What follows belongs to an exercise in optimizing a design on an open flow for small area; a production flow would make more cautious choices. Function was checked by simulation only, so behaviour that the tests miss may differ from the original. The series may have gaps, and a smaller design here may also do less where the tests do not look. No activity file was given, so power comes from the tool's default toggle rates.

==> design.v <==
module packet2emesh #(parameter AW = 32,    
		      parameter PW = 104)   
   (
    input [PW-1:0]  packet_in,    
    output 	    write_in,     
    output [1:0]    datamode_in,  
    output [4:0]    ctrlmode_in,  
    output [AW-1:0] dstaddr_in,   
    output [AW-1:0] srcaddr_in,   
    output [AW-1:0] data_in       
    );
   assign write_in          = packet_in[0];
   assign datamode_in[1:0]  = packet_in[2:1];
   assign ctrlmode_in[4:0]  = packet_in[7:3];
   assign dstaddr_in[31:0]  = packet_in[39:8];
   assign data_in[31:0]     = packet_in[71:40];
   assign srcaddr_in[31:0]  = packet_in[103:72];
endmodule  
module emesh2packet #(parameter AW = 32,    
		      parameter PW = 104)   
   (
    input 	    write_out,     
    input [1:0]     datamode_out,  
    input [4:0]     ctrlmode_out,  
    input [AW-1:0]  dstaddr_out,   
    input [AW-1:0]  data_out,      
    input [AW-1:0]  srcaddr_out,   
    output [PW-1:0] packet_out     
    );
   assign packet_out[0]      = write_out;
   assign packet_out[2:1]    = datamode_out[1:0];
   assign packet_out[7:3]    = ctrlmode_out[4:0];
   assign packet_out[39:8]   = dstaddr_out[31:0];
   assign packet_out[71:40]  = data_out[31:0];
   assign packet_out[103:72] = srcaddr_out[31:0];
endmodule  
module esaxi ( 
   wr_access, wr_packet, rd_access, rd_packet, rr_wait, s_axi_arready,
   s_axi_awready, s_axi_bid, s_axi_bresp, s_axi_bvalid, s_axi_rid,
   s_axi_rdata, s_axi_rlast, s_axi_rresp, s_axi_rvalid, s_axi_wready,
   wr_wait, rd_wait, rr_access, rr_packet, s_axi_aclk, s_axi_aresetn,
   s_axi_arid, s_axi_araddr, s_axi_arburst, s_axi_arcache,
   s_axi_arlock, s_axi_arlen, s_axi_arprot, s_axi_arqos, s_axi_arsize,
   s_axi_arvalid, s_axi_awid, s_axi_awaddr, s_axi_awburst,
   s_axi_awcache, s_axi_awlock, s_axi_awlen, s_axi_awprot,
   s_axi_awqos, s_axi_awsize, s_axi_awvalid, s_axi_bready,
   s_axi_rready, s_axi_wid, s_axi_wdata, s_axi_wlast, s_axi_wstrb,
   s_axi_wvalid
   );
   parameter          S_IDW               = 12;
   parameter          PW                  = 104;
   parameter [AW-1:0] RETURN_ADDR         = 0;
   parameter          AW                  = 32;
   parameter          DW                  = 32;
   parameter         TW                  = 16;   
   output 	   wr_access;   
   output [PW-1:0] wr_packet;
   input 	   wr_wait;
   output 	   rd_access;   
   output [PW-1:0] rd_packet;
   input 	   rd_wait;
   input 	   rr_access;         
   input [PW-1:0]  rr_packet;
   output 	   rr_wait;
   input 	  s_axi_aclk;
   input 	  s_axi_aresetn;
   input [S_IDW-1:0] s_axi_arid;     
   input [31:0]    s_axi_araddr;
   input [1:0] 	   s_axi_arburst;
   input [3:0] 	   s_axi_arcache;
   input  	   s_axi_arlock;
   input [7:0] 	   s_axi_arlen;
   input [2:0] 	   s_axi_arprot;
   input [3:0] 	   s_axi_arqos;
   output 	   s_axi_arready;
   input [2:0] 	   s_axi_arsize;
   input 	   s_axi_arvalid;
   input [S_IDW-1:0] s_axi_awid;     
   input [31:0]    s_axi_awaddr;
   input [1:0] 	   s_axi_awburst;
   input [3:0] 	   s_axi_awcache;
   input  	   s_axi_awlock;
   input [7:0] 	   s_axi_awlen;
   input [2:0] 	   s_axi_awprot;
   input [3:0] 	   s_axi_awqos;   
   input [2:0] 	   s_axi_awsize;
   input 	   s_axi_awvalid;
   output 	   s_axi_awready;
   output [S_IDW-1:0] s_axi_bid;     
   output [1:0]     s_axi_bresp;
   output 	    s_axi_bvalid;
   input 	    s_axi_bready;
   output [S_IDW-1:0] s_axi_rid;     
   output [31:0]      s_axi_rdata;
   output 	      s_axi_rlast;   
   output [1:0]       s_axi_rresp;
   output 	      s_axi_rvalid;
   input 	      s_axi_rready;
   input [S_IDW-1:0]  s_axi_wid;     
   input [31:0]       s_axi_wdata;
   input 	      s_axi_wlast;   
   input [3:0] 	      s_axi_wstrb;
   input 	      s_axi_wvalid;
   output 	      s_axi_wready;
   reg 		      s_axi_awready;
   reg 		      s_axi_wready;
   reg 		      s_axi_bvalid;
   reg [1:0] 	      s_axi_bresp;
   reg 		      s_axi_arready;
   reg [31:0] 	      axi_awaddr;   
   reg [1:0] 	      axi_awburst;
   reg [2:0] 	      axi_awsize;
   reg [S_IDW-1:0]    axi_bid;      
   reg [31:0] 	      axi_araddr;
   reg [7:0] 	      axi_arlen;
   reg [1:0] 	      axi_arburst;
   reg [2:0] 	      axi_arsize;
   reg [31:0] 	      s_axi_rdata;
   reg [1:0] 	      s_axi_rresp;
   reg 		      s_axi_rlast;
   reg 		      s_axi_rvalid;
   reg [S_IDW-1:0]      s_axi_rid;
   reg 		      read_active;
   reg [31:0] 	      read_addr;
   reg 		      write_active;
   reg 		      b_wait;       
   reg 		      wr_access;
   reg [1:0] 	      wr_datamode;
   reg [31:0] 	      wr_dstaddr;
   reg [31:0] 	      wr_data;
   reg [31:0] 	      wr_data_reg;
   reg [31:0] 	      wr_dstaddr_reg;
   reg [1:0] 	      wr_datamode_reg;
   reg 		      rd_access;
   reg [1:0] 	      rd_datamode;
   reg [31:0] 	      rd_dstaddr;
   reg [31:0] 	      rd_srcaddr;   
   reg 		      pre_wr_en;     
   reg 		      ractive_reg;   
   reg 		      rnext;
   wire 	      last_wr_beat;
   wire 	      last_rd_beat;
   wire [31:0] 	      rr_mux_data;
   wire [DW-1:0]      rr_data;
   wire [31:0] 	      rr_return_data;
   reg [TW-1:0]       timeout_counter;
   emesh2packet e2p_wr (
		     .packet_out	(wr_packet[PW-1:0]),
		     .write_out		(1'b1),
		     .datamode_out	(wr_datamode[1:0]),
		     .ctrlmode_out	(5'b0),
		     .dstaddr_out	(wr_dstaddr[AW-1:0]),
		     .data_out		(wr_data[DW-1:0]),
		     .srcaddr_out	(32'b0) 
		     );
   emesh2packet e2p_rd (
		     .packet_out	(rd_packet[PW-1:0]),
		     .write_out		(1'b0),
		     .datamode_out	(rd_datamode[1:0]),
		     .ctrlmode_out	(5'b0),
		     .dstaddr_out	(rd_dstaddr[AW-1:0]),
		     .data_out		(32'b0),
		     .srcaddr_out	(rd_srcaddr[AW-1:0])
		     );   
   packet2emesh p2e_rr (
			  .write_in		(),
			  .datamode_in		(),
			  .ctrlmode_in		(),
			  .dstaddr_in		(),
			  .data_in		(rr_data[DW-1:0]),
			  .srcaddr_in		(),
			  .packet_in		(rr_packet[PW-1:0])
			  );
   assign  last_wr_beat = s_axi_wready & s_axi_wvalid & s_axi_wlast;
   always @(posedge s_axi_aclk ) 
     begin
      if(~s_axi_aresetn)  
	begin
           s_axi_awready <= 1'b1;  
           write_active  <= 1'b0;           
	end 
      else 
	begin
           if( ~s_axi_awready & ~write_active & ~b_wait )
             s_axi_awready <= 1'b1;
           else if( s_axi_awvalid )
             s_axi_awready <= 1'b0;
           if( s_axi_awready & s_axi_awvalid )
             write_active <= 1'b1;
           else if( last_wr_beat )
             write_active <= 1'b0;         
	end  
     end  
   always @( posedge s_axi_aclk ) 
     if (~s_axi_aresetn)  
       begin
          axi_bid[S_IDW-1:0] <= 'd0;   
          axi_awaddr[31:0]   <= 32'd0;
          axi_awsize[2:0]    <= 3'd0;
          axi_awburst[1:0]   <= 2'd0;         
       end 
     else 
       begin	  
          if( s_axi_awready & s_axi_awvalid ) 
	    begin	     
	       axi_bid[S_IDW-1:0] <= s_axi_awid[S_IDW-1:0];
               axi_awaddr[31:0]   <= s_axi_awaddr[31:0];
               axi_awsize[2:0]    <= s_axi_awsize[2:0];   
               axi_awburst[1:0]   <= s_axi_awburst[1:0];  
            end 
	  else if( s_axi_wvalid & s_axi_wready ) 
            if( axi_awburst == 2'b01 ) 
	      begin  
		 axi_awaddr[31:2] <= axi_awaddr[31:2] + 32'd1;
		 axi_awaddr[1:0]  <= 2'b0;		 
	      end 
       end  
    assign s_axi_bid = axi_bid;
   always @ (posedge s_axi_aclk)
     if(~s_axi_aresetn) 
       s_axi_wready <= 1'b0;      
     else
       begin
	  if( last_wr_beat )
	    s_axi_wready <= 1'b0;
	  else if( write_active )
	    s_axi_wready <= ~wr_wait;
       end                             
   always @( posedge s_axi_aclk )
     if (~s_axi_aresetn) 
       begin
          s_axi_bvalid      <= 1'b0;
          s_axi_bresp[1:0]  <= 2'b0;
          b_wait            <= 1'b0;         
       end 
     else 
       begin         
         if( last_wr_beat ) 
	   begin
              s_axi_bvalid      <= 1'b1;
              s_axi_bresp[1:0]  <= 2'b0;            
              b_wait            <= ~s_axi_bready;   
         end 
	 else if (s_axi_bready & s_axi_bvalid) 
	   begin	    
              s_axi_bvalid <= 1'b0;
              b_wait       <= 1'b0;            
           end
       end  
   assign  last_rd_beat = s_axi_rvalid & s_axi_rlast & s_axi_rready;
   always @( posedge s_axi_aclk ) 
     if (~s_axi_aresetn) 
       begin	  
         s_axi_arready <= 1'b0;
         read_active   <= 1'b0;         
       end 
     else 
       begin    
          if( ~s_axi_arready & ~read_active )
            s_axi_arready <= 1'b1;
          else if( s_axi_arvalid )
            s_axi_arready <= 1'b0;
          if( s_axi_arready & s_axi_arvalid )
            read_active <= 1'b1;
          else if( last_rd_beat )
            read_active <= 1'b0;         
       end  
   always @( posedge s_axi_aclk ) 
      if (~s_axi_aresetn) 
	begin
           axi_araddr[31:0]   <= 0;
           axi_arlen          <= 8'd0;
           axi_arburst        <= 2'd0;
           axi_arsize[2:0]    <= 3'b0;
           s_axi_rlast        <= 1'b0;
           s_axi_rid[S_IDW-1:0] <= 'd0;         
	end
      else 
	begin         
         if( s_axi_arready & s_axi_arvalid ) 
	   begin	      
              axi_araddr[31:0]   <= s_axi_araddr[31:0];  
              axi_arlen[7:0]     <= s_axi_arlen[7:0];
              axi_arburst        <= s_axi_arburst;
              axi_arsize         <= s_axi_arsize;
              s_axi_rlast        <= ~(|s_axi_arlen[7:0]);
              s_axi_rid[S_IDW-1:0] <= s_axi_arid[S_IDW-1:0];              
         end 
	 else if( s_axi_rvalid & s_axi_rready) 
	   begin	      
              axi_arlen[7:0] <= axi_arlen[7:0] - 1;
              if(axi_arlen[7:0] == 8'd1)
		s_axi_rlast <= 1'b1;              
              if( s_axi_arburst == 2'b01) 
		begin  
		   axi_araddr[31:2] <= axi_araddr[31:2] + 1;
		   axi_araddr[1:0]  <= 2'b0;   
		end
           end  
	end  
   always @( posedge s_axi_aclk ) 
     if (~s_axi_aresetn) 
       begin
          wr_data_reg[31:0]     <= 32'd0;	  
          wr_dstaddr_reg[31:0]  <= 32'd0;	 
          wr_datamode_reg[1:0]  <= 2'd0;
          wr_access             <= 1'b0;
          pre_wr_en               <= 1'b0;
       end 
     else 
       begin
	  pre_wr_en                 <= s_axi_wready & s_axi_wvalid;
          wr_access               <= pre_wr_en;
	  wr_datamode_reg[1:0]    <= axi_awsize[1:0];	
          wr_dstaddr_reg[31:2]    <= axi_awaddr[31:2];  
	  if(s_axi_wstrb[0]) 
	    begin
	       wr_data_reg[31:0]   <= s_axi_wdata[31:0];
	       wr_dstaddr_reg[1:0] <= 2'd0;
	    end
	  else if(s_axi_wstrb[1])
	    begin
	       wr_data_reg[31:0]   <= {8'd0, s_axi_wdata[31:8]};
	       wr_dstaddr_reg[1:0] <= 2'd1;
	    end
	  else if(s_axi_wstrb[2])
	    begin
	       wr_data_reg[31:0]   <= {16'd0, s_axi_wdata[31:16]};
	       wr_dstaddr_reg[1:0] <= 2'd2;
	    end
	  else
	    begin
	       wr_data_reg[31:0]   <= {24'd0, s_axi_wdata[31:24]};
	       wr_dstaddr_reg[1:0] <= 2'd3;
	    end
       end  
   always @( posedge s_axi_aclk )     
     begin
        wr_data[31:0]     <= wr_data_reg[31:0];	  
        wr_dstaddr[31:0]  <= wr_dstaddr_reg[31:0];	  
        wr_datamode[1:0]  <= wr_datamode_reg[1:0];	  
     end
   always @( posedge s_axi_aclk )
     if (~s_axi_aresetn) 
       begin
	  rd_access         <= 1'b0;      
	  rd_datamode[1:0]  <= 2'd0;
	  rd_dstaddr[31:0]  <= 32'd0;
	  rd_srcaddr[31:0]  <= 32'd0;	 
          ractive_reg       <= 1'b0;
          rnext             <= 1'b0;          
      end 
     else
       begin
          ractive_reg       <= read_active;
          rnext             <= s_axi_rvalid & s_axi_rready & ~s_axi_rlast;    
          rd_access         <= ( ~ractive_reg & read_active ) | rnext;       
	  rd_datamode[1:0]  <= axi_arsize[1:0];
	  rd_dstaddr[31:0]  <= axi_araddr[31:0];
	  rd_srcaddr[31:0]  <= RETURN_ADDR;
       end
   assign rr_wait = 1'b0;
   assign rr_return_access     = rr_access | rr_timeout_access;
   assign rr_return_data[31:0] = rr_timeout_access ? 32'hDEADBEEF :
				                         rr_data[31:0];
   always @( posedge s_axi_aclk ) 
      if (!s_axi_aresetn) 
	begin
           s_axi_rvalid       <= 1'b0;
           s_axi_rdata[31:0]  <= 32'd0;
           s_axi_rresp        <= 2'd0;	   
	end 
      else 
	begin
         if( rr_return_access ) 
	   begin
              s_axi_rvalid <= 1'b1;
              s_axi_rresp  <= rr_timeout_access ? 2'b10 : 2'b00;
            case( axi_arsize[1:0] )
              2'b00:   s_axi_rdata[31:0] <= {4{rr_return_data[7:0]}};   
              2'b01:   s_axi_rdata[31:0] <= {2{rr_return_data[15:0]}};  
              default: s_axi_rdata[31:0] <= rr_return_data[31:0];       
            endcase  
           end 
	 else if( s_axi_rready ) 
           s_axi_rvalid <= 1'b0;
	end  
   reg [1:0] timeout_state;     
   always @ (posedge s_axi_aclk)
     if(!s_axi_aresetn)
       timeout_state[1:0] <= 2'b00;
     else
       case(timeout_state[1:0])
	 2'b00    : timeout_state[1:0] <= (s_axi_arvalid & s_axi_arready ) ? 2'b01 : 
						                                     2'b00;
	 2'b01   : timeout_state[1:0] <=  rr_access     ? 2'b00    :
						   counter_expired ? 2'b10 : 
						                     2'b01;
	 2'b10 : timeout_state[1:0] <= 2'b00;	 
	 default : timeout_state[1:0]          <= 2'b00;
       endcase  
   always @ (posedge s_axi_aclk)
     if(timeout_state[1:0]==2'b00)
       timeout_counter[TW-1:0] <= {(TW){1'b1}};   
     else if (timeout_state[1:0]==2'b01)   
       timeout_counter[TW-1:0] <= timeout_counter[TW-1:0] - 1'b1;
   assign counter_expired     = ~(|timeout_counter[TW-1:0]);
   assign rr_timeout_access = (timeout_state[1:0]==2'b10);
endmodule  
==> run.sh <==
#!/bin/bash
# synth_recipe.tcl (not shown) runs the flow's synth.tcl, then flattens the netlist and writes it again
# the make line also repeats each setting of config.mk as NAME=value (left out here)
make -C /OpenROAD-flow-scripts/flow DESIGN_CONFIG=/design/flow/config.mk WORK_HOME=/design/flow/orfs CLKGATE_MAP_FILE= SYNTH_SCRIPT=/design/flow/synth_recipe.tcl finish
==> config.mk <==
export PLATFORM = sky130hd
export DESIGN_NAME = esaxi
export DESIGN_NICKNAME = esaxi
export VERILOG_FILES = /design/flow/design.v
export SDC_FILE = /design/flow/constraint.sdc
export NUM_CORES = 4
export LEC_CHECK = 0
export CAP_MARGIN = 20
export CORE_MARGIN = 2
export CORE_UTILIZATION = 40
export SLEW_MARGIN = 20
==> constraint.sdc <==
create_clock -name core_clock -period 10.0 [get_ports {s_axi_aclk}]
set_input_delay 2.0000 -clock core_clock [delete_from_list [all_inputs] [get_ports {s_axi_aclk}]]
set_output_delay 2.0000 -clock core_clock [all_outputs]
set_load 0.01 [all_outputs]
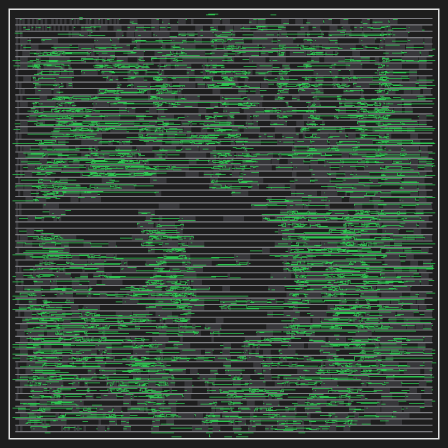
Run 1: M1 wires
Supply wires on this layer in grey.
share of all routed wire: 43%
wire length on this layer: 14600 um
longest straight run: 45.5 um
main direction: horizontal
nets with wire on the layer: 1648
wire length after detailed routing: 34.0 mm
met1 Usage GRT: 24.4%
Via Count: 10300

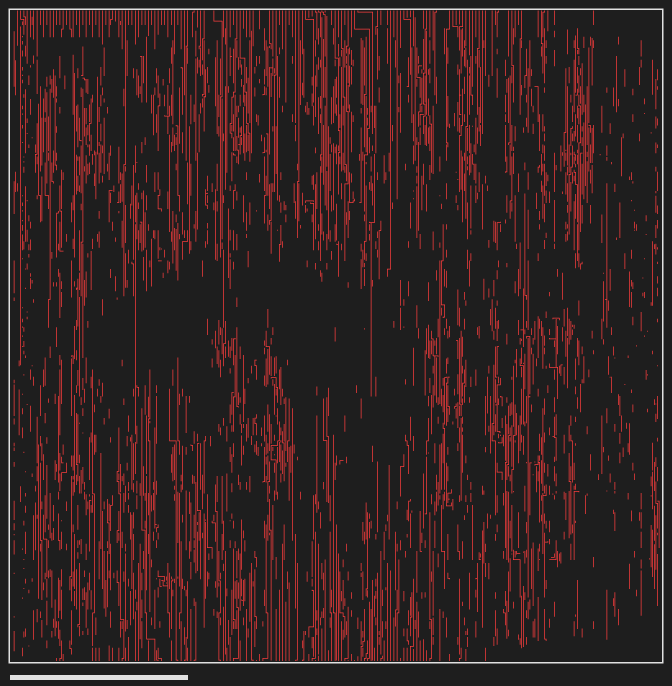
Run 1: M2 wires
The bar under the picture is 50 um long.
longest straight run: 95.0 um
share of all routed wire: 47%
wire length on this layer: 16100 um

==> impl_results.md, run 1 <==
- Status: complete, no violations
- Count of plain and timing-repair buffers: 351
- Final standard cell count with taps included and fillers excluded: 2142
- Most used DFF post-synth: dfxtp_1
- Final hold slack: 0.318 ns
- Clock buf/inv share: 6.97%
- Total setup violations reported at the end of the flow: 0
- Max-slew violation count: 0
- Sequential share of cell area: 38.3%
- Delay of the slowest cell on the worst path: 1.04 ns
- Initial antenna violation count: 2
- Cells on worst reg2reg path: 5
- PnR worst setup slack: 6.11 ns
- Detailed placer's ending HPWL: 23.6 mm
- Global-route wire length before repair: 51.7 mm
- EDFF count, synth: 0
- Highest-delay cell along the critical path: clkdlybuf4s50_1
- Worst-skew pair later-pin latency: 0.53 ns
- Total of fill cells in the finished design: 2892
- Setup CP Type: input port to register
- Multi-input gates: 971
- Number of diodes added for antenna fixing: 2
- Sink of the worst hold path: wr_dstaddr[18]
- Setup TNS after final layout: 0 ns
- Cell leakage power: 0.00664 uW
- CTS Hold Buffers Added: 0
- Routed WL per cell: 15.9 um
- Via count of the first global-routing pass: 9559
- Synth Register Bits: 331
- Max frequency: 257 MHz
- Buffers & Inverters on Critical Path: 2
- Number of iterations in the first detailed-routing pass: 6
- Cells after synthesis: 1404
- Tap cells: 402
- Core Rows: 65
- Startpoint of the lowest-slack register-to-register path: axi_awaddr[4]
- FF+latch count: 331
- Crit path top cell by count: nor2_1
- Synth Cell Area: 0.0128 mm2
- Via-per-instance ratio: 4.83
- Largest cell class by area: registers
- Arrival time at the worst endpoint: 4.35 ns
- Number of clock-tree buffers in the layout: 53
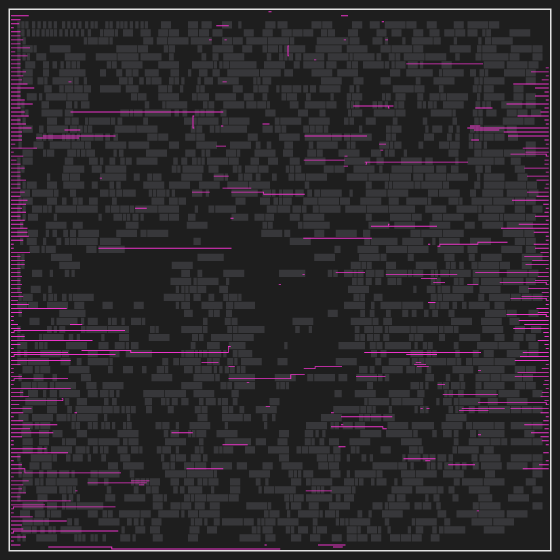
Run 1: signal wires on met3
main direction: horizontal
longest straight run: 57.0 um
share of all routed wire: 6.7%
nets with wire on the layer: 283
wire length on this layer: 2290 um

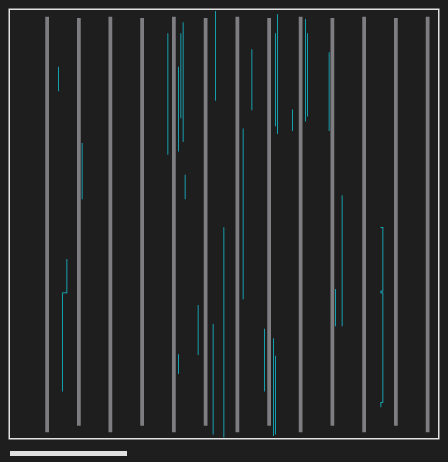
Run 1: signal wires on met4
The bar under the picture is 50 um long. Supply wires on this layer in grey.
main direction: vertical
share of all routed wire: 3.1%

-- run 1: cells by family after synthesis --
logic type               Yosys count  synth area share [%]
AO/OA/AOI/OAI                    282                  12.0
XOR/XNOR                          69                  4.71
adder cells (fa/ha/maj)            6                 0.585
buffers and inverters            212                  9.54
flip-flops                       331                  51.6
multiplexers                      31                  2.42
other                              2                0.0585
AND/OR/NAND/NOR                  471                  19.1
-- run 1: how the worst max path moves through the flow --
stage / startpoint / end / slack, ns / cells past startpoint
after floorplan: s_axi_wvalid / axi_awaddr[17] / 6.67 / 5
after global placement: s_axi_wstrb[1] / wr_data_reg[21] / 5.58 / 5
after detailed placement: s_axi_wstrb[1] / wr_data_reg[21] / 5.60 / 5
after CTS: s_axi_wstrb[1] / wr_data_reg[21] / 6.16 / 5
after global routing: s_axi_wstrb[1] / wr_data_reg[21] / 5.82 / 5
final: s_axi_wstrb[1] / wr_data_reg[21] / 6.11 / 5
-- run 1: report_power, final --
group          leakage [uW]  internal [uW]  switching [uW]
sequential          0.00272           1400            47.0
combinational       0.00333            181             168
clock              0.000589            796             536
-- run 1: per-layer routing --
layer,global-route usage [%],wire length [um],up-vias
met1,24.4,14600,4743
met2,32.2,16100,378
li1,-,-,5159
met4,7.46,1040,0
met3,4.19,2290,65
met5,0,0,-
-- run 1: synth_stat cells, types with 8 or more instances --
cell / count / area [um2]
nand3_1: 51 / 255
and3_1: 16 / 100
a22oi_1: 8 / 60.1
a211oi_1: 15 / 113
a21oi_1: 145 / 726
xnor2_1: 32 / 280
inv_1: 19 / 71.3
o21ai_0: 91 / 455
nor2_1: 71 / 267
dfxtp_1: 331 / 6630
clkbuf_1: 73 / 274
xor2_1: 37 / 324
mux2i_1: 31 / 310
nor3_2: 9 / 90.1
nor4_1: 9 / 56.3
nor3_1: 17 / 85.1
buf_4: 112 / 841
nand2b_1: 15 / 93.8
nand4_1: 19 / 119
nand2_1: 156 / 586
and2_1: 65 / 407
-- run 1: placed cells by master (no fill, tap or decap), types with 32 or more instances in the layout --
master,count
xor2_1,37
o21ai_0,91
clkdlybuf4s50_1,342
and2_1,65
nand2_1,154
a21oi_1,145
conb_1,112
clkbuf_16,37
dfxtp_1,331
xnor2_1,32
nand3_1,51
nor2_1,71
Run 1, cell placement:
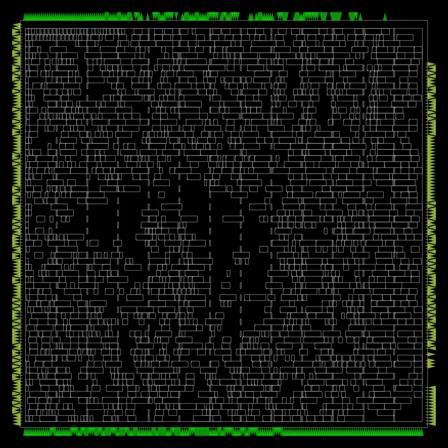

## Run 2: files that changed since run 1, shown whole
removed: run.sh
==> design.v <==
module packet2emesh #(parameter AW = 32,    
		      parameter PW = 104)   
   (
    input [PW-1:0]  packet_in,    
    output 	    write_in,     
    output [1:0]    datamode_in,  
    output [4:0]    ctrlmode_in,  
    output [AW-1:0] dstaddr_in,   
    output [AW-1:0] srcaddr_in,   
    output [AW-1:0] data_in       
    );
   assign write_in          = packet_in[0];
   assign datamode_in[1:0]  = packet_in[2:1];
   assign ctrlmode_in[4:0]  = packet_in[7:3];
   assign dstaddr_in[31:0]  = packet_in[39:8];
   assign data_in[31:0]     = packet_in[71:40];
   assign srcaddr_in[31:0]  = packet_in[103:72];
endmodule  
module emesh2packet #(parameter AW = 32,    
		      parameter PW = 104)   
   (
    input 	    write_out,     
    input [1:0]     datamode_out,  
    input [4:0]     ctrlmode_out,  
    input [AW-1:0]  dstaddr_out,   
    input [AW-1:0]  data_out,      
    input [AW-1:0]  srcaddr_out,   
    output [PW-1:0] packet_out     
    );
   assign packet_out[0]      = write_out;
   assign packet_out[2:1]    = datamode_out[1:0];
   assign packet_out[7:3]    = ctrlmode_out[4:0];
   assign packet_out[39:8]   = dstaddr_out[31:0];
   assign packet_out[71:40]  = data_out[31:0];
   assign packet_out[103:72] = srcaddr_out[31:0];
endmodule  
module esaxi ( 
   wr_access, wr_packet, rd_access, rd_packet, rr_wait, s_axi_arready,
   s_axi_awready, s_axi_bid, s_axi_bresp, s_axi_bvalid, s_axi_rid,
   s_axi_rdata, s_axi_rlast, s_axi_rresp, s_axi_rvalid, s_axi_wready,
   wr_wait, rd_wait, rr_access, rr_packet, s_axi_aclk, s_axi_aresetn,
   s_axi_arid, s_axi_araddr, s_axi_arburst, s_axi_arcache,
   s_axi_arlock, s_axi_arlen, s_axi_arprot, s_axi_arqos, s_axi_arsize,
   s_axi_arvalid, s_axi_awid, s_axi_awaddr, s_axi_awburst,
   s_axi_awcache, s_axi_awlock, s_axi_awlen, s_axi_awprot,
   s_axi_awqos, s_axi_awsize, s_axi_awvalid, s_axi_bready,
   s_axi_rready, s_axi_wid, s_axi_wdata, s_axi_wlast, s_axi_wstrb,
   s_axi_wvalid
   );
   parameter          S_IDW               = 12;
   parameter          PW                  = 104;
   parameter [AW-1:0] RETURN_ADDR         = 0;
   parameter          AW                  = 32;
   parameter          DW                  = 32;
   output 	   wr_access;   
   output [PW-1:0] wr_packet;
   input 	   wr_wait;
   output 	   rd_access;   
   output [PW-1:0] rd_packet;
   input 	   rd_wait;
   input 	   rr_access;         
   input [PW-1:0]  rr_packet;
   output 	   rr_wait;
   input 	  s_axi_aclk;
   input 	  s_axi_aresetn;
   input [S_IDW-1:0] s_axi_arid;     
   input [31:0]    s_axi_araddr;
   input [1:0] 	   s_axi_arburst;
   input [3:0] 	   s_axi_arcache;
   input  	   s_axi_arlock;
   input [7:0] 	   s_axi_arlen;
   input [2:0] 	   s_axi_arprot;
   input [3:0] 	   s_axi_arqos;
   output 	   s_axi_arready;
   input [2:0] 	   s_axi_arsize;
   input 	   s_axi_arvalid;
   input [S_IDW-1:0] s_axi_awid;     
   input [31:0]    s_axi_awaddr;
   input [1:0] 	   s_axi_awburst;
   input [3:0] 	   s_axi_awcache;
   input  	   s_axi_awlock;
   input [7:0] 	   s_axi_awlen;
   input [2:0] 	   s_axi_awprot;
   input [3:0] 	   s_axi_awqos;   
   input [2:0] 	   s_axi_awsize;
   input 	   s_axi_awvalid;
   output 	   s_axi_awready;
   output [S_IDW-1:0] s_axi_bid;     
   output [1:0]     s_axi_bresp;
   output 	    s_axi_bvalid;
   input 	    s_axi_bready;
   output [S_IDW-1:0] s_axi_rid;     
   output [31:0]      s_axi_rdata;
   output 	      s_axi_rlast;   
   output [1:0]       s_axi_rresp;
   output 	      s_axi_rvalid;
   input 	      s_axi_rready;
   input [S_IDW-1:0]  s_axi_wid;     
   input [31:0]       s_axi_wdata;
   input 	      s_axi_wlast;   
   input [3:0] 	      s_axi_wstrb;
   input 	      s_axi_wvalid;
   output 	      s_axi_wready;
   reg 		      s_axi_awready;
   reg 		      s_axi_wready;
   reg 		      s_axi_bvalid;
   reg 		      s_axi_arready;
   reg 		      s_axi_rvalid;
   reg [31:0] 	      s_axi_rdata;
   reg 		      rresp_err;
   reg [S_IDW-1:0]    s_axi_rid;
   reg [S_IDW-1:0]    axi_bid;
   reg 		      wr_access;
   reg 		      rd_access;
   reg 		      write_active;
   reg 		      b_wait;
   reg 		      pre_wr_en;
   reg 		      read_active;
   reg 		      rd_next;       
   wire 	      aw_fire      = s_axi_awready & s_axi_awvalid;
   wire 	      w_fire       = s_axi_wready  & s_axi_wvalid;
   wire 	      last_wr_beat = w_fire & s_axi_wlast;
   wire 	      ar_fire      = s_axi_arready & s_axi_arvalid;
   wire 	      r_fire       = s_axi_rvalid  & s_axi_rready;
   wire 	      last_rd_beat = r_fire & s_axi_rlast;
   always @(posedge s_axi_aclk)
     if (~s_axi_aresetn)
       begin
	  s_axi_awready <= 1'b1;
	  write_active  <= 1'b0;
	  s_axi_wready  <= 1'b0;
	  s_axi_bvalid  <= 1'b0;
	  b_wait        <= 1'b0;
	  pre_wr_en     <= 1'b0;
	  wr_access     <= 1'b0;
       end
     else
       begin
	  if (~s_axi_awready & ~write_active & ~b_wait)
	    s_axi_awready <= 1'b1;
	  else if (s_axi_awvalid)
	    s_axi_awready <= 1'b0;
	  if (aw_fire)
	    write_active <= 1'b1;
	  else if (last_wr_beat)
	    write_active <= 1'b0;
	  if (last_wr_beat)
	    s_axi_wready <= 1'b0;
	  else if (write_active)
	    s_axi_wready <= ~wr_wait;
	  if (last_wr_beat)
	    begin
	       s_axi_bvalid <= 1'b1;
	       b_wait       <= ~s_axi_bready;
	    end
	  else if (s_axi_bready & s_axi_bvalid)
	    begin
	       s_axi_bvalid <= 1'b0;
	       b_wait       <= 1'b0;
	    end
	  pre_wr_en <= w_fire;
	  wr_access <= pre_wr_en;
       end
   assign s_axi_bid   = axi_bid;
   assign s_axi_bresp = 2'b00;
   reg [31:2] 	      wr_addr;
   reg [1:0] 	      wr_size;
   reg 		      wr_incr;
   always @(posedge s_axi_aclk)
     if (s_axi_awready)
       begin
	  axi_bid <= aw_fire ? s_axi_awid : axi_bid;
	  wr_addr <= s_axi_awaddr[31:2];
	  wr_size <= s_axi_awsize[1:0];
	  wr_incr <= (s_axi_awburst == 2'b01);
       end
     else if (wr_access & wr_incr)
       wr_addr <= wr_addr + 30'd1;
   reg [31:0] 	      wr_data_reg, wr_data;
   reg [1:0] 	      wr_lane_reg, wr_lane;
   always @(posedge s_axi_aclk)
     begin
	if (s_axi_wstrb[0])
	  begin
	     wr_data_reg <= s_axi_wdata;
	     wr_lane_reg <= 2'd0;
	  end
	else if (s_axi_wstrb[1])
	  begin
	     wr_data_reg <= {8'd0, s_axi_wdata[31:8]};
	     wr_lane_reg <= 2'd1;
	  end
	else if (s_axi_wstrb[2])
	  begin
	     wr_data_reg <= {16'd0, s_axi_wdata[31:16]};
	     wr_lane_reg <= 2'd2;
	  end
	else
	  begin
	     wr_data_reg <= {24'd0, s_axi_wdata[31:24]};
	     wr_lane_reg <= 2'd3;
	  end
	wr_data <= wr_data_reg;
	wr_lane <= wr_lane_reg;
     end
   emesh2packet e2p_wr (
		     .packet_out	(wr_packet[PW-1:0]),
		     .write_out		(1'b1),
		     .datamode_out	(wr_size[1:0]),
		     .ctrlmode_out	(5'b0),
		     .dstaddr_out	({wr_addr[31:2], wr_lane[1:0]}),
		     .data_out		(wr_data[DW-1:0]),
		     .srcaddr_out	(32'b0)
		     );
   reg [31:0] 	      rd_addr;
   reg [1:0] 	      rd_size;
   reg [7:0] 	      rd_len;
   always @(posedge s_axi_aclk)
     if (~s_axi_aresetn)
       begin
	  s_axi_arready <= 1'b0;
	  read_active   <= 1'b0;
	  rd_next       <= 1'b0;
	  rd_access     <= 1'b0;
       end
     else
       begin
	  if (~s_axi_arready & ~read_active)
	    s_axi_arready <= 1'b1;
	  else if (s_axi_arvalid)
	    s_axi_arready <= 1'b0;
	  if (ar_fire)
	    read_active <= 1'b1;
	  else if (last_rd_beat)
	    read_active <= 1'b0;
	  rd_next   <= ar_fire | (r_fire & ~s_axi_rlast);
	  rd_access <= rd_next;
       end
   always @(posedge s_axi_aclk)
     if (s_axi_arready)
       begin
	  rd_addr   <= s_axi_araddr;
	  rd_size   <= s_axi_arsize[1:0];
	  rd_len    <= s_axi_arlen;
	  s_axi_rid <= s_axi_arid;
       end
     else if (r_fire)
       begin
	  rd_len <= rd_len - 8'd1;
	  if (s_axi_arburst == 2'b01)
	    rd_addr <= {rd_addr[31:2] + 30'd1, 2'b00};
       end
   assign s_axi_rlast = ~(|rd_len);
   emesh2packet e2p_rd (
		     .packet_out	(rd_packet[PW-1:0]),
		     .write_out		(1'b0),
		     .datamode_out	(rd_size[1:0]),
		     .ctrlmode_out	(5'b0),
		     .dstaddr_out	(rd_addr[AW-1:0]),
		     .data_out		(32'b0),
		     .srcaddr_out	(RETURN_ADDR)
		     );
   wire [DW-1:0]      rr_data;
   reg 		      tmo_armed;
   reg 		      tmo_expired;
   reg [15:0] 	      tmo_count;
   packet2emesh p2e_rr (
			  .write_in		(),
			  .datamode_in		(),
			  .ctrlmode_in		(),
			  .dstaddr_in		(),
			  .data_in		(rr_data[DW-1:0]),
			  .srcaddr_in		(),
			  .packet_in		(rr_packet[PW-1:0])
			  );
   assign rr_wait = 1'b0;
   wire 	      rr_return_access = rr_access | tmo_expired;
   wire [31:0] 	      rr_return_data   = tmo_expired ? 32'hDEADBEEF : rr_data;
   always @(posedge s_axi_aclk)
     if (~s_axi_aresetn)
       s_axi_rvalid <= 1'b0;
     else if (rr_return_access)
       s_axi_rvalid <= 1'b1;
     else if (s_axi_rready)
       s_axi_rvalid <= 1'b0;
   always @(posedge s_axi_aclk)
     if (~s_axi_rvalid)
       begin
	  rresp_err <= tmo_expired;
	  case (rd_size)
	    2'b00:   s_axi_rdata <= {4{rr_return_data[7:0]}};
	    2'b01:   s_axi_rdata <= {2{rr_return_data[15:0]}};
	    default: s_axi_rdata <= rr_return_data;
	  endcase
       end
   assign s_axi_rresp = {rresp_err, 1'b0};
   wire tmo_zero = ~(|tmo_count);
   always @(posedge s_axi_aclk)
     if (~s_axi_aresetn)
       begin
	  tmo_armed   <= 1'b0;
	  tmo_expired <= 1'b0;
       end
     else
       begin
	  tmo_armed   <= tmo_armed ? (~rr_access & ~tmo_zero) :
			 (~tmo_expired & ar_fire);
	  tmo_expired <= tmo_armed & ~rr_access & tmo_zero;
       end
   always @(posedge s_axi_aclk)
     if (tmo_armed)
       tmo_count <= tmo_count - 16'd1;
     else
       tmo_count <= 16'hFFFF;
endmodule  
==> flow/run.sh <==
#!/bin/bash
# Standard ORFS layout (bash standard.sh) with three changes to how the layout is made:
#  - port buffers use the smallest buffer cell (buf_1) instead of the default choice;
#  - constant outputs share tie cells (at most TIE_FANOUT ports per tie cell);
#  - the clock tree uses clkbuf_4 buffers and no dummy loads.
set -euo pipefail
here=$(pwd)
export BUFFER_PORTS_ARGS="-buffer_cell sky130_fd_sc_hd__buf_1"
export SKIP_REPAIR_TIE_FANOUT=1
export POST_FLOORPLAN_TCL="$here/flow/ties.tcl"
export TIE_FANOUT=${TIE_FANOUT:-16}
export CTS_ARGS="-sink_clustering_enable -repair_clock_nets -buf_list sky130_fd_sc_hd__clkbuf_4 -dont_use_dummy_load"
bash standard.sh finish > standard_flow.log 2>&1
==> flow/ties.tcl <==
# Run after floorplan with SKIP_REPAIR_TIE_FANOUT=1: split the single tie cells
# that synthesis made so that each drives at most TIE_FANOUT loads.
foreach tie_var {TIELO_CELL_AND_PORT TIEHI_CELL_AND_PORT} {
  set tie_cell_name [lindex $::env($tie_var) 0]
  set tie_lib_name [get_name [get_property [lindex [get_lib_cell $tie_cell_name] 0] library]]
  set tie_pin $tie_lib_name/$tie_cell_name/[lindex $::env($tie_var) 1]
  repair_tie_fanout -separation $::env(TIE_SEPARATION) -max_fanout $::env(TIE_FANOUT) $tie_pin
}
==> standard.sh <==
#!/bin/bash
# synth_recipe.tcl (not shown) runs the flow's synth.tcl, then flattens the netlist and writes it again
# the make line also repeats each setting of config.mk as NAME=value (left out here)
make -C /OpenROAD-flow-scripts/flow DESIGN_CONFIG=/design/flow/config.mk WORK_HOME=/design/flow/orfs CLKGATE_MAP_FILE= SYNTH_SCRIPT=/design/flow/synth_recipe.tcl "${@:-finish}"
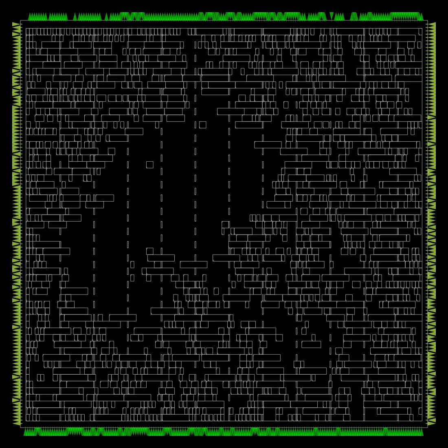
Run 2: cell placement
FF+latch count: 230
final core utilization: 46.9%

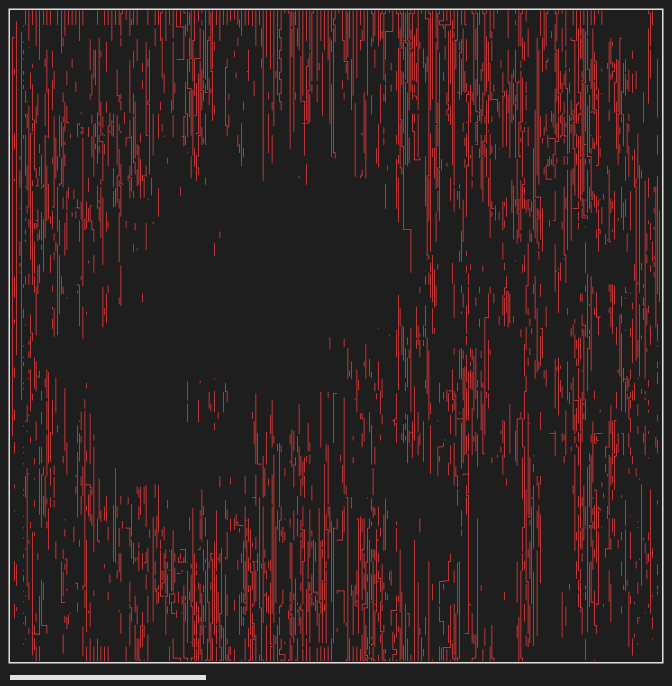
Run 2: M2 wires
The bar under the picture is 50 um long.
longest straight run: 102 um
main direction: vertical
share of all routed wire: 46%
wire length on this layer: 12900 um
nets with wire on the layer: 1334

==> impl_results.md, run 2 <==
- Synth Register Bits: 230 (-31%)
- Routed WL per cell: 16.4 um (+3.2%)
- Number of hold-slack violations in the final timing report: 0
- Setup CP Type: register to primary output
- Total of buffers placed on input and output ports: 343
- IO Pins: 578
- Ranking of synthesized cells by instance count: edfxtp_1, buf_4, nand2_1, dfxtp_1, o21ai_0
- Number of iterations in the first detailed-routing pass: 5 (-1)
- Via Count: 8579 (-17%)
- Post-cts resize count: 0
- Worst-skew pair later-pin latency: 0.68 ns (+0.15 ns)
- Cell leakage power: 0.00452 uW (-32%)
- Setup TNS after final layout: 0 ns (unchanged)
- Crit. Startpoint: rd_len[2]
- EDFF count, synth: 132 (+132)
- Status: complete, no violations
- Cells after synthesis: 1004 (-28%)
- Deepest clock path buffer count: 3
- Via count of the first global-routing pass: 8133 (-15%)
- Arrival time at the worst endpoint: 2.04 ns (-2.31 ns)
- Global-route wire length before repair: 43.3 mm (-16%)
- Via-per-instance ratio: 5.03 (+4.1%)
- Worst slew slack as a fraction of its limit: 34.5%
- Initial antenna violation count: 3 (+1)
- Startpoint of the lowest-slack register-to-register path: s_axi_arready
- Largest cells by area after synthesis: edfxtp_1, dfxtp_1, buf_4
- Commonest cells after routing, fill and taps aside: buf_1, edfxtp_1, conb_1
- Detailed placer's ending HPWL: 20.4 mm (-14%)
- CTS Hold Buffers Added: 0 (unchanged)
- Synth Cell Area: 0.0106 mm2 (-18%)
- Share of the synthesized area in the top cell type: 37.5% (-14 points)
- Most area-hungry cell type in the Yosys netlist: edfxtp_1
- Max-slew violation count: 0 (unchanged)
- H-tree lvl count: 2
- Core Rows: 59 (-9.2%)
- Most frequently used cell type in the post-synthesis netlist: edfxtp_1
- Wire length after detailed routing: 28.0 mm (-18%)
- Worst Setup Start Kind: register
- Most frequent standard cell in the layout excluding fill and tap cells: buf_1
- Most used DFF post-synth: edfxtp_1
- Total setup violations reported at the end of the flow: 0 (unchanged)
- Remaining DRCs: 0
- P per Cell Area: 169 mW/mm2
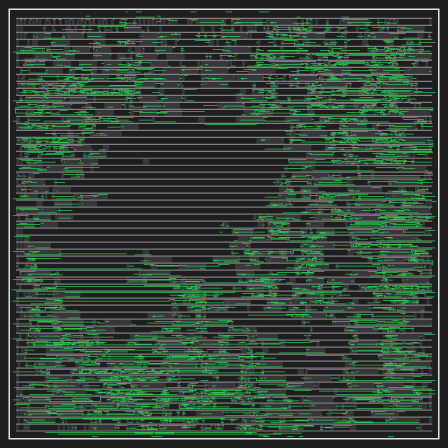
Run 2: M1 wires
Supply wires on this layer in grey.
share of all routed wire: 42%
longest straight run: 86.9 um
wire length on this layer: 11700 um

==> run 2: changes by cell type after synthesis, sizes merged, moves of 31 or more <==
cell / change
dfxtp: -233
edfxtp: +132
a21oi: -122
nand2: -52
and2: -50
clkbuf: -31
==> run 2: layer usage <==
metal,global-route usage [%],share of wire (%)
met1,24.7,42
met2,30.8,46
met3,5.58,8.7
met4,8.77,3.3
met5,0,0
==> run 2: per-stage QoR <==
stage / worst slack [ns] / hold WS, ns / instances / util (%)
3_5_place_dp: 6.59 / 0.312 / 1643 / 45.1
4_1_cts: 5.88 / 0.295 / 1704 / 46.9
2_1_floorplan: 5.12 / 0.310 / 1004 / -
6_report: 5.96 / 0.299 / 1707 / 46.9
3_3_place_gp: 6.60 / 0.310 / 1643 / 45.1
5_1_grt: 5.75 / 0.303 / 1706 / 46.9
==> run 2: area by class of cell <==
type                       count  area, um2
tap                          335        419
multi-input combinational    710       3980
fill                        2580      13800
inverter                      18       67.6
clock buffer                  61        458
antenna                        3       7.51
sequential                   230       5930
timing repair buffer         350       1340
==> run 2: final timing paths <==
check / end / slack [ns] / cells past startpoint
setup / recovery: s_axi_rlast / 5.96 / 3
hold / removal: wr_data[14] / 0.30 / 0
setup reg to reg: rd_addr[8] / 7.55 / 4
hold reg to reg: wr_data[14] / 0.30 / 0
==> run 2: cell families (layout without fill, tap and decap cells) <==
group | after synthesis | in the layout | synth area share (%)
AND/OR/NAND/NOR | 355 | 355 | 17.4
flip-flops | 230 | 230 | 56.1
AO/OA/AOI/OAI | 178 | 178 | 10.3
buffers and inverters | 174 | 429 | 10.2
XOR/XNOR | 41 | 41 | 3.40
multiplexers | 19 | 19 | 1.87
adder cells (fa/ha/maj) | 5 | 5 | 0.593
other | 2 | 115 | 0.0711
==> run 2: worst max-delay path: stages, from the launching register on <==
cell      delay, ns
edfxtp_1       0.43
nor3_1         0.39
and4b_1        0.34
buf_1          0.24
==> run 2: where the power goes <==
part	internal, uW	switching, uW	total, uW
registers	1100	60.1	1160
logic	100	189	289
clock network	274	335	608
Run 2, signal wires on met4:
The bar under the picture is 50 um long. Supply wires on this layer in grey.
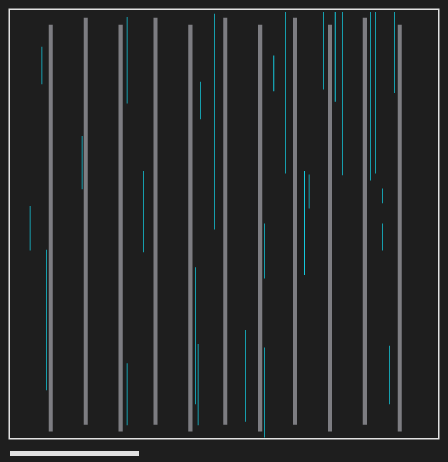

==> run 3, diff against run 2 <==
==> run.sh (new file) <==
#!/bin/bash
# synth_recipe.tcl (not shown) runs the flow's synth.tcl, then flattens the netlist and writes it again
# the make line also repeats each setting of config.mk as NAME=value (left out here)
make -C /OpenROAD-flow-scripts/flow DESIGN_CONFIG=/design/flow/config.mk WORK_HOME=/design/flow/orfs CLKGATE_MAP_FILE= SYNTH_SCRIPT=/design/flow/synth_recipe.tcl finish
removed: flow/run.sh
removed: flow/ties.tcl
removed: standard.sh
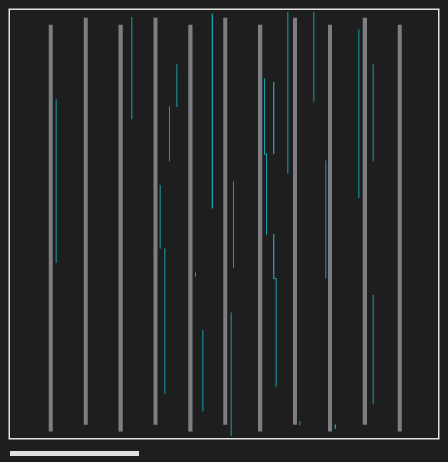
Run 3: signal wires on met4
The bar under the picture is 50 um long. Supply wires on this layer in grey.
share of all routed wire: 2.9%
nets with wire on the layer: 13
longest straight run: 75.5 um
wire length on this layer: 850 um

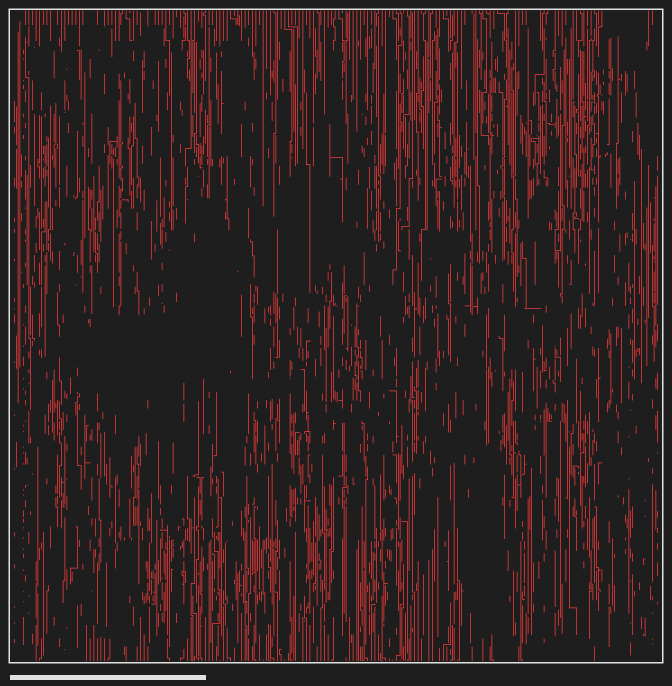
Run 3: M2 wires
The bar under the picture is 50 um long.
main direction: vertical
longest straight run: 94.7 um
share of all routed wire: 47%
nets with wire on the layer: 1301

==> impl_results.md, run 3 <==
- Max frequency: 230 MHz
- Most frequently used cell type in the post-synthesis netlist: edfxtp_1
- Synth Cell Area: 0.0106 mm2 (unchanged)
- Required time of the critical path: 8.00 ns
- Total of fill cells in the finished design: 2320 (-10%)
- Net switching power: 636 uW (+8.9%)
- Via-per-instance ratio: 4.93 (-1.9%)
- EDFF count, synth: 132 (unchanged)
- Internal: 1960 uW (+33%)
- Part of the cycle the worst path needs: 43.5%
- Total setup violations reported at the end of the flow: 0 (unchanged)
- Yosys warnings: 1
- Die height: 166 um
- CTS tree: built
- H-tree lvl count: 1 (-1)
- Global-route wire length before repair: 44.9 mm (+3.6%)
- Worst slew slack as a fraction of its limit: 32.7% (-1.8 points)
- Clock network power share: 39.6% (+10 points)
- Routed WL per cell: 17.6 um (+7.1%)
- CTS Hold Buffers Added: 0 (unchanged)
- Post-CTS Repair Setup Buffers: 0
- Sink of the worst hold path: wr_data[10]
- Number of iterations in the first detailed-routing pass: 5 (unchanged)
- Setup CP Type: register to primary output
- Time the worst path needs with I/O delays and setup: 4.35 ns
- Sequential share of power: 44.7% (-12 points)
- Most frequent standard cell in the layout excluding fill and tap cells: clkdlybuf4s50_1
- Remaining DRCs: 0 (unchanged)
- Switching power as a share of total power: 24.5% (-3.9 points)
- Total of buffers placed on input and output ports: 343 (unchanged)
- Share of total power in combinational logic: 15.7% (+1.6 points)
- Share of the synthesized area in the top cell type: 37.5% (unchanged)
- Worst Setup Start Kind: register
- Cell leakage power: 0.00563 uW (+24%)
- Synth Register Bits: 230 (unchanged)
- Slack of the worst reg-to-reg path: 7.55 ns (about the same)
- Cells after synthesis: 1004 (unchanged)
- Worst Hold Path Cells: 0 (unchanged)
- Worst r2r dst: rd_addr[15]
- Max reg flops: 64
- Commonest cells after routing, fill and taps aside: clkdlybuf4s50_1, edfxtp_1, conb_1
- Core Rows: 59 (unchanged)
- Cells on worst reg2reg path: 4 (unchanged)
- Largest cells by area after synthesis: edfxtp_1, dfxtp_1, buf_4
- Detailed placer's ending HPWL: 21.8 mm (+6.7%)
- IO Pins: 578 (unchanged)
- Setup TNS after final layout: 0 ns (unchanged)
- Arrival time at the worst endpoint: 2.35 ns (+0.31 ns)
- Area used by multi-input combinational logic: 0.00398 mm2 (unchanged)
- Final core utilization: 57.0% (+10 points)
- Area of the core: 0.0260 mm2
- P per Cell Area: 175 mW/mm2 (+3.9%)
- Max-slew violation count: 0 (unchanged)
- Gr ovfl total: 0
- Initial antenna violation count: 5 (+2)
- Via count of the first global-routing pass: 7769 (-4.5%)
- Worst-skew pair later-pin latency: 0.53 ns (-0.15 ns)
- Status: complete, no violations
- IR Drop Worst-Case VDD: 0.000165 V
- Post-cts resize count: 0 (unchanged)
- Most used DFF post-synth: edfxtp_1
- Ranking of synthesized cells by instance count: edfxtp_1, buf_4, nand2_1, dfxtp_1, o21ai_0
- Seq. cell area: 0.00593 mm2 (unchanged)
- Deepest clock path buffer count: 3 (unchanged)
- Startpoint of the lowest-slack register-to-register path: s_axi_arready
- Most area-hungry cell type in the Yosys netlist: edfxtp_1
- Number of hold-slack violations in the final timing report: 0 (unchanged)
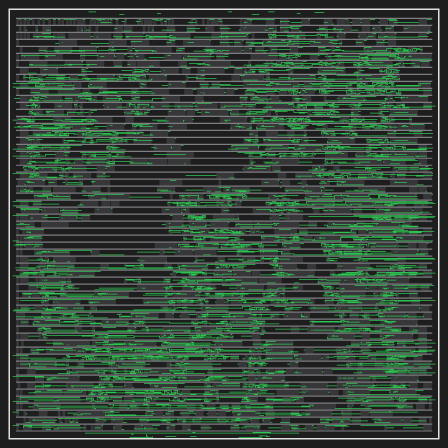
Run 3: M1 wires
Supply wires on this layer in grey.
longest straight run: 84.2 um
nets with wire on the layer: 1321
share of all routed wire: 42%
wire length on this layer: 12500 um
Via Count: 8359
wire length after detailed routing: 29.8 mm
met1 Usage GRT: 26.3%

run 3: metal layers:
metal	wire length [um]	global-route usage (%)	vias up
li1	-	-	4058
met2	14000	33.4	318
met4	849	6.63	4
met1	12500	26.3	3928
met3	2370	5.89	51
met5	27	0	-
run 3: metrics by stage:
step                hold WS (ns)  cells  cell area [um2]  setup slack [ns]
floorplan                  0.310   1114            11000              5.12
global placement           0.310   1643            13900              5.72
detailed placement         0.312   1643            13900              5.69
CTS                        0.326   1690            14800              5.66
global route               0.325   1692            14800              5.51
finish                     0.322   1695            14800              5.65
run 3: cell families after synthesis:
kind of cell,synth area share [%]
flip-flops,56.1
buffers and inverters,10.2
AND/OR/NAND/NOR,17.4
adder cells (fa/ha/maj),0.593
AO/OA/AOI/OAI,10.3
XOR/XNOR,3.40
multiplexers,1.87
other,0.0711
run 3: power by group through the flow:
stage / sequential, uW / clock (uW) / combinational (uW)
finish: 1160 / 1030 / 409
CTS: 1160 / 1050 / 412
floorplan: 1200 / 0 / 178
detailed placement: 1180 / 0 / 410
global placement: 1180 / 0 / 407
global route: 1170 / 1090 / 444
run 3: cell type report:
cell class	instances	share of cell area [%]
well taps	335	2.83
diodes	5	0.0845
repair buffers	350	23.5
clock inverters	13	1.29
flip-flops and latches	230	40.0
multi-input cells	710	26.8
inverters	18	0.456
clock buffers	34	4.96
run 3: critical path, stage by stage, from the launching register on:
cell	delay [ns]
edfxtp_1	0.43
nor3_1	0.40
and4b_1	0.33
clkdlybuf4s50_1	0.66
run 3: how the worst max path moves through the flow:
stage	startpoint	endpoint	cells past startpoint
2_1_floorplan	s_axi_arburst[1]	rd_addr[0]	2
3_3_place_gp	s_axi_wstrb[1]	wr_data_reg[18]	4
3_5_place_dp	s_axi_wstrb[1]	wr_data_reg[17]	4
4_1_cts	rd_len[2]	s_axi_rlast	3
5_1_grt	rd_len[2]	s_axi_rlast	3
6_report	rd_len[2]	s_axi_rlast	3
Run 3, cell placement:
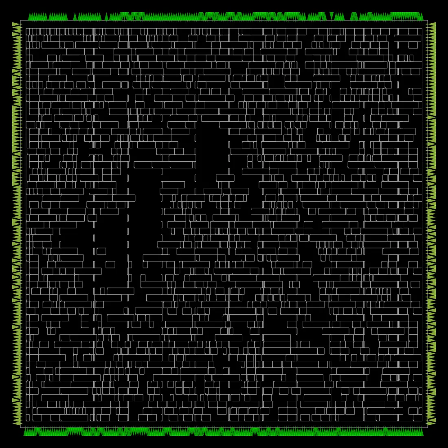

==> run 4, diff against run 3 <==
--- a/design.v
+++ b/design.v
@@ -167,15 +167,17 @@
    reg [1:0] 	      wr_size;
    reg 		      wr_incr;
    always @(posedge s_axi_aclk)
-     if (s_axi_awready)
-       begin
-	  axi_bid <= aw_fire ? s_axi_awid : axi_bid;
-	  wr_addr <= s_axi_awaddr[31:2];
-	  wr_size <= s_axi_awsize[1:0];
-	  wr_incr <= (s_axi_awburst == 2'b01);
-       end
-     else if (wr_access & wr_incr)
-       wr_addr <= wr_addr + 30'd1;
+     begin
+	if (aw_fire)
+	  axi_bid <= s_axi_awid;
+	if (s_axi_awready)
+	  begin
+	     wr_size <= s_axi_awsize[1:0];
+	     wr_incr <= (s_axi_awburst == 2'b01);
+	  end
+	wr_addr <= s_axi_awready ? s_axi_awaddr[31:2] :
+		   wr_addr + {29'd0, wr_access & wr_incr};
+     end
    reg [31:0] 	      wr_data_reg, wr_data;
    reg [1:0] 	      wr_lane_reg, wr_lane;
    always @(posedge s_axi_aclk)
@@ -236,20 +238,21 @@
 	  rd_next   <= ar_fire | (r_fire & ~s_axi_rlast);
 	  rd_access <= rd_next;
        end
+   wire 	      rd_incr = r_fire & (s_axi_arburst == 2'b01);
    always @(posedge s_axi_aclk)
-     if (s_axi_arready)
-       begin
-	  rd_addr   <= s_axi_araddr;
-	  rd_size   <= s_axi_arsize[1:0];
-	  rd_len    <= s_axi_arlen;
-	  s_axi_rid <= s_axi_arid;
-       end
-     else if (r_fire)
-       begin
-	  rd_len <= rd_len - 8'd1;
-	  if (s_axi_arburst == 2'b01)
-	    rd_addr <= {rd_addr[31:2] + 30'd1, 2'b00};
-       end
+     begin
+	if (s_axi_arready)
+	  begin
+	     rd_size   <= s_axi_arsize[1:0];
+	     s_axi_rid <= s_axi_arid;
+	  end
+	rd_addr[31:2] <= s_axi_arready ? s_axi_araddr[31:2] :
+			 rd_addr[31:2] + {29'd0, rd_incr};
+	rd_addr[1:0]  <= s_axi_arready ? s_axi_araddr[1:0] :
+			 rd_addr[1:0] & {2{~rd_incr}};
+	rd_len        <= s_axi_arready ? s_axi_arlen :
+			 rd_len - {7'd0, r_fire};
+     end
    assign s_axi_rlast = ~(|rd_len);
    emesh2packet e2p_rd (
 		     .packet_out	(rd_packet[PW-1:0]),
@@ -263,7 +266,7 @@
    wire [DW-1:0]      rr_data;
    reg 		      tmo_armed;
    reg 		      tmo_expired;
-   reg [15:0] 	      tmo_count;
+   reg [16:0] 	      tmo_count;
    packet2emesh p2e_rr (
 			  .write_in		(),
 			  .datamode_in		(),
@@ -294,7 +297,7 @@
 	  endcase
        end
    assign s_axi_rresp = {rresp_err, 1'b0};
-   wire tmo_zero = ~(|tmo_count);
+   wire tmo_zero = &tmo_count;
    always @(posedge s_axi_aclk)
      if (~s_axi_aresetn)
        begin
@@ -309,7 +312,7 @@
        end
    always @(posedge s_axi_aclk)
      if (tmo_armed)
-       tmo_count <= tmo_count - 16'd1;
+       tmo_count <= {tmo_count[15:0], tmo_count[16] ^ tmo_count[13]};
      else
-       tmo_count <= 16'hFFFF;
+       tmo_count <= 17'h001FC;
 endmodule  
==> flow/run.sh (new file) <==
#!/bin/bash
# Standard ORFS layout (bash standard.sh) with three changes to how the layout is made:
#  - port buffers use the smallest buffer cell (buf_1) instead of the default choice;
#  - constant outputs share tie cells (at most TIE_FANOUT ports per tie cell);
#  - the clock tree uses clkbuf_4 buffers and no dummy loads.
set -euo pipefail
here=$(pwd)
export BUFFER_PORTS_ARGS="-buffer_cell sky130_fd_sc_hd__buf_1"
export SKIP_REPAIR_TIE_FANOUT=1
export POST_FLOORPLAN_TCL="$here/flow/ties.tcl"
export TIE_FANOUT=${TIE_FANOUT:-16}
export CTS_ARGS="-sink_clustering_enable -repair_clock_nets -buf_list sky130_fd_sc_hd__clkbuf_4 -dont_use_dummy_load"
bash standard.sh finish > standard_flow.log 2>&1
==> flow/ties.tcl (new file) <==
# Run after floorplan with SKIP_REPAIR_TIE_FANOUT=1: split the single tie cells
# that synthesis made so that each drives at most TIE_FANOUT loads.
foreach tie_var {TIELO_CELL_AND_PORT TIEHI_CELL_AND_PORT} {
  set tie_cell_name [lindex $::env($tie_var) 0]
  set tie_lib_name [get_name [get_property [lindex [get_lib_cell $tie_cell_name] 0] library]]
  set tie_pin $tie_lib_name/$tie_cell_name/[lindex $::env($tie_var) 1]
  repair_tie_fanout -separation $::env(TIE_SEPARATION) -max_fanout $::env(TIE_FANOUT) $tie_pin
}
==> standard.sh (new file) <==
#!/bin/bash
# synth_recipe.tcl (not shown) runs the flow's synth.tcl, then flattens the netlist and writes it again
# the make line also repeats each setting of config.mk as NAME=value (left out here)
make -C /OpenROAD-flow-scripts/flow DESIGN_CONFIG=/design/flow/config.mk WORK_HOME=/design/flow/orfs CLKGATE_MAP_FILE= SYNTH_SCRIPT=/design/flow/synth_recipe.tcl "${@:-finish}"
--- a/config.mk
+++ b/config.mk
@@ -7,5 +7,5 @@
 export LEC_CHECK = 0
 export CAP_MARGIN = 20
 export CORE_MARGIN = 2
-export CORE_UTILIZATION = 40
+export CORE_UTILIZATION = 25
 export SLEW_MARGIN = 20
removed: run.sh
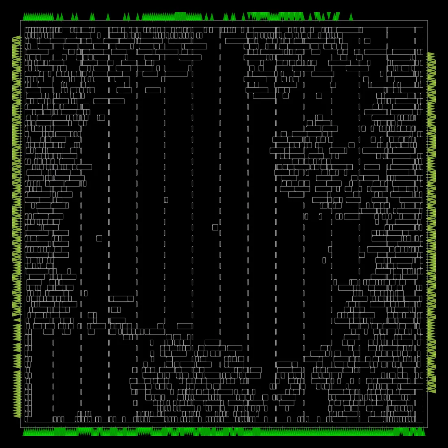
Run 4: cell placement
area of the core: 0.0386 mm2
tap cells: 518
sequential share of cell area: 44.7%

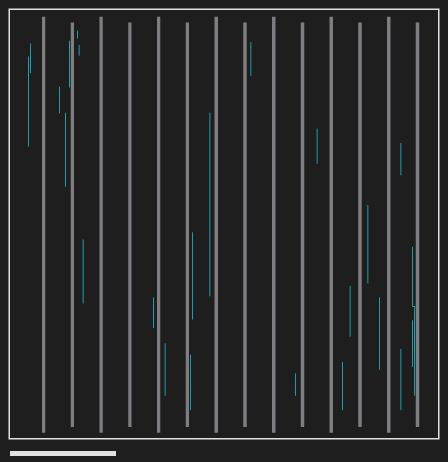
Run 4: signal wires on met4
The bar under the picture is 50 um long. Supply wires on this layer in grey.
main direction: vertical
wire length on this layer: 650 um

==> impl_results.md, run 4 <==
- Status: complete, no violations
- Time the worst path needs with I/O delays and setup: 3.97 ns (-0.384 ns)
- Syn avg cell area: 9.94 um2
- Gr ovfl total: 0 (unchanged)
- Global-route wire length before repair: 42.6 mm (-5.1%)
- Most used DFF post-synth: dfxtp_1
- IR Drop Worst-Case VDD: 0.0000802 V (-51%)
- Number of iterations in the first detailed-routing pass: 4 (-1)
- Measured slew at the worst slew-check pin: 0.903 ns
- Via-per-instance ratio: 4.42 (-10%)
- Internal: 1470 uW (-25%)
- Max-slew violation count: 0 (unchanged)
- Post-cts resize count: 0 (unchanged)
- Wire length after detailed routing: 27.8 mm (-6.5%)
- Area share of xor/xnor cells in the synthesized design: 2.95% (-0.45 points)
- Net switching power: 600 uW (-5.7%)
- Via Count: 8323 (-0.43%)
- Required time of the critical path: 8.00 ns (about the same)
- CP delay by family, top: simple AND/OR/NAND/NOR gates
- Part of the cycle the worst path needs: 39.7% (-3.8 points)
- Commonest cells after routing, fill and taps aside: buf_1, dfxtp_1, conb_1
- P per Cell Area: 176 mW/mm2 (+0.42%)
- Worst slew slack as a fraction of its limit: 39.8% (+7.1 points)
- CTS Hold Buffers Added: 0 (unchanged)
- Mux contribution to synthesized area: 2.25% (+0.38 points)
- Arrival time at the worst endpoint: 1.97 ns (-0.38 ns)
- Initial antenna violation count: 3 (-2)
- Worst-skew pair later-pin latency: 0.67 ns (+0.14 ns)
- Most frequently used cell type in the post-synthesis netlist: dfxtp_1
- Delay of the slowest cell on the worst path: 0.42 ns (-0.24 ns)
- Deepest clock path buffer count: 3 (unchanged)
- Basic-gate share of the synthesized area counting and, or, nand and nor cells: 18.5% (+1.0 points)
- Max frequency: 252 MHz (+9.7%)
- Critical Path Fanout Max: 4
- Combinational family with the most area after synthesis: simple AND/OR/NAND/NOR gates
- Synth Register Bits: 231 (+0.43%)
- Cell leakage power: 0.00451 uW (-20%)
- Sum of internal, switching and leakage power: 2070 uW
- Via count of the first global-routing pass: 8130 (+4.6%)
- Largest cells by area after synthesis: dfxtp_1, edfxtp_1, buf_4
- Final core utilization: 30.4% (-27 points)
- Adder-cell area share of the yosys netlist: 0.894% (+0.30 points)
- CTS tree: built
- Worst Setup Start Kind: register
- Detailed placer's ending HPWL: 21.2 mm (-2.8%)
- Area added between synthesis and finish: 19.7%
- Cells after synthesis: 986 (-1.8%)
- Clock network power share: 31.5% (-8.1 points)
- Most area-hungry cell type in the Yosys netlist: dfxtp_1
- Switching power as a share of total power: 29.0% (+4.6 points)
- Synth Cell Area: 0.00980 mm2 (-7.2%)
- Post-synthesis cell type count: 49
- Most frequent standard cell in the layout excluding fill and tap cells: buf_1
- IO Pins: 578 (unchanged)
- Ranking of synthesized cells by instance count: dfxtp_1, buf_4, nand2_1, o21ai_0, nor2_1
- Share of the synthesized area in compound gates (AO/OA/AOI/OAI): 10.7% (+0.39 points)
- Number of hold-slack violations in the final timing report: 0 (unchanged)
- Share of the synthesized area in the top cell type: 34.5% (-3.0 points)
- H-tree lvl count: 3 (+2)
- Setup CP Type: register to primary output
- Max reg flops: 64 (unchanged)
- Total setup violations reported at the end of the flow: 0 (unchanged)
- Core Rows: 72 (+22%)
- Critical Path, Cell by Cell: nor4_1 -> nand2_1 -> inv_1 -> buf_1
- Post-CTS Repair Setup Buffers: 0 (unchanged)
- Share of total power in combinational logic: 14.1% (-1.6 points)
- EDFF count, synth: 62 (-53%)
- Highest-delay cell along the critical path: nor4_1
- Remaining DRCs: 0 (unchanged)
- Slack of the worst reg-to-reg path: 7.18 ns (-0.37 ns)
- Routed WL per cell: 14.8 um (-16%)
- Yosys warnings: 1 (unchanged)
- Die height: 202 um (+21%)
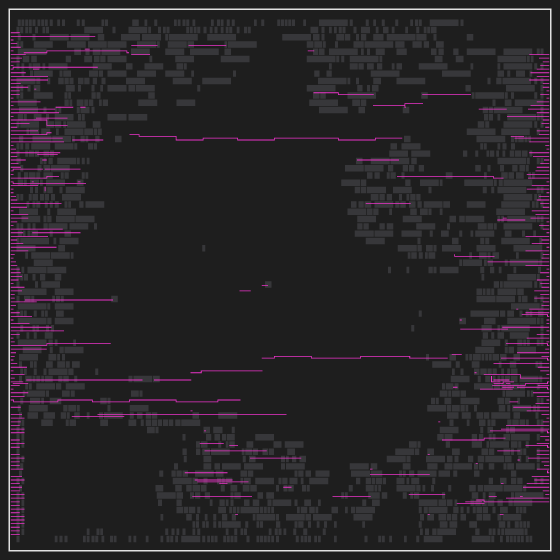
Run 4: signal wires on met3
longest straight run: 70.4 um
wire length on this layer: 2650 um
nets with wire on the layer: 296
share of all routed wire: 9.5%
main direction: horizontal

==> run 4: logic make-up after synthesis <==
group | Yosys count
AOI/OAI and AO/OA | 170
xor gates and xnor gates | 33
adders and majority gates | 7
buffers and inverters | 176
DFF | 231
muxes | 21
other | 2
and+or+nand+nor | 346
==> run 4: per-layer routing <==
metal	part of all wire (%)	vias to the layer above	track usage, %
met5	0.093	-	0
met4	2.3	4	5.04
met3	9.5	58	4.97
met2	47	396	21.7
met1	41	3850	15.6
li1	-	4015	-
==> run 4: per-stage QoR <==
step	hold WS, ns	setup slack, ns	cell area [um2]	cells
after floorplan	0.310	6.34	9800	986
after global placement	0.311	5.31	11200	1812
after detailed placement	0.312	5.27	11200	1812
after CTS	0.307	5.88	11700	1880
after global routing	0.320	5.74	11700	1884
final	0.311	6.03	11700	1884
==> run 4: area by class of cell <==
class | count | area, um2
diodes | 3 | 7.51
inverters | 25 | 93.8
multi-input cells | 689 | 3870
repair buffers | 350 | 1350
flip-flops and latches | 231 | 5250
clock buffers | 68 | 510
well taps | 518 | 648
fillers | 4159 | 26900
==> run 4: worst paths after layout <==
path,from,cells past startpoint,endpoint
worst max-delay path,rd_len[4],4,s_axi_rlast
worst min-delay path,wr_data_reg[19],0,wr_data[19]
worst max register to register,s_axi_rvalid,8,rd_addr[26]
worst min register to register,wr_data_reg[19],0,wr_data[19]
==> run 4: power groups by stage <==
| stage | sequential (uW) | combinational, uW | clock (uW) |
|---|---|---|---|
| after CTS | 1120 | 294 | 693 |
| after detailed placement | 1140 | 293 | 0 |
| after global routing | 1130 | 327 | 737 |
| after floorplan | 1160 | 173 | 0 |
| final | 1120 | 292 | 651 |
| after global placement | 1140 | 290 | 0 |
==> run 5, diff against run 4 <==
--- a/config.mk
+++ b/config.mk
@@ -7,5 +7,5 @@
 export LEC_CHECK = 0
 export CAP_MARGIN = 20
 export CORE_MARGIN = 2
-export CORE_UTILIZATION = 25
+export CORE_UTILIZATION = 40
 export SLEW_MARGIN = 20
==> impl_results.md, run 5 <==
- Status: aborted with a tool error
- Halt Stage: I/O pin placement (3_2_place_iop)
- First error: [ERROR PPL-0024] Number of IO pins (578) exceeds maximum number of available positions (574). Increase the die perimeter from 642.00um to 786.08um.
- Post-synthesis cell type count: 49 (unchanged)
- Synth Cell Area: 0.00980 mm2 (unchanged)
- Synth Register Bits: 231 (unchanged)
- Most area-hungry cell type in the Yosys netlist: dfxtp_1
- Cells after synthesis: 986 (unchanged)
- Core Rows: 57 (-21%)
- Most frequently used cell type in the post-synthesis netlist: dfxtp_1
- Most used DFF post-synth: dfxtp_1
- Effective utilization at floorplan: 40.5%
- Yosys warnings: 1 (unchanged)
- Share of the synthesized area in the top cell type: 34.5% (unchanged)
- Sequential fraction of the synthesis area: 53.5%
- EDFF count, synth: 62 (unchanged)
- Largest cells by area after synthesis: dfxtp_1, edfxtp_1, buf_4
- Width of the die: 161 um
- Proportion of register bits with asynchronous set or reset after synthesis: 0%
- Syn avg cell area: 9.94 um2 (unchanged)
- Die height: 161 um (-21%)
- Ranking of synthesized cells by instance count: dfxtp_1, buf_4, nand2_1, o21ai_0, nor2_1
==> run 5: kinds of logic after synthesis <==
logic type      after synthesis  synth area share (%)
simple gates                346                  18.5
flops                       231                  53.5
buf+inv                     176                  11.1
compound gates              170                  10.7
xor+xnor                     33                  2.95
mux                          21                  2.25
fa+ha+maj                     7                 0.894
other cells                   2                0.0767
==> run 6, diff against run 5 <==
==> flow/run.sh (replaced) <==
#!/bin/bash
# Standard ORFS layout (bash standard.sh) with three changes to how the layout is made:
#  - port buffers use the smallest buffer cell (buf_1) instead of the default choice;
#  - constant outputs keep the one tie cell per value that synthesis made
#    (no repair_tie_fanout);
#  - the clock tree uses clkbuf_4 buffers and no dummy loads.
set -euo pipefail
export BUFFER_PORTS_ARGS="-buffer_cell sky130_fd_sc_hd__buf_1"
export SKIP_REPAIR_TIE_FANOUT=1
export CTS_ARGS="-sink_clustering_enable -repair_clock_nets -buf_list sky130_fd_sc_hd__clkbuf_4 -dont_use_dummy_load"
bash standard.sh finish > standard_flow.log 2>&1
removed: flow/ties.tcl
==> impl_results.md, run 6 <==
- Die height: 161 um (unchanged)
- Core Rows: 57 (unchanged)
- Most frequently used cell type in the post-synthesis netlist: dfxtp_1
- Synth Register Bits: 231 (unchanged)
- Post-synthesis cell type count: 49 (unchanged)
- Largest cells by area after synthesis: dfxtp_1, edfxtp_1, buf_4
- Width of the die: 161 um (unchanged)
- Most area-hungry cell type in the Yosys netlist: dfxtp_1
- Status: aborted with a tool error
- Ranking of synthesized cells by instance count: dfxtp_1, buf_4, nand2_1, o21ai_0, nor2_1
- Synth Cell Area: 0.00980 mm2 (unchanged)
- Proportion of register bits with asynchronous set or reset after synthesis: 0% (unchanged)
- Halt Stage: I/O pin placement (3_2_place_iop)
- Yosys warnings: 1 (unchanged)
- First error: [ERROR PPL-0024] Number of IO pins (578) exceeds maximum number of available positions (574). Increase the die perimeter from 642.00um to 786.08um.
- Most used DFF post-synth: dfxtp_1
- Sequential fraction of the synthesis area: 53.5% (unchanged)
- Syn avg cell area: 9.94 um2 (unchanged)
- Share of the synthesized area in the top cell type: 34.5% (unchanged)
- EDFF count, synth: 62 (unchanged)
- Cells after synthesis: 986 (unchanged)
- Effective utilization at floorplan: 40.5% (unchanged)
run 6: logic make-up after synthesis:
kind of cell,after synthesis,synth area share [%]
and+or+nand+nor,346,18.5
DFF,231,53.5
buffers and inverters,176,11.1
AOI/OAI and AO/OA,170,10.7
xor gates and xnor gates,33,2.95
muxes,21,2.25
adders and majority gates,7,0.894
other,2,0.0767
==> run 7, diff against run 6 <==
--- a/config.mk
+++ b/config.mk
@@ -7,5 +7,5 @@
 export LEC_CHECK = 0
 export CAP_MARGIN = 20
 export CORE_MARGIN = 2
-export CORE_UTILIZATION = 40
+export CORE_UTILIZATION = 25
 export SLEW_MARGIN = 20
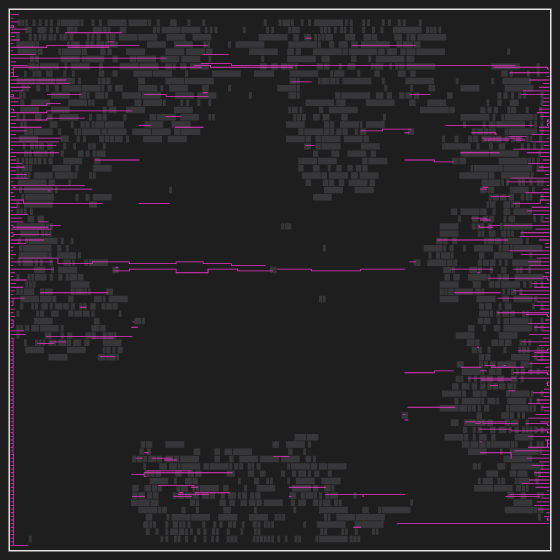
Run 7: signal wires on met3
wire length on this layer: 2930 um
share of all routed wire: 10%
main direction: horizontal
longest straight run: 106 um
nets with wire on the layer: 247
wire length after detailed routing: 29.2 mm
Via Count: 8077
global routing usage on met3: 5.47%

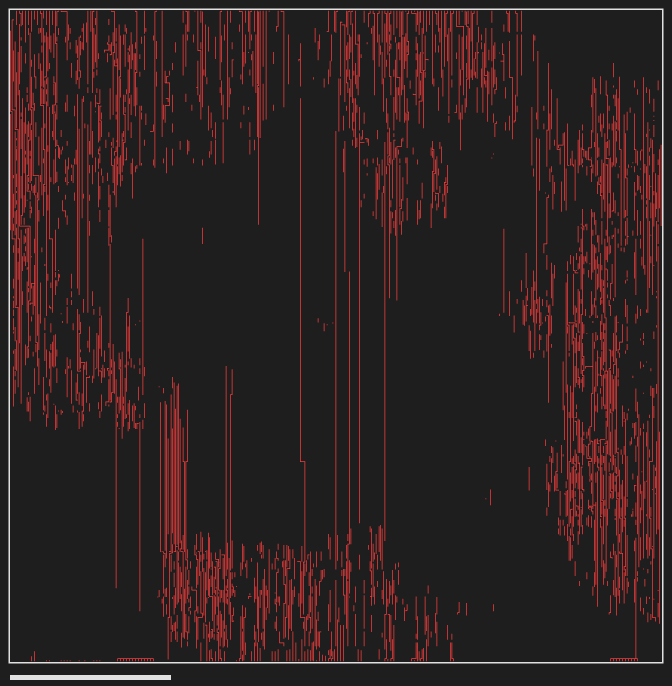
Run 7: M2 wires
The bar under the picture is 50 um long.
longest straight run: 136 um
main direction: vertical

==> impl_results.md, run 7 <==
- Status: complete, no violations
- Proportion of register bits with asynchronous set or reset after synthesis: 0% (unchanged)
- Root buffer selected by CTS: clkbuf_4
- Fraction of layout cells with a size suffix above 1: 7.50%
- P per Cell Area: 183 mW/mm2
- Clock sink count: 231
- Reg clk slew, reported paths: 0.05 ns
- Detailed placer's ending HPWL: 22.0 mm
- Die height: 202 um (+26%)
- Initial antenna violation count: 6
- RSZ-0062 raised after global routing: false
- Class of the most critical hold timing path: register to register
- Part of the cycle the worst path needs: 39.6%
- Maximum number of pins on one net before global-route repair: 112
- Yosys warnings: 1 (unchanged)
- Final layout net count: 1563
- Most frequently used cell type in the post-synthesis netlist: dfxtp_1
- Total of buffers placed on input and output ports: 343
- Required time of the critical path: 8.00 ns
- Effective utilization at floorplan: 25.3% (-15 points)
- Measured slew at the worst slew-check pin: 0.947 ns
- Ranking of synthesized cells by instance count: dfxtp_1, buf_4, nand2_1, o21ai_0, nor2_1
- Largest cells by area after synthesis: dfxtp_1, edfxtp_1, buf_4
- Share of the synthesized area in the top cell type: 34.5% (unchanged)
- Worst-skew pair later-pin latency: 0.68 ns
- Synth Register Bits: 231 (unchanged)
- Cells after synthesis: 986 (unchanged)
- Post-synthesis cell type count: 49 (unchanged)
- Most used DFF post-synth: dfxtp_1
- Syn avg cell area: 9.94 um2 (unchanged)
- Most area-hungry cell type in the Yosys netlist: dfxtp_1
- Sequential fraction of the synthesis area: 53.5% (unchanged)
- EDFF count, synth: 62 (unchanged)
- Total setup violations reported at the end of the flow: 0
- Synth Cell Area: 0.00980 mm2 (unchanged)
- Width of the die: 202 um (+26%)
- Time the worst path needs with I/O delays and setup: 3.96 ns
- PnR worst setup slack: 6.04 ns
- Core Rows: 72 (+26%)
- Number of iterations in the first detailed-routing pass: 5
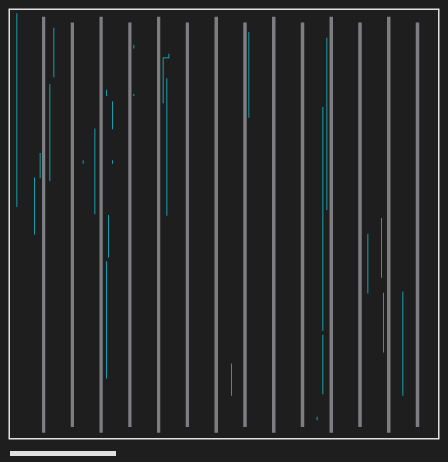
Run 7: signal wires on met4
The bar under the picture is 50 um long. Supply wires on this layer in grey.
wire length on this layer: 827 um
longest straight run: 105 um
nets with wire on the layer: 16
share of all routed wire: 2.8%
main direction: vertical

## run 7: cell counts after synthesis
No cell type changed its count.
## run 7: logic make-up after synthesis
| family | Yosys count | share of synthesized area (%) |
|---|---|---|
| other | 2 | 0.0767 |
| xor gates and xnor gates | 33 | 2.95 |
| muxes | 21 | 2.25 |
| adders and majority gates | 7 | 0.894 |
| AOI/OAI and AO/OA | 170 | 10.7 |
| DFF | 231 | 53.5 |
| and+or+nand+nor | 346 | 18.5 |
| buffers and inverters | 176 | 11.1 |
## run 7: path summary, 6_finish.rpt
kind	slack, ns	end	depth (start not counted)	start
setup / recovery	6.04	s_axi_rlast	4	rd_len[4]
hold / removal	0.31	wr_data[26]	0	wr_data_reg[26]
setup reg to reg	7.27	wr_addr[28]	7	wr_access
hold reg to reg	0.31	wr_data[26]	0	wr_data_reg[26]
## run 7: layout make-up
| type | count | area (um2) |
|---|---|---|
| timing repair buffer | 352 | 1360 |
| sequential | 231 | 5250 |
| multi-input combinational | 579 | 3460 |
| clock buffer | 66 | 495 |
| inverter | 25 | 93.8 |
| antenna | 2 | 5.00 |
| fill | 4142 | 27300 |
| tap | 518 | 648 |
## run 7: through the flow
stage	hold slack [ns]	area [um2]	utilization [%]	cells	power (uW)
final	0.315	11300	29.2	1773	2070
after global routing	0.328	11300	29.2	1773	2200
after CTS	0.313	11300	29.2	1771	2110
after detailed placement	0.312	10800	28.0	1705	1440
after global placement	0.311	10800	28.0	1705	1430
after floorplan	0.310	9800	-	986	1330
## run 7: critical path, cell delays in order (launching register included)
cell and delay, ns:
dfxtp_1 0.34, nor4_1 0.41, nand2_1 0.24, inv_1 0.09, buf_1 0.25
## run 7: layer usage
metal	GRT usage [%]	routed length, um	vias up
met5	0	68	-
met4	6.28	826	10
met3	5.47	2930	60
met2	24.5	14400	374
met1	15.0	10900	3720
li1	-	-	3913
## run 7: power by group
| group | switching [uW] | internal [uW] | total, uW |
|---|---|---|---|
| Clock | 346 | 299 | 645 |
| Sequential | 69.9 | 1050 | 1120 |
| Combinational | 193 | 106 | 299 |
| Total | 609 | 1460 | 2070 |
Run 7, cell placement:
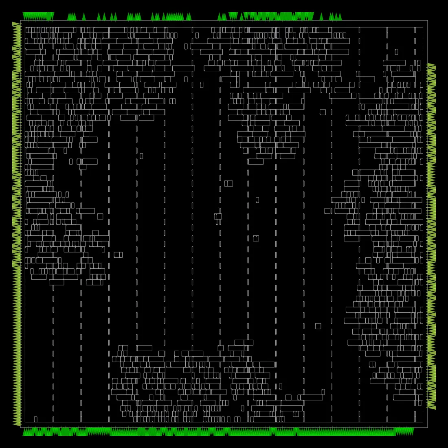

==> run 8, diff against run 7 <==
--- a/design.v
+++ b/design.v
@@ -166,6 +166,18 @@
    reg [31:2] 	      wr_addr;
    reg [1:0] 	      wr_size;
    reg 		      wr_incr;
+   wire [31:2] 	      wr_carry;
+   wire [31:2] 	      wr_addr_inc;
+   assign wr_carry[2] = wr_access & wr_incr;
+   genvar 	      gi;
+   generate
+      for (gi = 2; gi < 32; gi = gi + 1) begin : g_wr_inc
+	 assign wr_addr_inc[gi] = wr_addr[gi] ^ wr_carry[gi];
+	 if (gi < 31) begin : g_c
+	    assign wr_carry[gi+1] = wr_carry[gi] & wr_addr[gi];
+	 end
+      end
+   endgenerate
    always @(posedge s_axi_aclk)
      begin
 	if (aw_fire)
@@ -175,8 +187,7 @@
 	     wr_size <= s_axi_awsize[1:0];
 	     wr_incr <= (s_axi_awburst == 2'b01);
 	  end
-	wr_addr <= s_axi_awready ? s_axi_awaddr[31:2] :
-		   wr_addr + {29'd0, wr_access & wr_incr};
+	wr_addr <= s_axi_awready ? s_axi_awaddr[31:2] : wr_addr_inc;
      end
    reg [31:0] 	      wr_data_reg, wr_data;
    reg [1:0] 	      wr_lane_reg, wr_lane;
@@ -239,6 +250,26 @@
 	  rd_access <= rd_next;
        end
    wire 	      rd_incr = r_fire & (s_axi_arburst == 2'b01);
+   wire [31:2] 	      rd_carry;
+   wire [31:2] 	      rd_addr_inc;
+   wire [7:0] 	      rd_borrow;
+   wire [7:0] 	      rd_len_dec;
+   assign rd_carry[2]  = rd_incr;
+   assign rd_borrow[0] = r_fire;
+   generate
+      for (gi = 2; gi < 32; gi = gi + 1) begin : g_rd_inc
+	 assign rd_addr_inc[gi] = rd_addr[gi] ^ rd_carry[gi];
+	 if (gi < 31) begin : g_c
+	    assign rd_carry[gi+1] = rd_carry[gi] & rd_addr[gi];
+	 end
+      end
+      for (gi = 0; gi < 8; gi = gi + 1) begin : g_rd_dec
+	 assign rd_len_dec[gi] = rd_len[gi] ^ rd_borrow[gi];
+	 if (gi < 7) begin : g_b
+	    assign rd_borrow[gi+1] = rd_borrow[gi] & ~rd_len[gi];
+	 end
+      end
+   endgenerate
    always @(posedge s_axi_aclk)
      begin
 	if (s_axi_arready)
@@ -246,12 +277,10 @@
 	     rd_size   <= s_axi_arsize[1:0];
 	     s_axi_rid <= s_axi_arid;
 	  end
-	rd_addr[31:2] <= s_axi_arready ? s_axi_araddr[31:2] :
-			 rd_addr[31:2] + {29'd0, rd_incr};
+	rd_addr[31:2] <= s_axi_arready ? s_axi_araddr[31:2] : rd_addr_inc;
 	rd_addr[1:0]  <= s_axi_arready ? s_axi_araddr[1:0] :
 			 rd_addr[1:0] & {2{~rd_incr}};
-	rd_len        <= s_axi_arready ? s_axi_arlen :
-			 rd_len - {7'd0, r_fire};
+	rd_len        <= s_axi_arready ? s_axi_arlen : rd_len_dec;
      end
    assign s_axi_rlast = ~(|rd_len);
    emesh2packet e2p_rd (
--- a/config.mk
+++ b/config.mk
@@ -5,6 +5,7 @@
 export SDC_FILE = /design/flow/constraint.sdc
 export NUM_CORES = 4
 export LEC_CHECK = 0
+export ABC_AREA = 1
 export CAP_MARGIN = 20
 export CORE_MARGIN = 2
 export CORE_UTILIZATION = 25
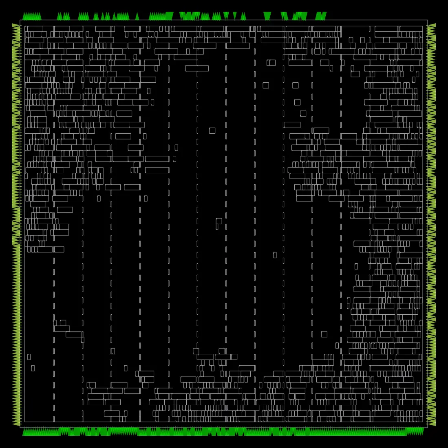
Run 8: cell placement
sequential share of cell area: 49.3%
total of fill cells in the finished design: 3919
Core Rows: 70
FF+latch count: 231
area of the core: 0.0364 mm2

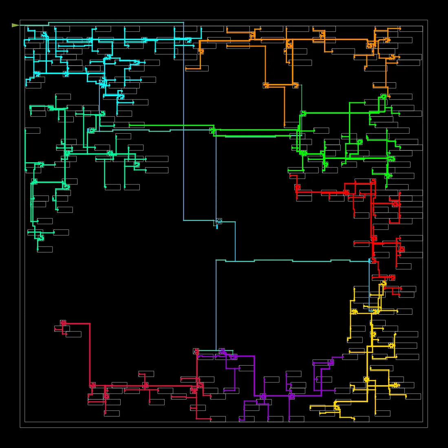
Run 8: the clock tree on the layout
root buffer selected by CTS: clkbuf_4
clock sink count: 231

==> impl_results.md, run 8 <==
- Status: complete, no violations
- Worst Setup Start Kind: input port
- Sink of the worst hold path: wr_data[30]
- Number of cells in the design after placement: 1600 (-6.2%)
- Number of iterations in the first detailed-routing pass: 4 (-1)
- Highest-delay cell along the critical path: ha_1
- Most area-hungry cell type in the Yosys netlist: dfxtp_1
- EDFF count, synth: 62 (unchanged)
- Worst Hold Path Cells: 0 (unchanged)
- Width of the die: 196 um (-2.9%)
- CTS Hold Buffers Added: 0
- Crit path top cell by count: ha_1
- Yosys warnings: 1 (unchanged)
- Via Count: 6927 (-14%)
- Net switching power: 575 uW (-5.6%)
- Total of buffers placed on input and output ports: 343 (unchanged)
- Clock network power share: 32.3% (+1.1 points)
- Delay of the slowest cell on the worst path: 0.25 ns (-0.16 ns)
- Worst r2r dst: rd_addr[31]
- Most used DFF post-synth: dfxtp_1
- Cells after synthesis: 924 (-6.3%)
- RSZ-0062 raised after global routing: false
- Ranking of synthesized cells by instance count: nand2_1, dfxtp_1, buf_4, inv_1, ha_1
- Routed WL per cell: 15.2 um
- Global routing usage on met3: 5.78% (+0.31 points)
- Maximum clock skew at final layout: 0.0855 ns
- Slack of the worst reg-to-reg path: 3.13 ns (-4.14 ns)
- Maximum number of pins on one net before global-route repair: 112 (unchanged)
- Required time of the critical path: 10.49 ns (+2.49 ns)
- Switching power as a share of total power: 28.5% (-1.0 points)
- P per Cell Area: 190 mW/mm2 (+3.9%)
- Final standard cell count with taps included and fillers excluded: 1672 (-5.7%)
- Proportion of register bits with asynchronous set or reset after synthesis: 0% (unchanged)
- Total setup violations reported at the end of the flow: 0 (unchanged)
- Post-synthesis cell type count: 32 (-35%)
- Part of the cycle the worst path needs: 79.7% (+40 points)
- Detailed placer's ending HPWL: 19.3 mm (-12%)
- Min-Delay Startpoint: wr_data_reg[30]
- Commonest cells after routing, fill and taps aside: buf_1, nand2_1, dfxtp_1
- Initial antenna violation count: 6 (unchanged)
- Arrival time at the worst endpoint: 8.46 ns
- Internal: 1450 uW (-0.73%)
- Sum of internal, switching and leakage power: 2020 uW (-2.2%)
- Startpoint of the lowest-slack register-to-register path: s_axi_rvalid
- Met2 Resource Use GR: 22.9% (-1.6 points)
- Syn avg cell area: 9.97 um2 (+0.39%)
- Time the worst path needs with I/O delays and setup: 7.97 ns (+4.02 ns)
- Area post-placement: 0.0101 mm2 (-6.3%)
- Post-CTS Repair Setup Buffers: 0
- Most frequently used cell type in the post-synthesis netlist: nand2_1
- Share of total power in combinational logic: 13.6% (-0.9 points)
- Die height: 196 um (-2.9%)
- Sequential fraction of the synthesis area: 56.9% (+3.4 points)
- Wire length after detailed routing: 25.4 mm (-13%)
- Sequential share of power: 54.1% (-0.2 points)
- Final layout net count: 1567 (+0.26%)
- Crit. Startpoint: s_axi_rready
- Synth Register Bits: 231 (unchanged)
- Most Used Layer, Global Route: met2
- Worst-skew pair later-pin latency: 0.71 ns (+0.03 ns)
- Largest cells by area after synthesis: dfxtp_1, edfxtp_1, nand2_1
- Fraction of layout cells with a size suffix above 1: 7.76% (+0.25 points)
- CTS tree: built
- Cells on worst reg2reg path: 35 (+28)
- Class of the most critical hold timing path: register to register
- Most frequent standard cell in the layout excluding fill and tap cells: buf_1
- Share of the synthesized area in the top cell type: 36.7% (+2.2 points)
- Final hold slack: 0.296 ns (-0.0186 ns)
- Effective utilization at floorplan: 25.3% (-0.054 points)
- Met1 Usage GRT: 13.3% (-1.7 points)
- Max frequency: 125 MHz
- Area of all placed cells without fillers: 0.0106 mm2 (-5.8%)
- Measured slew at the worst slew-check pin: 0.861 ns (-0.0857 ns)
- Reg clk slew, reported paths: 0.06 ns (about the same)
- Synth Cell Area: 0.00922 mm2 (-5.9%)
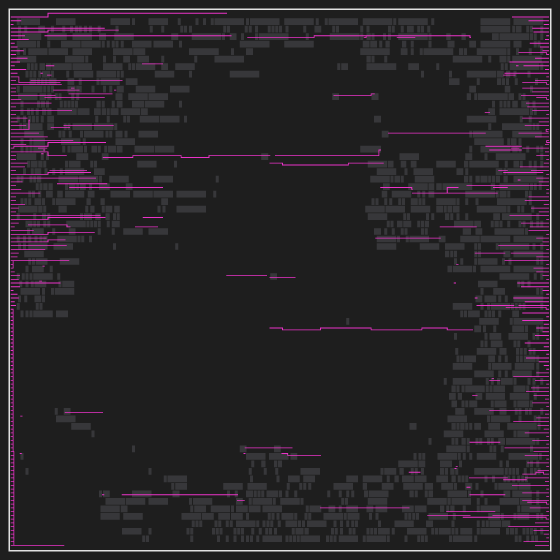
Run 8: signal wires on met3
longest straight run: 67.6 um
wire length on this layer: 2860 um
nets with wire on the layer: 253
main direction: horizontal
share of all routed wire: 11%

==> run 8: cell count changes in the layout (fill, tap and decap cells not counted), moves of 24 or more <==
cell     delta
a31oi_1    -30
and2_1     -26
ha_1       +58
inv_1      +45
nand2_1   +171
nand4_1    -24
nor2_1     -31
o21ai_0    -27
==> run 8: metal layers <==
metal  share of wire, %  vias to the layer above
met5               0.10                        -
met4                3.2                        4
met3                 11                       55
met2                 48                      345
met1                 37                     3100
li1                   -                     3423
==> run 8: cell families (layout without fill, tap and decap cells) <==
group,Yosys count,in the layout,share of synthesized area (%)
other,2,7,0.0815
adder cells (fa/ha/maj),65,65,8.82
flip-flops,231,231,56.9
AND/OR/NAND/NOR,324,324,14.2
AO/OA/AOI/OAI,85,85,5.69
XOR/XNOR,4,4,0.380
buffers and inverters,213,488,13.9
==> run 8: layout make-up <==
class | count | area (um2)
Antenna cell | 5 | 12.5
Clock buffer | 67 | 503
Fill cell | 3919 | 25800
Inverter | 72 | 273
Multi-Input combinational cell | 480 | 2690
Sequential cell | 231 | 5250
Tap cell | 468 | 586
Timing Repair Buffer | 349 | 1330
==> run 8: power groups by stage <==
stage	clock, uW	sequential [uW]	combinational (uW)
after global routing	745	1100	312
after detailed placement	0	1110	279
final	653	1090	275
after CTS	689	1090	280
after floorplan	0	1140	156
after global placement	0	1110	274
==> run 8: worst max-delay path: cells and delay by family <==
family          cells  cell delay (ns)
buf+inv             3             0.33
xor+xnor            1             0.13
simple gates        2             0.29
fa+ha+maj          29             5.61
compound gates      1             0.08
==> run 8: worst max path at each step <==
stage | end | slack, ns | cells past startpoint
detailed placement | rd_addr[31] | 1.21 | 36
global placement | rd_addr[31] | 1.26 | 36
floorplan | rd_addr[31] | 2.47 | 35
CTS | rd_addr[31] | 1.94 | 36
finish | rd_addr[31] | 2.03 | 36
global route | rd_addr[31] | 1.80 | 36
==> run 8: per-stage QoR <==
stage | utilization (%) | setup slack [ns]
3_3_place_gp | 27.8 | 1.26
5_1_grt | 29.2 | 1.80
4_1_cts | 29.2 | 1.94
2_1_floorplan | - | 2.47
6_report | 29.2 | 2.03
3_5_place_dp | 27.8 | 1.21
Run 8, signal wires on met4:
The bar under the picture is 50 um long. Supply wires on this layer in grey.
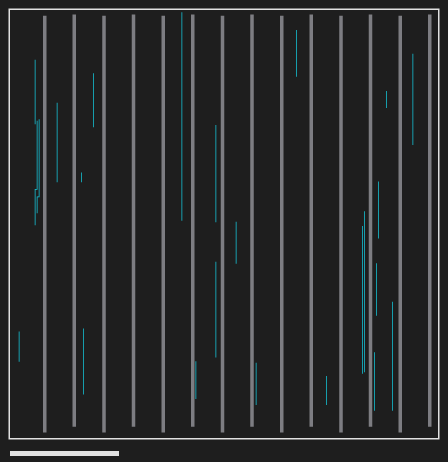

==> run 9, diff against run 8 <==
--- a/flow/run.sh
+++ b/flow/run.sh
@@ -7,5 +7,5 @@
 set -euo pipefail
 export BUFFER_PORTS_ARGS="-buffer_cell sky130_fd_sc_hd__buf_1"
 export SKIP_REPAIR_TIE_FANOUT=1
-export CTS_ARGS="-sink_clustering_enable -repair_clock_nets -buf_list sky130_fd_sc_hd__clkbuf_4 -dont_use_dummy_load"
+export CTS_ARGS="-sink_clustering_enable -repair_clock_nets -buf_list sky130_fd_sc_hd__clkbuf_8 -sink_clustering_size 12 -sink_clustering_max_diameter 50 -dont_use_dummy_load"
 bash standard.sh finish > standard_flow.log 2>&1
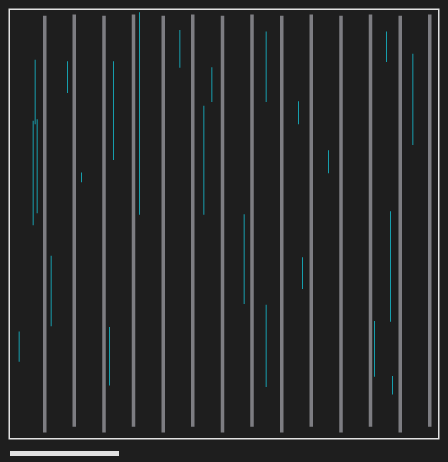
Run 9: signal wires on met4
The bar under the picture is 50 um long. Supply wires on this layer in grey.
nets with wire on the layer: 11
share of all routed wire: 2.9%

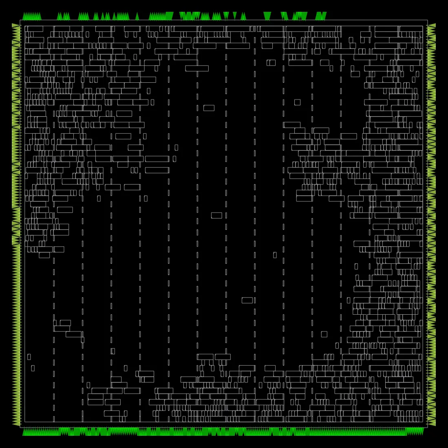
Run 9: cell placement
final standard cell count with taps included and fillers excluded: 1628
final core utilization: 28.9%
total of fill cells in the finished design: 3905
tap cells: 468

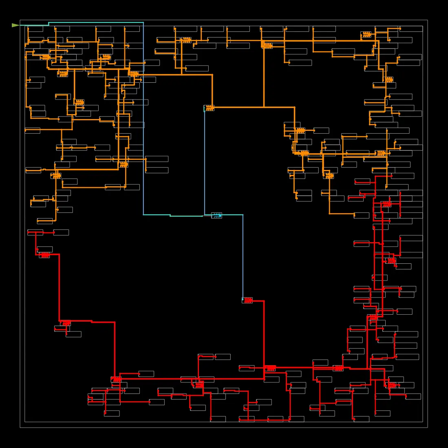
Run 9: the clock tree on the layout
H-tree lvl count: 1
root buffer selected by CTS: clkbuf_8
clock buffers created by TritonCTS: 28

==> impl_results.md, run 9 <==
- Clock sink count: 231 (unchanged)
- Most frequently used cell type in the post-synthesis netlist: nand2_1
- Required time of the critical path: 10.40 ns (-0.09 ns)
- Net switching power: 534 uW (-7.1%)
- Detailed placer's ending HPWL: 19.3 mm (unchanged)
- Maximum number of pins on one net before global-route repair: 112 (unchanged)
- Switching power as a share of total power: 27.8% (-0.65 points)
- EDFF count, synth: 62 (unchanged)
- Cells after synthesis: 924 (unchanged)
- Final layout net count: 1528 (-2.5%)
- Share of the synthesized area in the top cell type: 36.7% (unchanged)
- Arrival time at the worst endpoint: 8.45 ns (about the same)
- Syn avg cell area: 9.97 um2 (unchanged)
- Yosys warnings: 1 (unchanged)
- Final hold slack: 0.305 ns (+0.00884 ns)
- Die height: 196 um (unchanged)
- Part of the cycle the worst path needs: 80.5% (+0.75 points)
- Largest cells by area after synthesis: dfxtp_1, edfxtp_1, nand2_1
- Measured slew at the worst slew-check pin: 0.867 ns (+0.00640 ns)
- Die outline area: 0.0384 mm2
- PnR worst setup slack: 1.95 ns (-0.0749 ns)
- Sequential fraction of the synthesis area: 56.9% (unchanged)
- Setup TNS after final layout: 0 ns
- IR Drop Worst-Case VDD: 0.000143 V
- Effective utilization at floorplan: 25.3% (unchanged)
- Internal: 1390 uW (-4.1%)
- Synth Cell Area: 0.00922 mm2 (unchanged)
- Most frequent standard cell in the layout excluding fill and tap cells: buf_1
- Via Count: 6705 (-3.2%)
- Reg clk slew, reported paths: 0.09 ns (+0.03 ns)
- Number of iterations in the first detailed-routing pass: 6 (+2)
- Number of diodes added for antenna fixing: 0 (-5)
- Worst Setup Start Kind: input port
- Maximum clock skew at final layout: 0.102 ns (+0.0164 ns)
- Post-cts resize count: 0
- Cell leakage power: 0.00464 uW
- Ranking of synthesized cells by instance count: nand2_1, dfxtp_1, buf_4, inv_1, ha_1
- Initial antenna violation count: 4 (-2)
- Width of the die: 196 um (unchanged)
- Most used DFF post-synth: dfxtp_1
- Share of total power in combinational logic: 14.3% (+0.7 points)
- Wire length after detailed routing: 24.9 mm (-1.9%)
- Post-synthesis cell type count: 32 (unchanged)
- Worst Hold Path Cells: 0 (unchanged)
- Max frequency: 124 MHz (-0.93%)
- RSZ-0062 raised after global routing: false
- Worst-skew pair later-pin latency: 0.61 ns (-0.10 ns)
- CTS tree: built
- CTS Hold Buffers Added: 0 (unchanged)
- Class of the most critical hold timing path: register to register
- Post-CTS Repair Setup Buffers: 0 (unchanged)
- Worst r2r dst: rd_addr[31]
- Routed WL per cell: 15.3 um (+0.72%)
- Remaining DRCs: 0
- Slack of the worst reg-to-reg path: 3.17 ns (+0.04 ns)
- Area of the core: 0.0364 mm2 (unchanged)
- Delay of the slowest cell on the worst path: 0.25 ns (about the same)
- Startpoint of the lowest-slack register-to-register path: s_axi_rvalid
- Synth Register Bits: 231 (unchanged)
- Gr ovfl total: 0
- Crit path top cell by count: ha_1
- Sink of the worst hold path: wr_data[9]
- Clock network power share: 28.9% (-3.4 points)
- Highest-delay cell along the critical path: ha_1
- Setup CP Type: input port to register
- Pre-CTS worst setup slack: 1.21 ns (unchanged)
- Max-cap viol count: 0
- Total of buffers placed on input and output ports: 343 (unchanged)
- Total setup violations reported at the end of the flow: 0 (unchanged)
- P per Cell Area: 183 mW/mm2 (-3.8%)
- Area post-placement: 0.0101 mm2 (unchanged)
- Time the worst path needs with I/O delays and setup: 8.05 ns (+0.0749 ns)
- Area of all placed cells without fillers: 0.0105 mm2 (-1.2%)
- Capturing element type of the critical path: register
- Most area-hungry cell type in the Yosys netlist: dfxtp_1
- Sequential share of power: 56.8% (+2.7 points)
- Core Rows: 70 (unchanged)
- Fraction of layout cells with a size suffix above 1: 4.66% (-3.1 points)
- Status: complete, no violations
- Proportion of register bits with asynchronous set or reset after synthesis: 0% (unchanged)
- Commonest cells after routing, fill and taps aside: buf_1, nand2_1, dfxtp_1
- Cells on worst reg2reg path: 35 (unchanged)
- Min-Delay Startpoint: wr_data_reg[9]
[run 9: cell count changes in the layout (fill, tap and decap cells not counted)]
cell,before,now
clkbuf_4,67,0
diode_2,5,0
clkbuf_8,0,28
[run 9: cell type report]
type	instances	area, um2	share of cell area (%)
repair buffers	349	1330	12.7
flip-flops and latches	231	5250	49.9
inverters	72	273	2.59
clock buffers	28	385	3.67
multi-input cells	480	2690	25.6
well taps	468	586	5.57
[run 9: critical path: cells and delay by family]
kind / cells / cell delay [ns]
adders and majority gates: 29 / 5.62
buffers and inverters: 3 / 0.33
and+or+nand+nor: 2 / 0.29
xor gates and xnor gates: 1 / 0.13
AOI/OAI and AO/OA: 1 / 0.08
[run 9: how the worst max path moves through the flow]
stage	slack [ns]	cells after the start	endpoint	start
after floorplan	2.47	35	rd_addr[31]	s_axi_rready
final	1.95	36	rd_addr[31]	s_axi_rready
after CTS	1.83	36	rd_addr[31]	s_axi_rready
after detailed placement	1.21	36	rd_addr[31]	s_axi_rready
after global placement	1.26	36	rd_addr[31]	s_axi_rready
after global routing	1.65	36	rd_addr[31]	s_axi_rready
[run 9: logic make-up after synthesis]
group | Yosys count | share of synthesized area, %
other cells | 2 | 0.0815
simple gates | 324 | 14.2
flops | 231 | 56.9
xor+xnor | 4 | 0.380
buf+inv | 213 | 13.9
fa+ha+maj | 65 | 8.82
compound gates | 85 | 5.69
[run 9: metal layers]
| layer | wire [um] | global-route usage (%) | vias to the layer above |
|---|---|---|---|
| met1 | 9540 | 13.4 | 3033 |
| met3 | 2400 | 3.87 | 52 |
| met4 | 713 | 4.55 | 4 |
| met5 | 26 | 0 | - |
| met2 | 12200 | 23.1 | 295 |
| li1 | - | - | 3321 |
[run 9: through the flow]
step / utilization, % / std cells / power, uW
2_1_floorplan: - / 924 / 1300
3_3_place_gp: 27.8 / 1600 / 1390
3_5_place_dp: 27.8 / 1600 / 1390
4_1_cts: 28.9 / 1628 / 1960
5_1_grt: 28.9 / 1628 / 2030
6_report: 28.9 / 1628 / 1920
[run 9: power groups by stage]
| stage | Clock, uW | Sequential, uW | Combinational, uW |
|---|---|---|---|
| detailed placement | 0 | 1110 | 279 |
| CTS | 590 | 1090 | 280 |
| floorplan | 0 | 1140 | 156 |
| global placement | 0 | 1110 | 274 |
| finish | 555 | 1090 | 274 |
| global route | 617 | 1100 | 312 |
Run 9, M2 wires:
The bar under the picture is 50 um long.
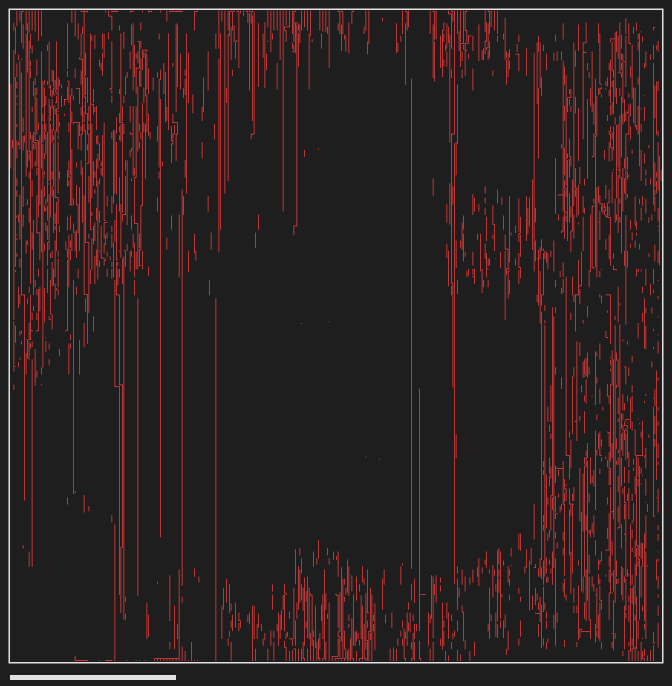

==> run 10, diff against run 9 <==
--- a/flow/run.sh
+++ b/flow/run.sh
@@ -7,5 +7,5 @@
 set -euo pipefail
 export BUFFER_PORTS_ARGS="-buffer_cell sky130_fd_sc_hd__buf_1"
 export SKIP_REPAIR_TIE_FANOUT=1
-export CTS_ARGS="-sink_clustering_enable -repair_clock_nets -buf_list sky130_fd_sc_hd__clkbuf_8 -sink_clustering_size 12 -sink_clustering_max_diameter 50 -dont_use_dummy_load"
+export CTS_ARGS="-sink_clustering_enable -repair_clock_nets -buf_list sky130_fd_sc_hd__clkbuf_16 -sink_clustering_size 20 -sink_clustering_max_diameter 60 -dont_use_dummy_load"
 bash standard.sh finish > standard_flow.log 2>&1
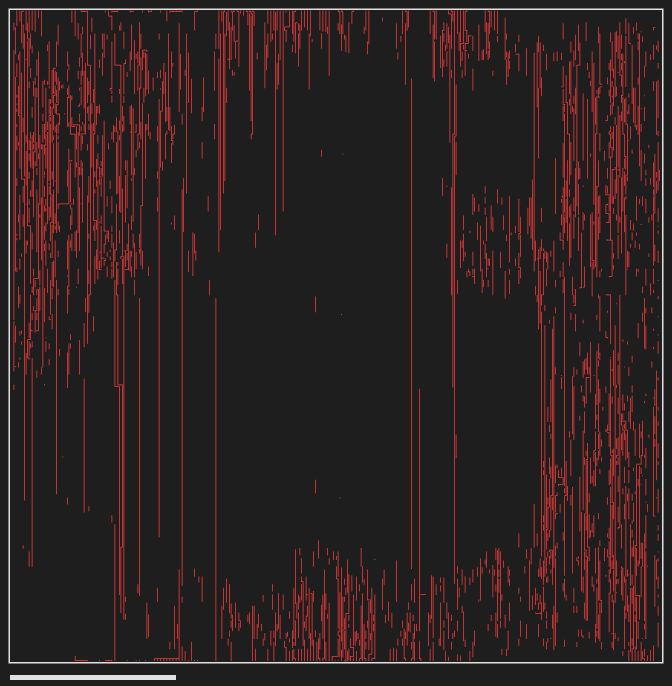
Run 10: M2 wires
The bar under the picture is 50 um long.
main direction: vertical
share of all routed wire: 49%
wire length after detailed routing: 24.9 mm
met2 Resource Use GR: 23.1%
Via Count: 6702

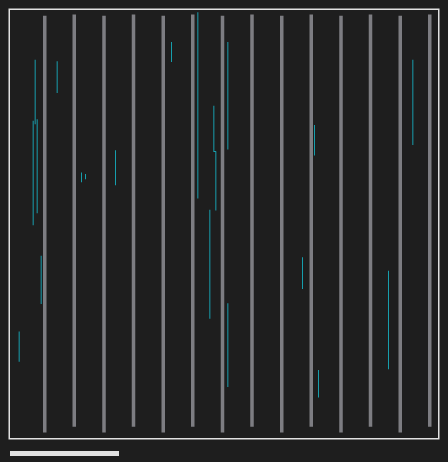
Run 10: signal wires on met4
The bar under the picture is 50 um long. Supply wires on this layer in grey.
nets with wire on the layer: 12
main direction: vertical
share of all routed wire: 2.4%
wire length on this layer: 594 um

==> impl_results.md, run 10 <==
- Number of diodes added for antenna fixing: 0 (unchanged)
- Root buffer selected by CTS: clkbuf_16
- Clock sink count: 231 (unchanged)
- Final hold slack: 0.301 ns (-0.00358 ns)
- Setup TNS after final layout: 0 ns (unchanged)
- Post-synthesis cell type count: 32 (unchanged)
- Cell leakage power: 0.00473 uW (+1.8%)
- RSZ-0062 raised after global routing: false
- Largest cells by area after synthesis: dfxtp_1, edfxtp_1, nand2_1
- Maximum clock skew at final layout: 0.0850 ns (-0.0169 ns)
- Total of fill cells in the finished design: 3878 (-0.69%)
- Routed WL per cell: 15.3 um (+0.26%)
- Synth Cell Area: 0.00922 mm2 (unchanged)
- Cells after synthesis: 924 (unchanged)
- Ranking of synthesized cells by instance count: nand2_1, dfxtp_1, buf_4, inv_1, ha_1
- P per Cell Area: 196 mW/mm2 (+7.1%)
- EDFF count, synth: 62 (unchanged)
- Most frequently used cell type in the post-synthesis netlist: nand2_1
- Startpoint of the lowest-slack register-to-register path: s_axi_rvalid
- Sequential fraction of the synthesis area: 56.9% (unchanged)
- Total setup violations reported at the end of the flow: 0 (unchanged)
- Number of iterations in the first detailed-routing pass: 4 (-2)
- H-tree lvl count: 1 (unchanged)
- Initial antenna violation count: 4 (unchanged)
- Final layout net count: 1523 (-0.33%)
- Remaining DRCs: 0 (unchanged)
- Arrival time at the worst endpoint: 8.44 ns (about the same)
- Setup CP Type: input port to register
- Post-CTS Repair Setup Buffers: 0 (unchanged)
- Global-route wire length before repair: 36.8 mm
- Syn avg cell area: 9.97 um2 (unchanged)
- Crit path top cell by count: ha_1
- CTS tree: built
- Core Rows: 70 (unchanged)
- Time the worst path needs with I/O delays and setup: 8.10 ns (+0.0523 ns)
- CTS Hold Buffers Added: 0 (unchanged)
- Part of the cycle the worst path needs: 81.0% (+0.52 points)
- Crit. Startpoint: s_axi_rready
- GRT Resource Usage Total: 12.5%
- Synth Register Bits: 231 (unchanged)
- Required time of the critical path: 10.34 ns (-0.06 ns)
- Fraction of layout cells with a size suffix above 1: 4.24% (-0.41 points)
- Proportion of register bits with asynchronous set or reset after synthesis: 0% (unchanged)
- Die outline area: 0.0384 mm2 (unchanged)
- Clock buffers created by TritonCTS: 23 (-18%)
- Buffers & Inverters on Critical Path: 3 (unchanged)
- Measured slew at the worst slew-check pin: 0.861 ns (-0.00606 ns)
- Effective utilization at floorplan: 25.3% (unchanged)
- Via-per-instance ratio: 4.13
- Min-Delay Startpoint: wr_data_reg[31]
- Class of the most critical hold timing path: register to register
- CP delay by family, top: adder cells
- Gr ovfl total: 0 (unchanged)
- Reg clk slew, reported paths: 0.06 ns (-0.03 ns)
- Status: complete, no violations
- Capturing element type of the critical path: register
- Max frequency: 123 MHz (-0.64%)
- Post-cts resize count: 0 (unchanged)
- Detailed placer's ending HPWL: 19.3 mm (unchanged)
- Area of the core: 0.0364 mm2 (unchanged)
- Commonest cells after routing, fill and taps aside: buf_1, nand2_1, dfxtp_1
- Highest-delay cell along the critical path: ha_1
- Most frequent standard cell in the layout excluding fill and tap cells: buf_1
- Most area-hungry cell type in the Yosys netlist: dfxtp_1
- Width of the die: 196 um (unchanged)
- Max-cap viol count: 0 (unchanged)
- Worst Setup Start Kind: input port
- Total of buffers placed on input and output ports: 343 (unchanged)
- Share of the synthesized area in the top cell type: 36.7% (unchanged)
- Yosys warnings: 1 (unchanged)
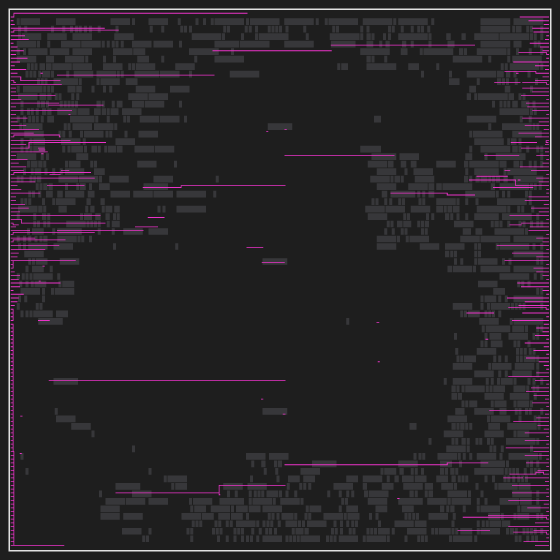
Run 10: signal wires on met3
share of all routed wire: 10%
wire length on this layer: 2540 um
main direction: horizontal

run 10: cell types whose count changed in the layout (fill, tap and decap cells not counted):
| cell | change |
|---|---|
| clkbuf_8 | -28 |
| clkbuf_16 | +23 |
run 10: final timing paths:
kind                               endpoint  slack [ns]  cells past startpoint
worst max-delay path            rd_addr[31]        1.90                     36
worst max register to register  rd_addr[31]        3.12                     35
worst min-delay path            wr_data[31]        0.30                      0
worst min register to register  wr_data[31]        0.30                      0
run 10: final cells by class:
class	instances	area [um2]	share of cell area [%]
multi-input cells	480	2690	25.1
repair buffers	349	1330	12.5
well taps	468	586	5.47
inverters	72	273	2.55
clock buffers	23	576	5.38
flip-flops and latches	231	5250	49.0
run 10: metrics by stage:
stage / utilization, % / instances / area, um2 / worst slack [ns] / total power (uW)
finish: 29.4 / 1623 / 10700 / 1.90 / 2090
detailed placement: 27.8 / 1600 / 10100 / 1.21 / 1390
global route: 29.4 / 1623 / 10700 / 1.57 / 2200
CTS: 29.4 / 1623 / 10700 / 1.72 / 2130
floorplan: - / 924 / 9220 / 2.47 / 1300
global placement: 27.8 / 1600 / 10100 / 1.26 / 1390
run 10: logic make-up after synthesis:
logic type,count (synthesis),synth area share (%)
adders and majority gates,65,8.82
AOI/OAI and AO/OA,85,5.69
buffers and inverters,213,13.9
other,2,0.0815
DFF,231,56.9
xor gates and xnor gates,4,0.380
and+or+nand+nor,324,14.2
run 10: power by group:
part	internal [uW]	switching (uW)	total [uW]
Combinational	88.3	187	275
Clock	401	326	727
Sequential	1050	39.1	1090
run 10: worst register-to-register path, delay by kind of cell (launching register included):
kind,cells,cell delay (ns)
buffers and inverters,2,0.25
and+or+nand+nor,2,0.29
AOI/OAI and AO/OA,1,0.08
adders and majority gates,29,5.61
xor gates and xnor gates,1,0.13
DFF,1,0.32
run 10: routing by layer:
metal	share of wire (%)	vias up	wire length, um	global-route usage [%]
met1	38	3043	9490	13.4
met5	0.11	-	28	0
li1	-	3320	-	-
met4	2.4	4	593	4.04
met2	49	291	12200	23.1
met3	10	44	2540	4.04
Run 10, the clock tree on the layout:
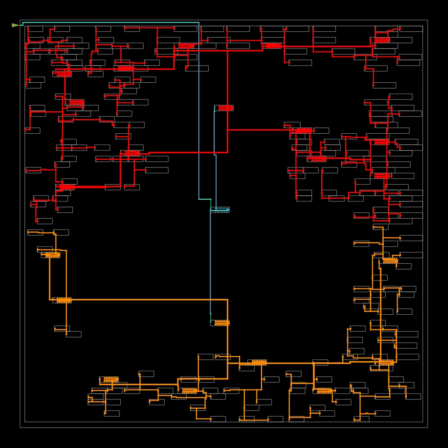

==> run 11, diff against run 10 <==
==> flow/run.sh (replaced) <==
#!/bin/bash
# Standard ORFS layout (bash standard.sh) with these changes to how the layout is made:
#  - synthesis is synth_recipe.tcl unchanged, except that Yosys's abc call maps
#    the logic with flow/area.abc (an area-oriented ABC script);
#  - port buffers use the smallest buffer cell (buf_1);
#  - constant outputs keep the one tie cell per value that synthesis made
#    (no repair_tie_fanout);
#  - the clock tree uses clkbuf_8 buffers, sink clusters of up to 12 flops
#    within 50 um, and no dummy loads.
set -euo pipefail
here=$(pwd)
export FLOW_SYNTH_TCL="$here/synth_recipe.tcl"
export MY_ABC_SCRIPT="$here/flow/area.abc"
export BUFFER_PORTS_ARGS="-buffer_cell sky130_fd_sc_hd__buf_1"
export SKIP_REPAIR_TIE_FANOUT=1
export CTS_ARGS="-sink_clustering_enable -repair_clock_nets -buf_list sky130_fd_sc_hd__clkbuf_8 -sink_clustering_size 12 -sink_clustering_max_diameter 50 -dont_use_dummy_load"
bash standard.sh SYNTH_SCRIPT="$here/flow/synth_wrap.tcl" finish > standard_flow.log 2>&1
==> flow/area.abc (new file) <==
strash
dch
amap
topo
==> flow/synth_wrap.tcl (new file) <==
proc abc {args} {
  set i [lsearch -exact $args -script]
  if {$i >= 0 && [info exists ::env(MY_ABC_SCRIPT)] && $::env(MY_ABC_SCRIPT) ne ""} {
    lset args [expr {$i + 1}] $::env(MY_ABC_SCRIPT)
  }
  yosys abc {*}$args
}
source $::env(FLOW_SYNTH_TCL)
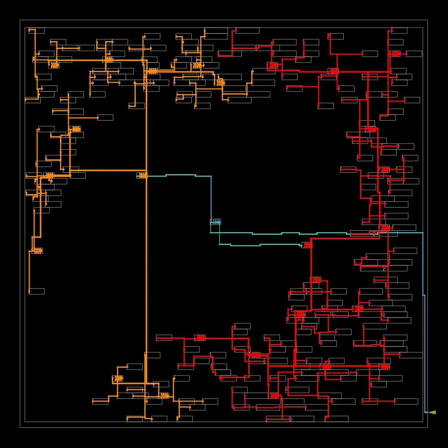
Run 11: the clock tree on the layout
clock buffers created by TritonCTS: 27

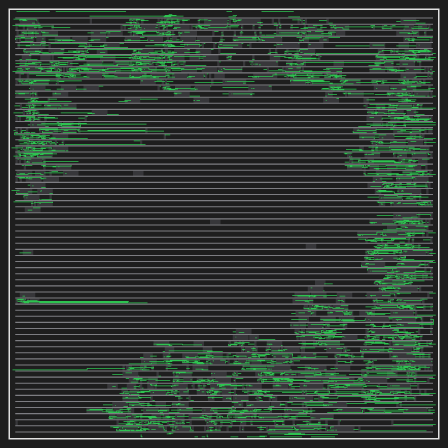
Run 11: M1 wires
Supply wires on this layer in grey.
longest straight run: 48.3 um
wire length on this layer: 8660 um
main direction: horizontal
nets with wire on the layer: 1082

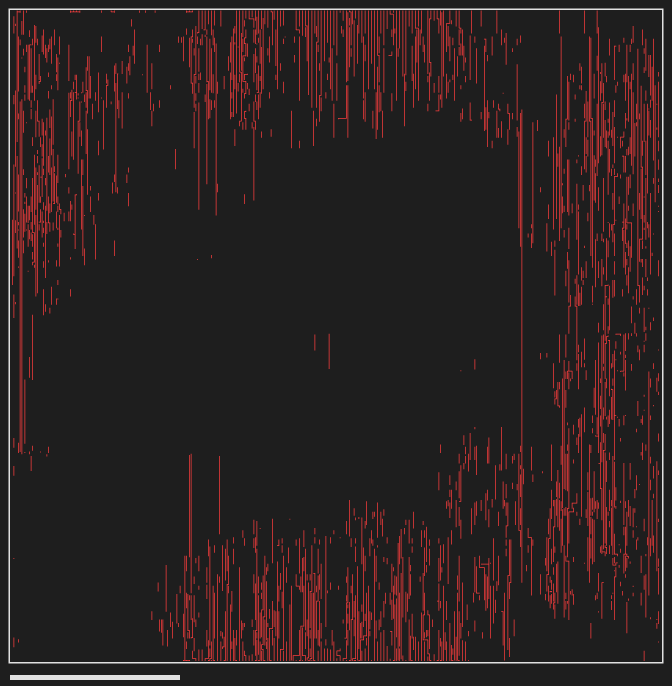
Run 11: M2 wires
The bar under the picture is 50 um long.
wire length on this layer: 10400 um
main direction: vertical
nets with wire on the layer: 1069
wire length after detailed routing: 22.2 mm
met2 Resource Use GR: 19.5%

==> impl_results.md, run 11 <==
- Synth Register Bits: 231 (unchanged)
- Basic-gate share of the synthesized area counting and, or, nand and nor cells: 6.65% (-7.6 points)
- Width of the die: 191 um (-2.4%)
- Share of the synthesized area in compound gates (AO/OA/AOI/OAI): 12.5% (+6.9 points)
- Syn avg cell area: 11.9 um2 (+20%)
- EDFF count, synth: 62 (unchanged)
- Clock network power share: 28.4% (-6.3 points)
- Post-synthesis cell type count: 33 (+3.1%)
- Class of the most critical hold timing path: register to register
- Sum of internal, switching and leakage power: 1890 uW (-9.6%)
- RSZ-0062 raised after global routing: false
- Total setup violations reported at the end of the flow: 0 (unchanged)
- Gr ovfl total: 0 (unchanged)
- Total of buffers placed on input and output ports: 343 (unchanged)
- Capturing element type of the critical path: register
- Share of total power in combinational logic: 13.9% (+0.8 points)
- Global routing usage on met3: 3.47% (-0.57 points)
- Setup CP Type: input port to register
- CTS tree: built
- Via Count: 6248 (-6.8%)
- Detailed placer's ending HPWL: 16.8 mm (-13%)
- Part of the cycle the worst path needs: 79.0% (-2.1 points)
- Measured slew at the worst slew-check pin: 0.975 ns (+0.114 ns)
- Met1 Usage GRT: 12.5% (-0.95 points)
- Status: complete, no violations
- Time the worst path needs with I/O delays and setup: 7.90 ns (-0.205 ns)
- Adder-cell area share of the yosys netlist: 9.27% (+0.45 points)
- Reg clk slew, reported paths: 0.07 ns (about the same)
- Proportion of register bits with asynchronous set or reset after synthesis: 0% (unchanged)
- Area used by multi-input combinational logic: 0.00250 mm2 (-6.9%)
- Final layout net count: 1366 (-10%)
- CTS Hold Buffers Added: 0 (unchanged)
- Post-cts resize count: 0 (unchanged)
- Highest-delay cell along the critical path: ha_1
- Area share of xor/xnor cells in the synthesized design: 0% (-0.38 points)
- Net switching power: 508 uW (-8.0%)
- Most Used Layer, Global Route: met2
- Total of fill cells in the finished design: 3669 (-5.4%)
- Required time of the critical path: 10.47 ns (+0.13 ns)
- Global-route wire length before repair: 32.2 mm (-13%)
- Die outline area: 0.0366 mm2 (-4.8%)
- Worst Setup Start Kind: input port
- Switching power as a share of total power: 26.8% (+0.46 points)
- Clock sink count: 231 (unchanged)
- Sequential fraction of the synthesis area: 59.8% (+2.9 points)
-- run 11: critical path, delay by kind of cell --
family                   cells  cell delay, ns
AND/OR/NAND/NOR              4            0.47
AO/OA/AOI/OAI                2            0.20
adder cells (fa/ha/maj)     29            5.60
buffers and inverters        1            0.09
-- run 11: stage by stage --
stage / cell area, um2 / util [%] / cells / hold slack, ns / setup WS (ns)
floorplan: 8770 / - / 735 / 0.310 / 2.33
global placement: 9820 / 28.4 / 1426 / 0.311 / 1.41
detailed placement: 9820 / 28.4 / 1426 / 0.312 / 1.39
CTS: 10200 / 29.5 / 1453 / 0.330 / 2.03
global route: 10200 / 29.5 / 1453 / 0.333 / 1.78
finish: 10200 / 29.5 / 1453 / 0.328 / 2.10
-- run 11: power by group through the flow --
stage / Combinational [uW] / Clock [uW] / Sequential, uW
final: 263 / 539 / 1090
after global routing: 295 / 608 / 1100
after CTS: 266 / 573 / 1090
after detailed placement: 265 / 0 / 1110
after global placement: 262 / 0 / 1110
after floorplan: 142 / 0 / 1150
-- run 11: layer usage --
layer  part of all wire (%)  up-vias
met5                      0        -
met4                    4.5        0
met1                     39     2902
met2                     47      288
li1                       -     3012
met3                    9.4       46
-- run 11: how the worst max path moves through the flow --
stage / slack, ns / end / from
after floorplan: 2.33 / rd_addr[31] / s_axi_rready
after global placement: 1.41 / rd_addr[31] / s_axi_rready
after detailed placement: 1.39 / rd_addr[31] / s_axi_rready
after CTS: 2.03 / rd_addr[31] / s_axi_rready
after global routing: 1.78 / rd_addr[31] / s_axi_rready
final: 2.10 / rd_addr[31] / s_axi_rready
-- run 11: cell families (layout without fill, tap and decap cells) --
group | after synthesis | in the layout
buffers and inverters | 159 | 422
adder cells (fa/ha/maj) | 65 | 65
AND/OR/NAND/NOR | 130 | 130
AO/OA/AOI/OAI | 148 | 148
other | 2 | 2
flip-flops | 231 | 231
-- run 11: area by class of cell --
| class | count | area share, % |
|---|---|---|
| Tap cell | 455 | 5.58 |
| Sequential cell | 231 | 51.5 |
| Multi-Input combinational cell | 345 | 24.6 |
| Timing Repair Buffer | 349 | 13.1 |
| Inverter | 46 | 1.69 |
| Clock buffer | 27 | 3.64 |
Run 11, signal wires on met3:
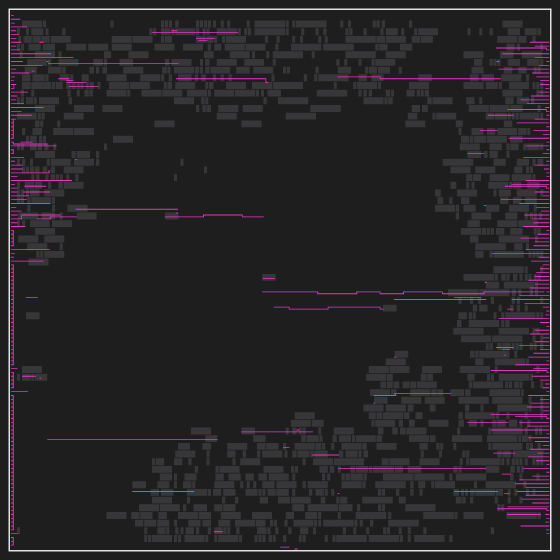

==> run 12, diff against run 11 <==
--- a/design.v
+++ b/design.v
@@ -191,28 +191,23 @@
      end
    reg [31:0] 	      wr_data_reg, wr_data;
    reg [1:0] 	      wr_lane_reg, wr_lane;
+   wire 	      ln0 = s_axi_wstrb[0];
+   wire 	      ln1 = ~s_axi_wstrb[0] & s_axi_wstrb[1];
+   wire 	      ln2 = ~s_axi_wstrb[0] & ~s_axi_wstrb[1] & s_axi_wstrb[2];
+   wire 	      ln3 = ~s_axi_wstrb[0] & ~s_axi_wstrb[1] & ~s_axi_wstrb[2];
+   wire [7:0] 	      wb0 = s_axi_wdata[7:0];
+   wire [7:0] 	      wb1 = s_axi_wdata[15:8];
+   wire [7:0] 	      wb2 = s_axi_wdata[23:16];
+   wire [7:0] 	      wb3 = s_axi_wdata[31:24];
    always @(posedge s_axi_aclk)
      begin
-	if (s_axi_wstrb[0])
-	  begin
-	     wr_data_reg <= s_axi_wdata;
-	     wr_lane_reg <= 2'd0;
-	  end
-	else if (s_axi_wstrb[1])
-	  begin
-	     wr_data_reg <= {8'd0, s_axi_wdata[31:8]};
-	     wr_lane_reg <= 2'd1;
-	  end
-	else if (s_axi_wstrb[2])
-	  begin
-	     wr_data_reg <= {16'd0, s_axi_wdata[31:16]};
-	     wr_lane_reg <= 2'd2;
-	  end
-	else
-	  begin
-	     wr_data_reg <= {24'd0, s_axi_wdata[31:24]};
-	     wr_lane_reg <= 2'd3;
-	  end
+	wr_data_reg[7:0]   <= ({8{ln0}} & wb0) | ({8{ln1}} & wb1) |
+			      ({8{ln2}} & wb2) | ({8{ln3}} & wb3);
+	wr_data_reg[15:8]  <= ({8{ln0}} & wb1) | ({8{ln1}} & wb2) |
+			      ({8{ln2}} & wb3);
+	wr_data_reg[23:16] <= ({8{ln0}} & wb2) | ({8{ln1}} & wb3);
+	wr_data_reg[31:24] <= ({8{ln0}} & wb3);
+	wr_lane_reg        <= {ln2 | ln3, ln1 | ln3};
 	wr_data <= wr_data_reg;
 	wr_lane <= wr_lane_reg;
      end
@@ -295,7 +290,6 @@
    wire [DW-1:0]      rr_data;
    reg 		      tmo_armed;
    reg 		      tmo_expired;
-   reg [16:0] 	      tmo_count;
    packet2emesh p2e_rr (
 			  .write_in		(),
 			  .datamode_in		(),
@@ -315,18 +309,28 @@
        s_axi_rvalid <= 1'b1;
      else if (s_axi_rready)
        s_axi_rvalid <= 1'b0;
+   reg [31:0] 	      rr_fmt;
+   always @(*)
+     case (rd_size)
+       2'b00:   rr_fmt = {4{rr_return_data[7:0]}};
+       2'b01:   rr_fmt = {2{rr_return_data[15:0]}};
+       default: rr_fmt = rr_return_data;
+     endcase
+   wire [16:0] 	      tmo_count = s_axi_rdata[16:0];
+   wire 	      tmo_zero  = &tmo_count;
    always @(posedge s_axi_aclk)
      if (~s_axi_rvalid)
        begin
-	  rresp_err <= tmo_expired;
-	  case (rd_size)
-	    2'b00:   s_axi_rdata <= {4{rr_return_data[7:0]}};
-	    2'b01:   s_axi_rdata <= {2{rr_return_data[15:0]}};
-	    default: s_axi_rdata <= rr_return_data;
-	  endcase
+	  rresp_err          <= tmo_expired;
+	  s_axi_rdata[31:17] <= rr_fmt[31:17];
+	  if (rr_return_access)
+	    s_axi_rdata[16:0] <= rr_fmt[16:0];
+	  else if (tmo_armed)
+	    s_axi_rdata[16:0] <= {tmo_count[15:0], tmo_count[16] ^ tmo_count[13]};
+	  else
+	    s_axi_rdata[16:0] <= 17'h001FC;
        end
    assign s_axi_rresp = {rresp_err, 1'b0};
-   wire tmo_zero = &tmo_count;
    always @(posedge s_axi_aclk)
      if (~s_axi_aresetn)
        begin
@@ -339,9 +343,4 @@
 			 (~tmo_expired & ar_fire);
 	  tmo_expired <= tmo_armed & ~rr_access & tmo_zero;
        end
-   always @(posedge s_axi_aclk)
-     if (tmo_armed)
-       tmo_count <= {tmo_count[15:0], tmo_count[16] ^ tmo_count[13]};
-     else
-       tmo_count <= 17'h001FC;
 endmodule  
--- a/config.mk
+++ b/config.mk
@@ -9,4 +9,5 @@
 export CAP_MARGIN = 20
 export CORE_MARGIN = 2
 export CORE_UTILIZATION = 25
+export PLACE_DENSITY = 0.85
 export SLEW_MARGIN = 20
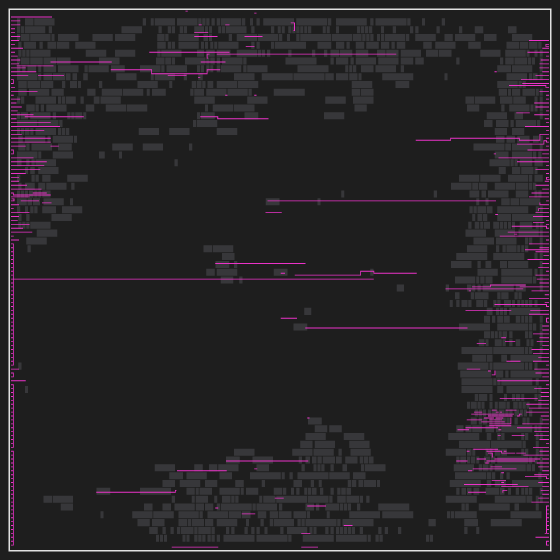
Run 12: signal wires on met3
share of all routed wire: 9.0%
wire length on this layer: 2140 um

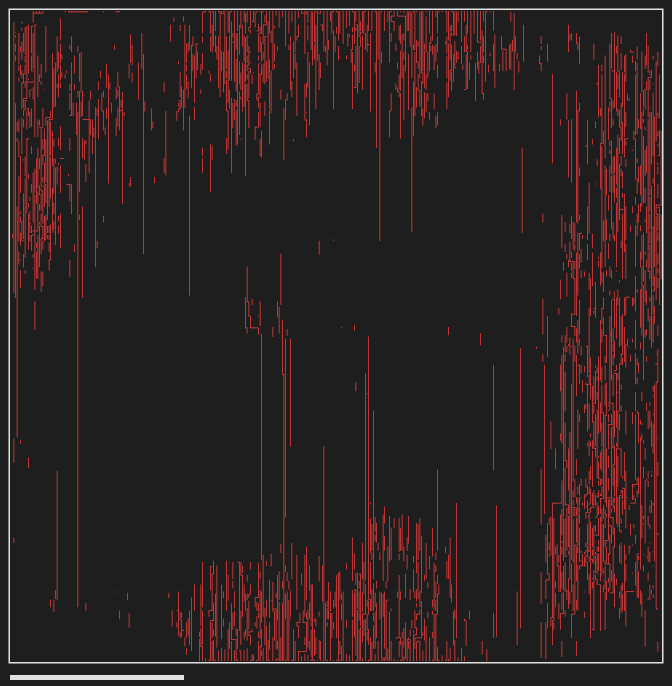
Run 12: M2 wires
The bar under the picture is 50 um long.
share of all routed wire: 50%
main direction: vertical
wire length after detailed routing: 23.8 mm
Via Count: 6450
met2 Resource Use GR: 23.5%

==> impl_results.md, run 12 <==
- Total of fill cells in the finished design: 3414 (-7.0%)
- Detailed placer's ending HPWL: 18.6 mm (+11%)
- Multi-input gates: 347 (+0.58%)
- Total of buffers placed on input and output ports: 343 (unchanged)
- Count of plain and timing-repair buffers: 349 (unchanged)
- Global-route wire length before repair: 35.4 mm (+10%)
- Total met2 wirelength after detailed routing: 12.0 mm (+15%)
- Clock buf/inv share: 3.63% (-0.011 points)
- Highest routing layer actually used: met4
- Setup CP Type: input port to register
- Clock buffers created by TritonCTS: 26 (-3.7%)
- Worst Setup Start Kind: input port
- Die outline area: 0.0352 mm2 (-3.7%)
- Post-cts resize count: 0 (unchanged)
- Status: complete, no violations
- Largest cell class by area: registers
- Non-clock inverter instance count of the final layout: 49 (+6.5%)
- Number of clock-tree buffers in the layout: 26 (-3.7%)
- Gr ovfl total: 0 (unchanged)
- Final hold slack: 0.300 ns (-0.0279 ns)
- Syn avg cell area: 11.7 um2 (-2.2%)
- Required time of the critical path: 10.43 ns (-0.04 ns)
- Highest-delay cell along the critical path: ha_1
- RSZ-0062 raised after global routing: false
- Clock sink count: 214 (-7.4%)
- Sequential fraction of the synthesis area: 58.1% (-1.7 points)
- FF+latch count: 214 (-7.4%)
- Share of the final layout cell area in multi-input gates: 25.4% (+0.85 points)
- Class of the most critical hold timing path: register to register
- Sequential share of cell area: 49.8% (-1.6 points)
- Synth Register Bits: 214 (-7.4%)
- Sum of routed wire segments on met1: 8.87 mm (+2.5%)
- Met3 wire length: 2.14 mm (+2.4%)
- CP delay by family, top: adder cells
- CTS tree: built
- Capturing element type of the critical path: register
- Proportion of register bits with asynchronous set or reset after synthesis: 0% (unchanged)
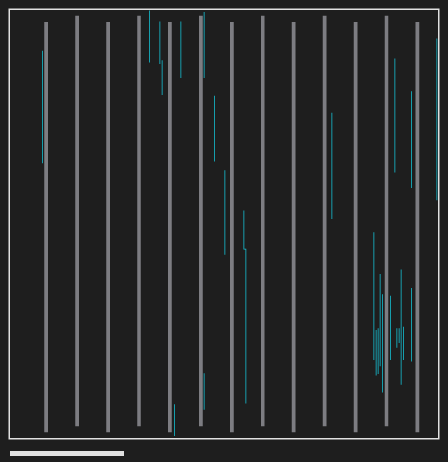
Run 12: signal wires on met4
The bar under the picture is 50 um long. Supply wires on this layer in grey.
nets with wire on the layer: 22
wire length on this layer: 863 um
main direction: vertical
share of all routed wire: 3.6%
longest straight run: 70.7 um

==> run 12: cell count changes after synthesis, sizes merged, moves of 4 or more <==
cell | before | now
dfxtp | 169 | 152
nor2 | 59 | 63
o22ai | 0 | 20
o21bai | 0 | 5
or2 | 8 | 1
a21oi | 10 | 19
o21ai | 42 | 26
nor2b | 14 | 4
==> run 12: worst reg2reg max path, delay by kind of cell (launching register included) <==
| family | cells | cell delay [ns] |
|---|---|---|
| AO/OA/AOI/OAI | 2 | 0.20 |
| adder cells (fa/ha/maj) | 29 | 5.62 |
| buffers and inverters | 2 | 0.43 |
| flip-flops | 1 | 0.32 |
| AND/OR/NAND/NOR | 4 | 0.54 |
==> run 12: final timing paths <==
check	from	endpoint	depth (start not counted)	slack [ns]
worst max-delay path	s_axi_rready	rd_addr[31]	36	1.98
worst min-delay path	wr_data_reg[20]	wr_data[20]	0	0.30
worst min register to register	wr_data_reg[20]	wr_data[20]	0	0.30
worst max register to register	s_axi_rvalid	rd_addr[31]	37	2.79
==> run 12: power by group <==
group	internal, uW	switching (uW)	leakage (uW)
clock	228	284	0.000187
sequential	985	43.2	0.00189
combinational	101	180	0.00176
==> run 12: through the flow <==
step | std cells | worst slack, ns | power, uW | instance area, um2
2_1_floorplan | 723 | 2.33 | 1230 | 8440
3_3_place_gp | 1407 | 1.34 | 1320 | 9490
3_5_place_dp | 1407 | 1.25 | 1330 | 9490
4_1_cts | 1433 | 1.82 | 1850 | 9840
5_1_grt | 1434 | 1.60 | 1910 | 9850
6_report | 1435 | 1.98 | 1820 | 9850
==> run 12: logic make-up after synthesis <==
group	share of synthesized area (%)
and+or+nand+nor	5.75
AOI/OAI and AO/OA	14.2
adders and majority gates	9.64
buffers and inverters	12.2
other	0.0890
DFF	58.1
==> run 12: per-layer routing <==
layer	GRT usage (%)	vias to the layer above
met5	0	-
li1	-	3005
met1	14.0	3018
met2	23.5	367
met3	3.22	60
met4	4.94	0

-- port drivers added, routing unchanged --
The results above use ideal ports. As a check the final layouts listed here were re-extracted and re-timed, cells and wires unchanged.
Step 1, drivers: a clkbuf_16 drives s_axi_aclk and a buf_2 each remaining input, both assumed.
Step 2 also shifts input and output timing later by t, the mid clock arrival at the registers, as if the neighbouring blocks saw the same clock.
a / b / c = ideal / step 1 / step 2; a / b = the first two.
run | t, ns | setup slack, ns
run 1 | 0.566 | 6.108 / 6.126 / 5.560
run 2 | 0.690 | 5.959 / 5.918 / 6.593
run 3 | 0.573 | 5.647 / 5.601 / 5.660
run 4 | 0.691 | 6.031 / 5.992 / 5.343
run 7 | 0.704 | 6.044 / 5.989 / 5.645
run 8 | 0.710 | 2.026 / 2.041 / 1.332
run 9 | 0.600 | 1.951 / 1.965 / 1.365
run 10 | 0.556 | 1.899 / 1.916 / 1.360
run 11 | 0.594 | 2.104 / 2.119 / 1.525
run 12 | 0.571 | 1.980 / 2.000 / 1.430
After both steps setup and hold are still met in every run listed.
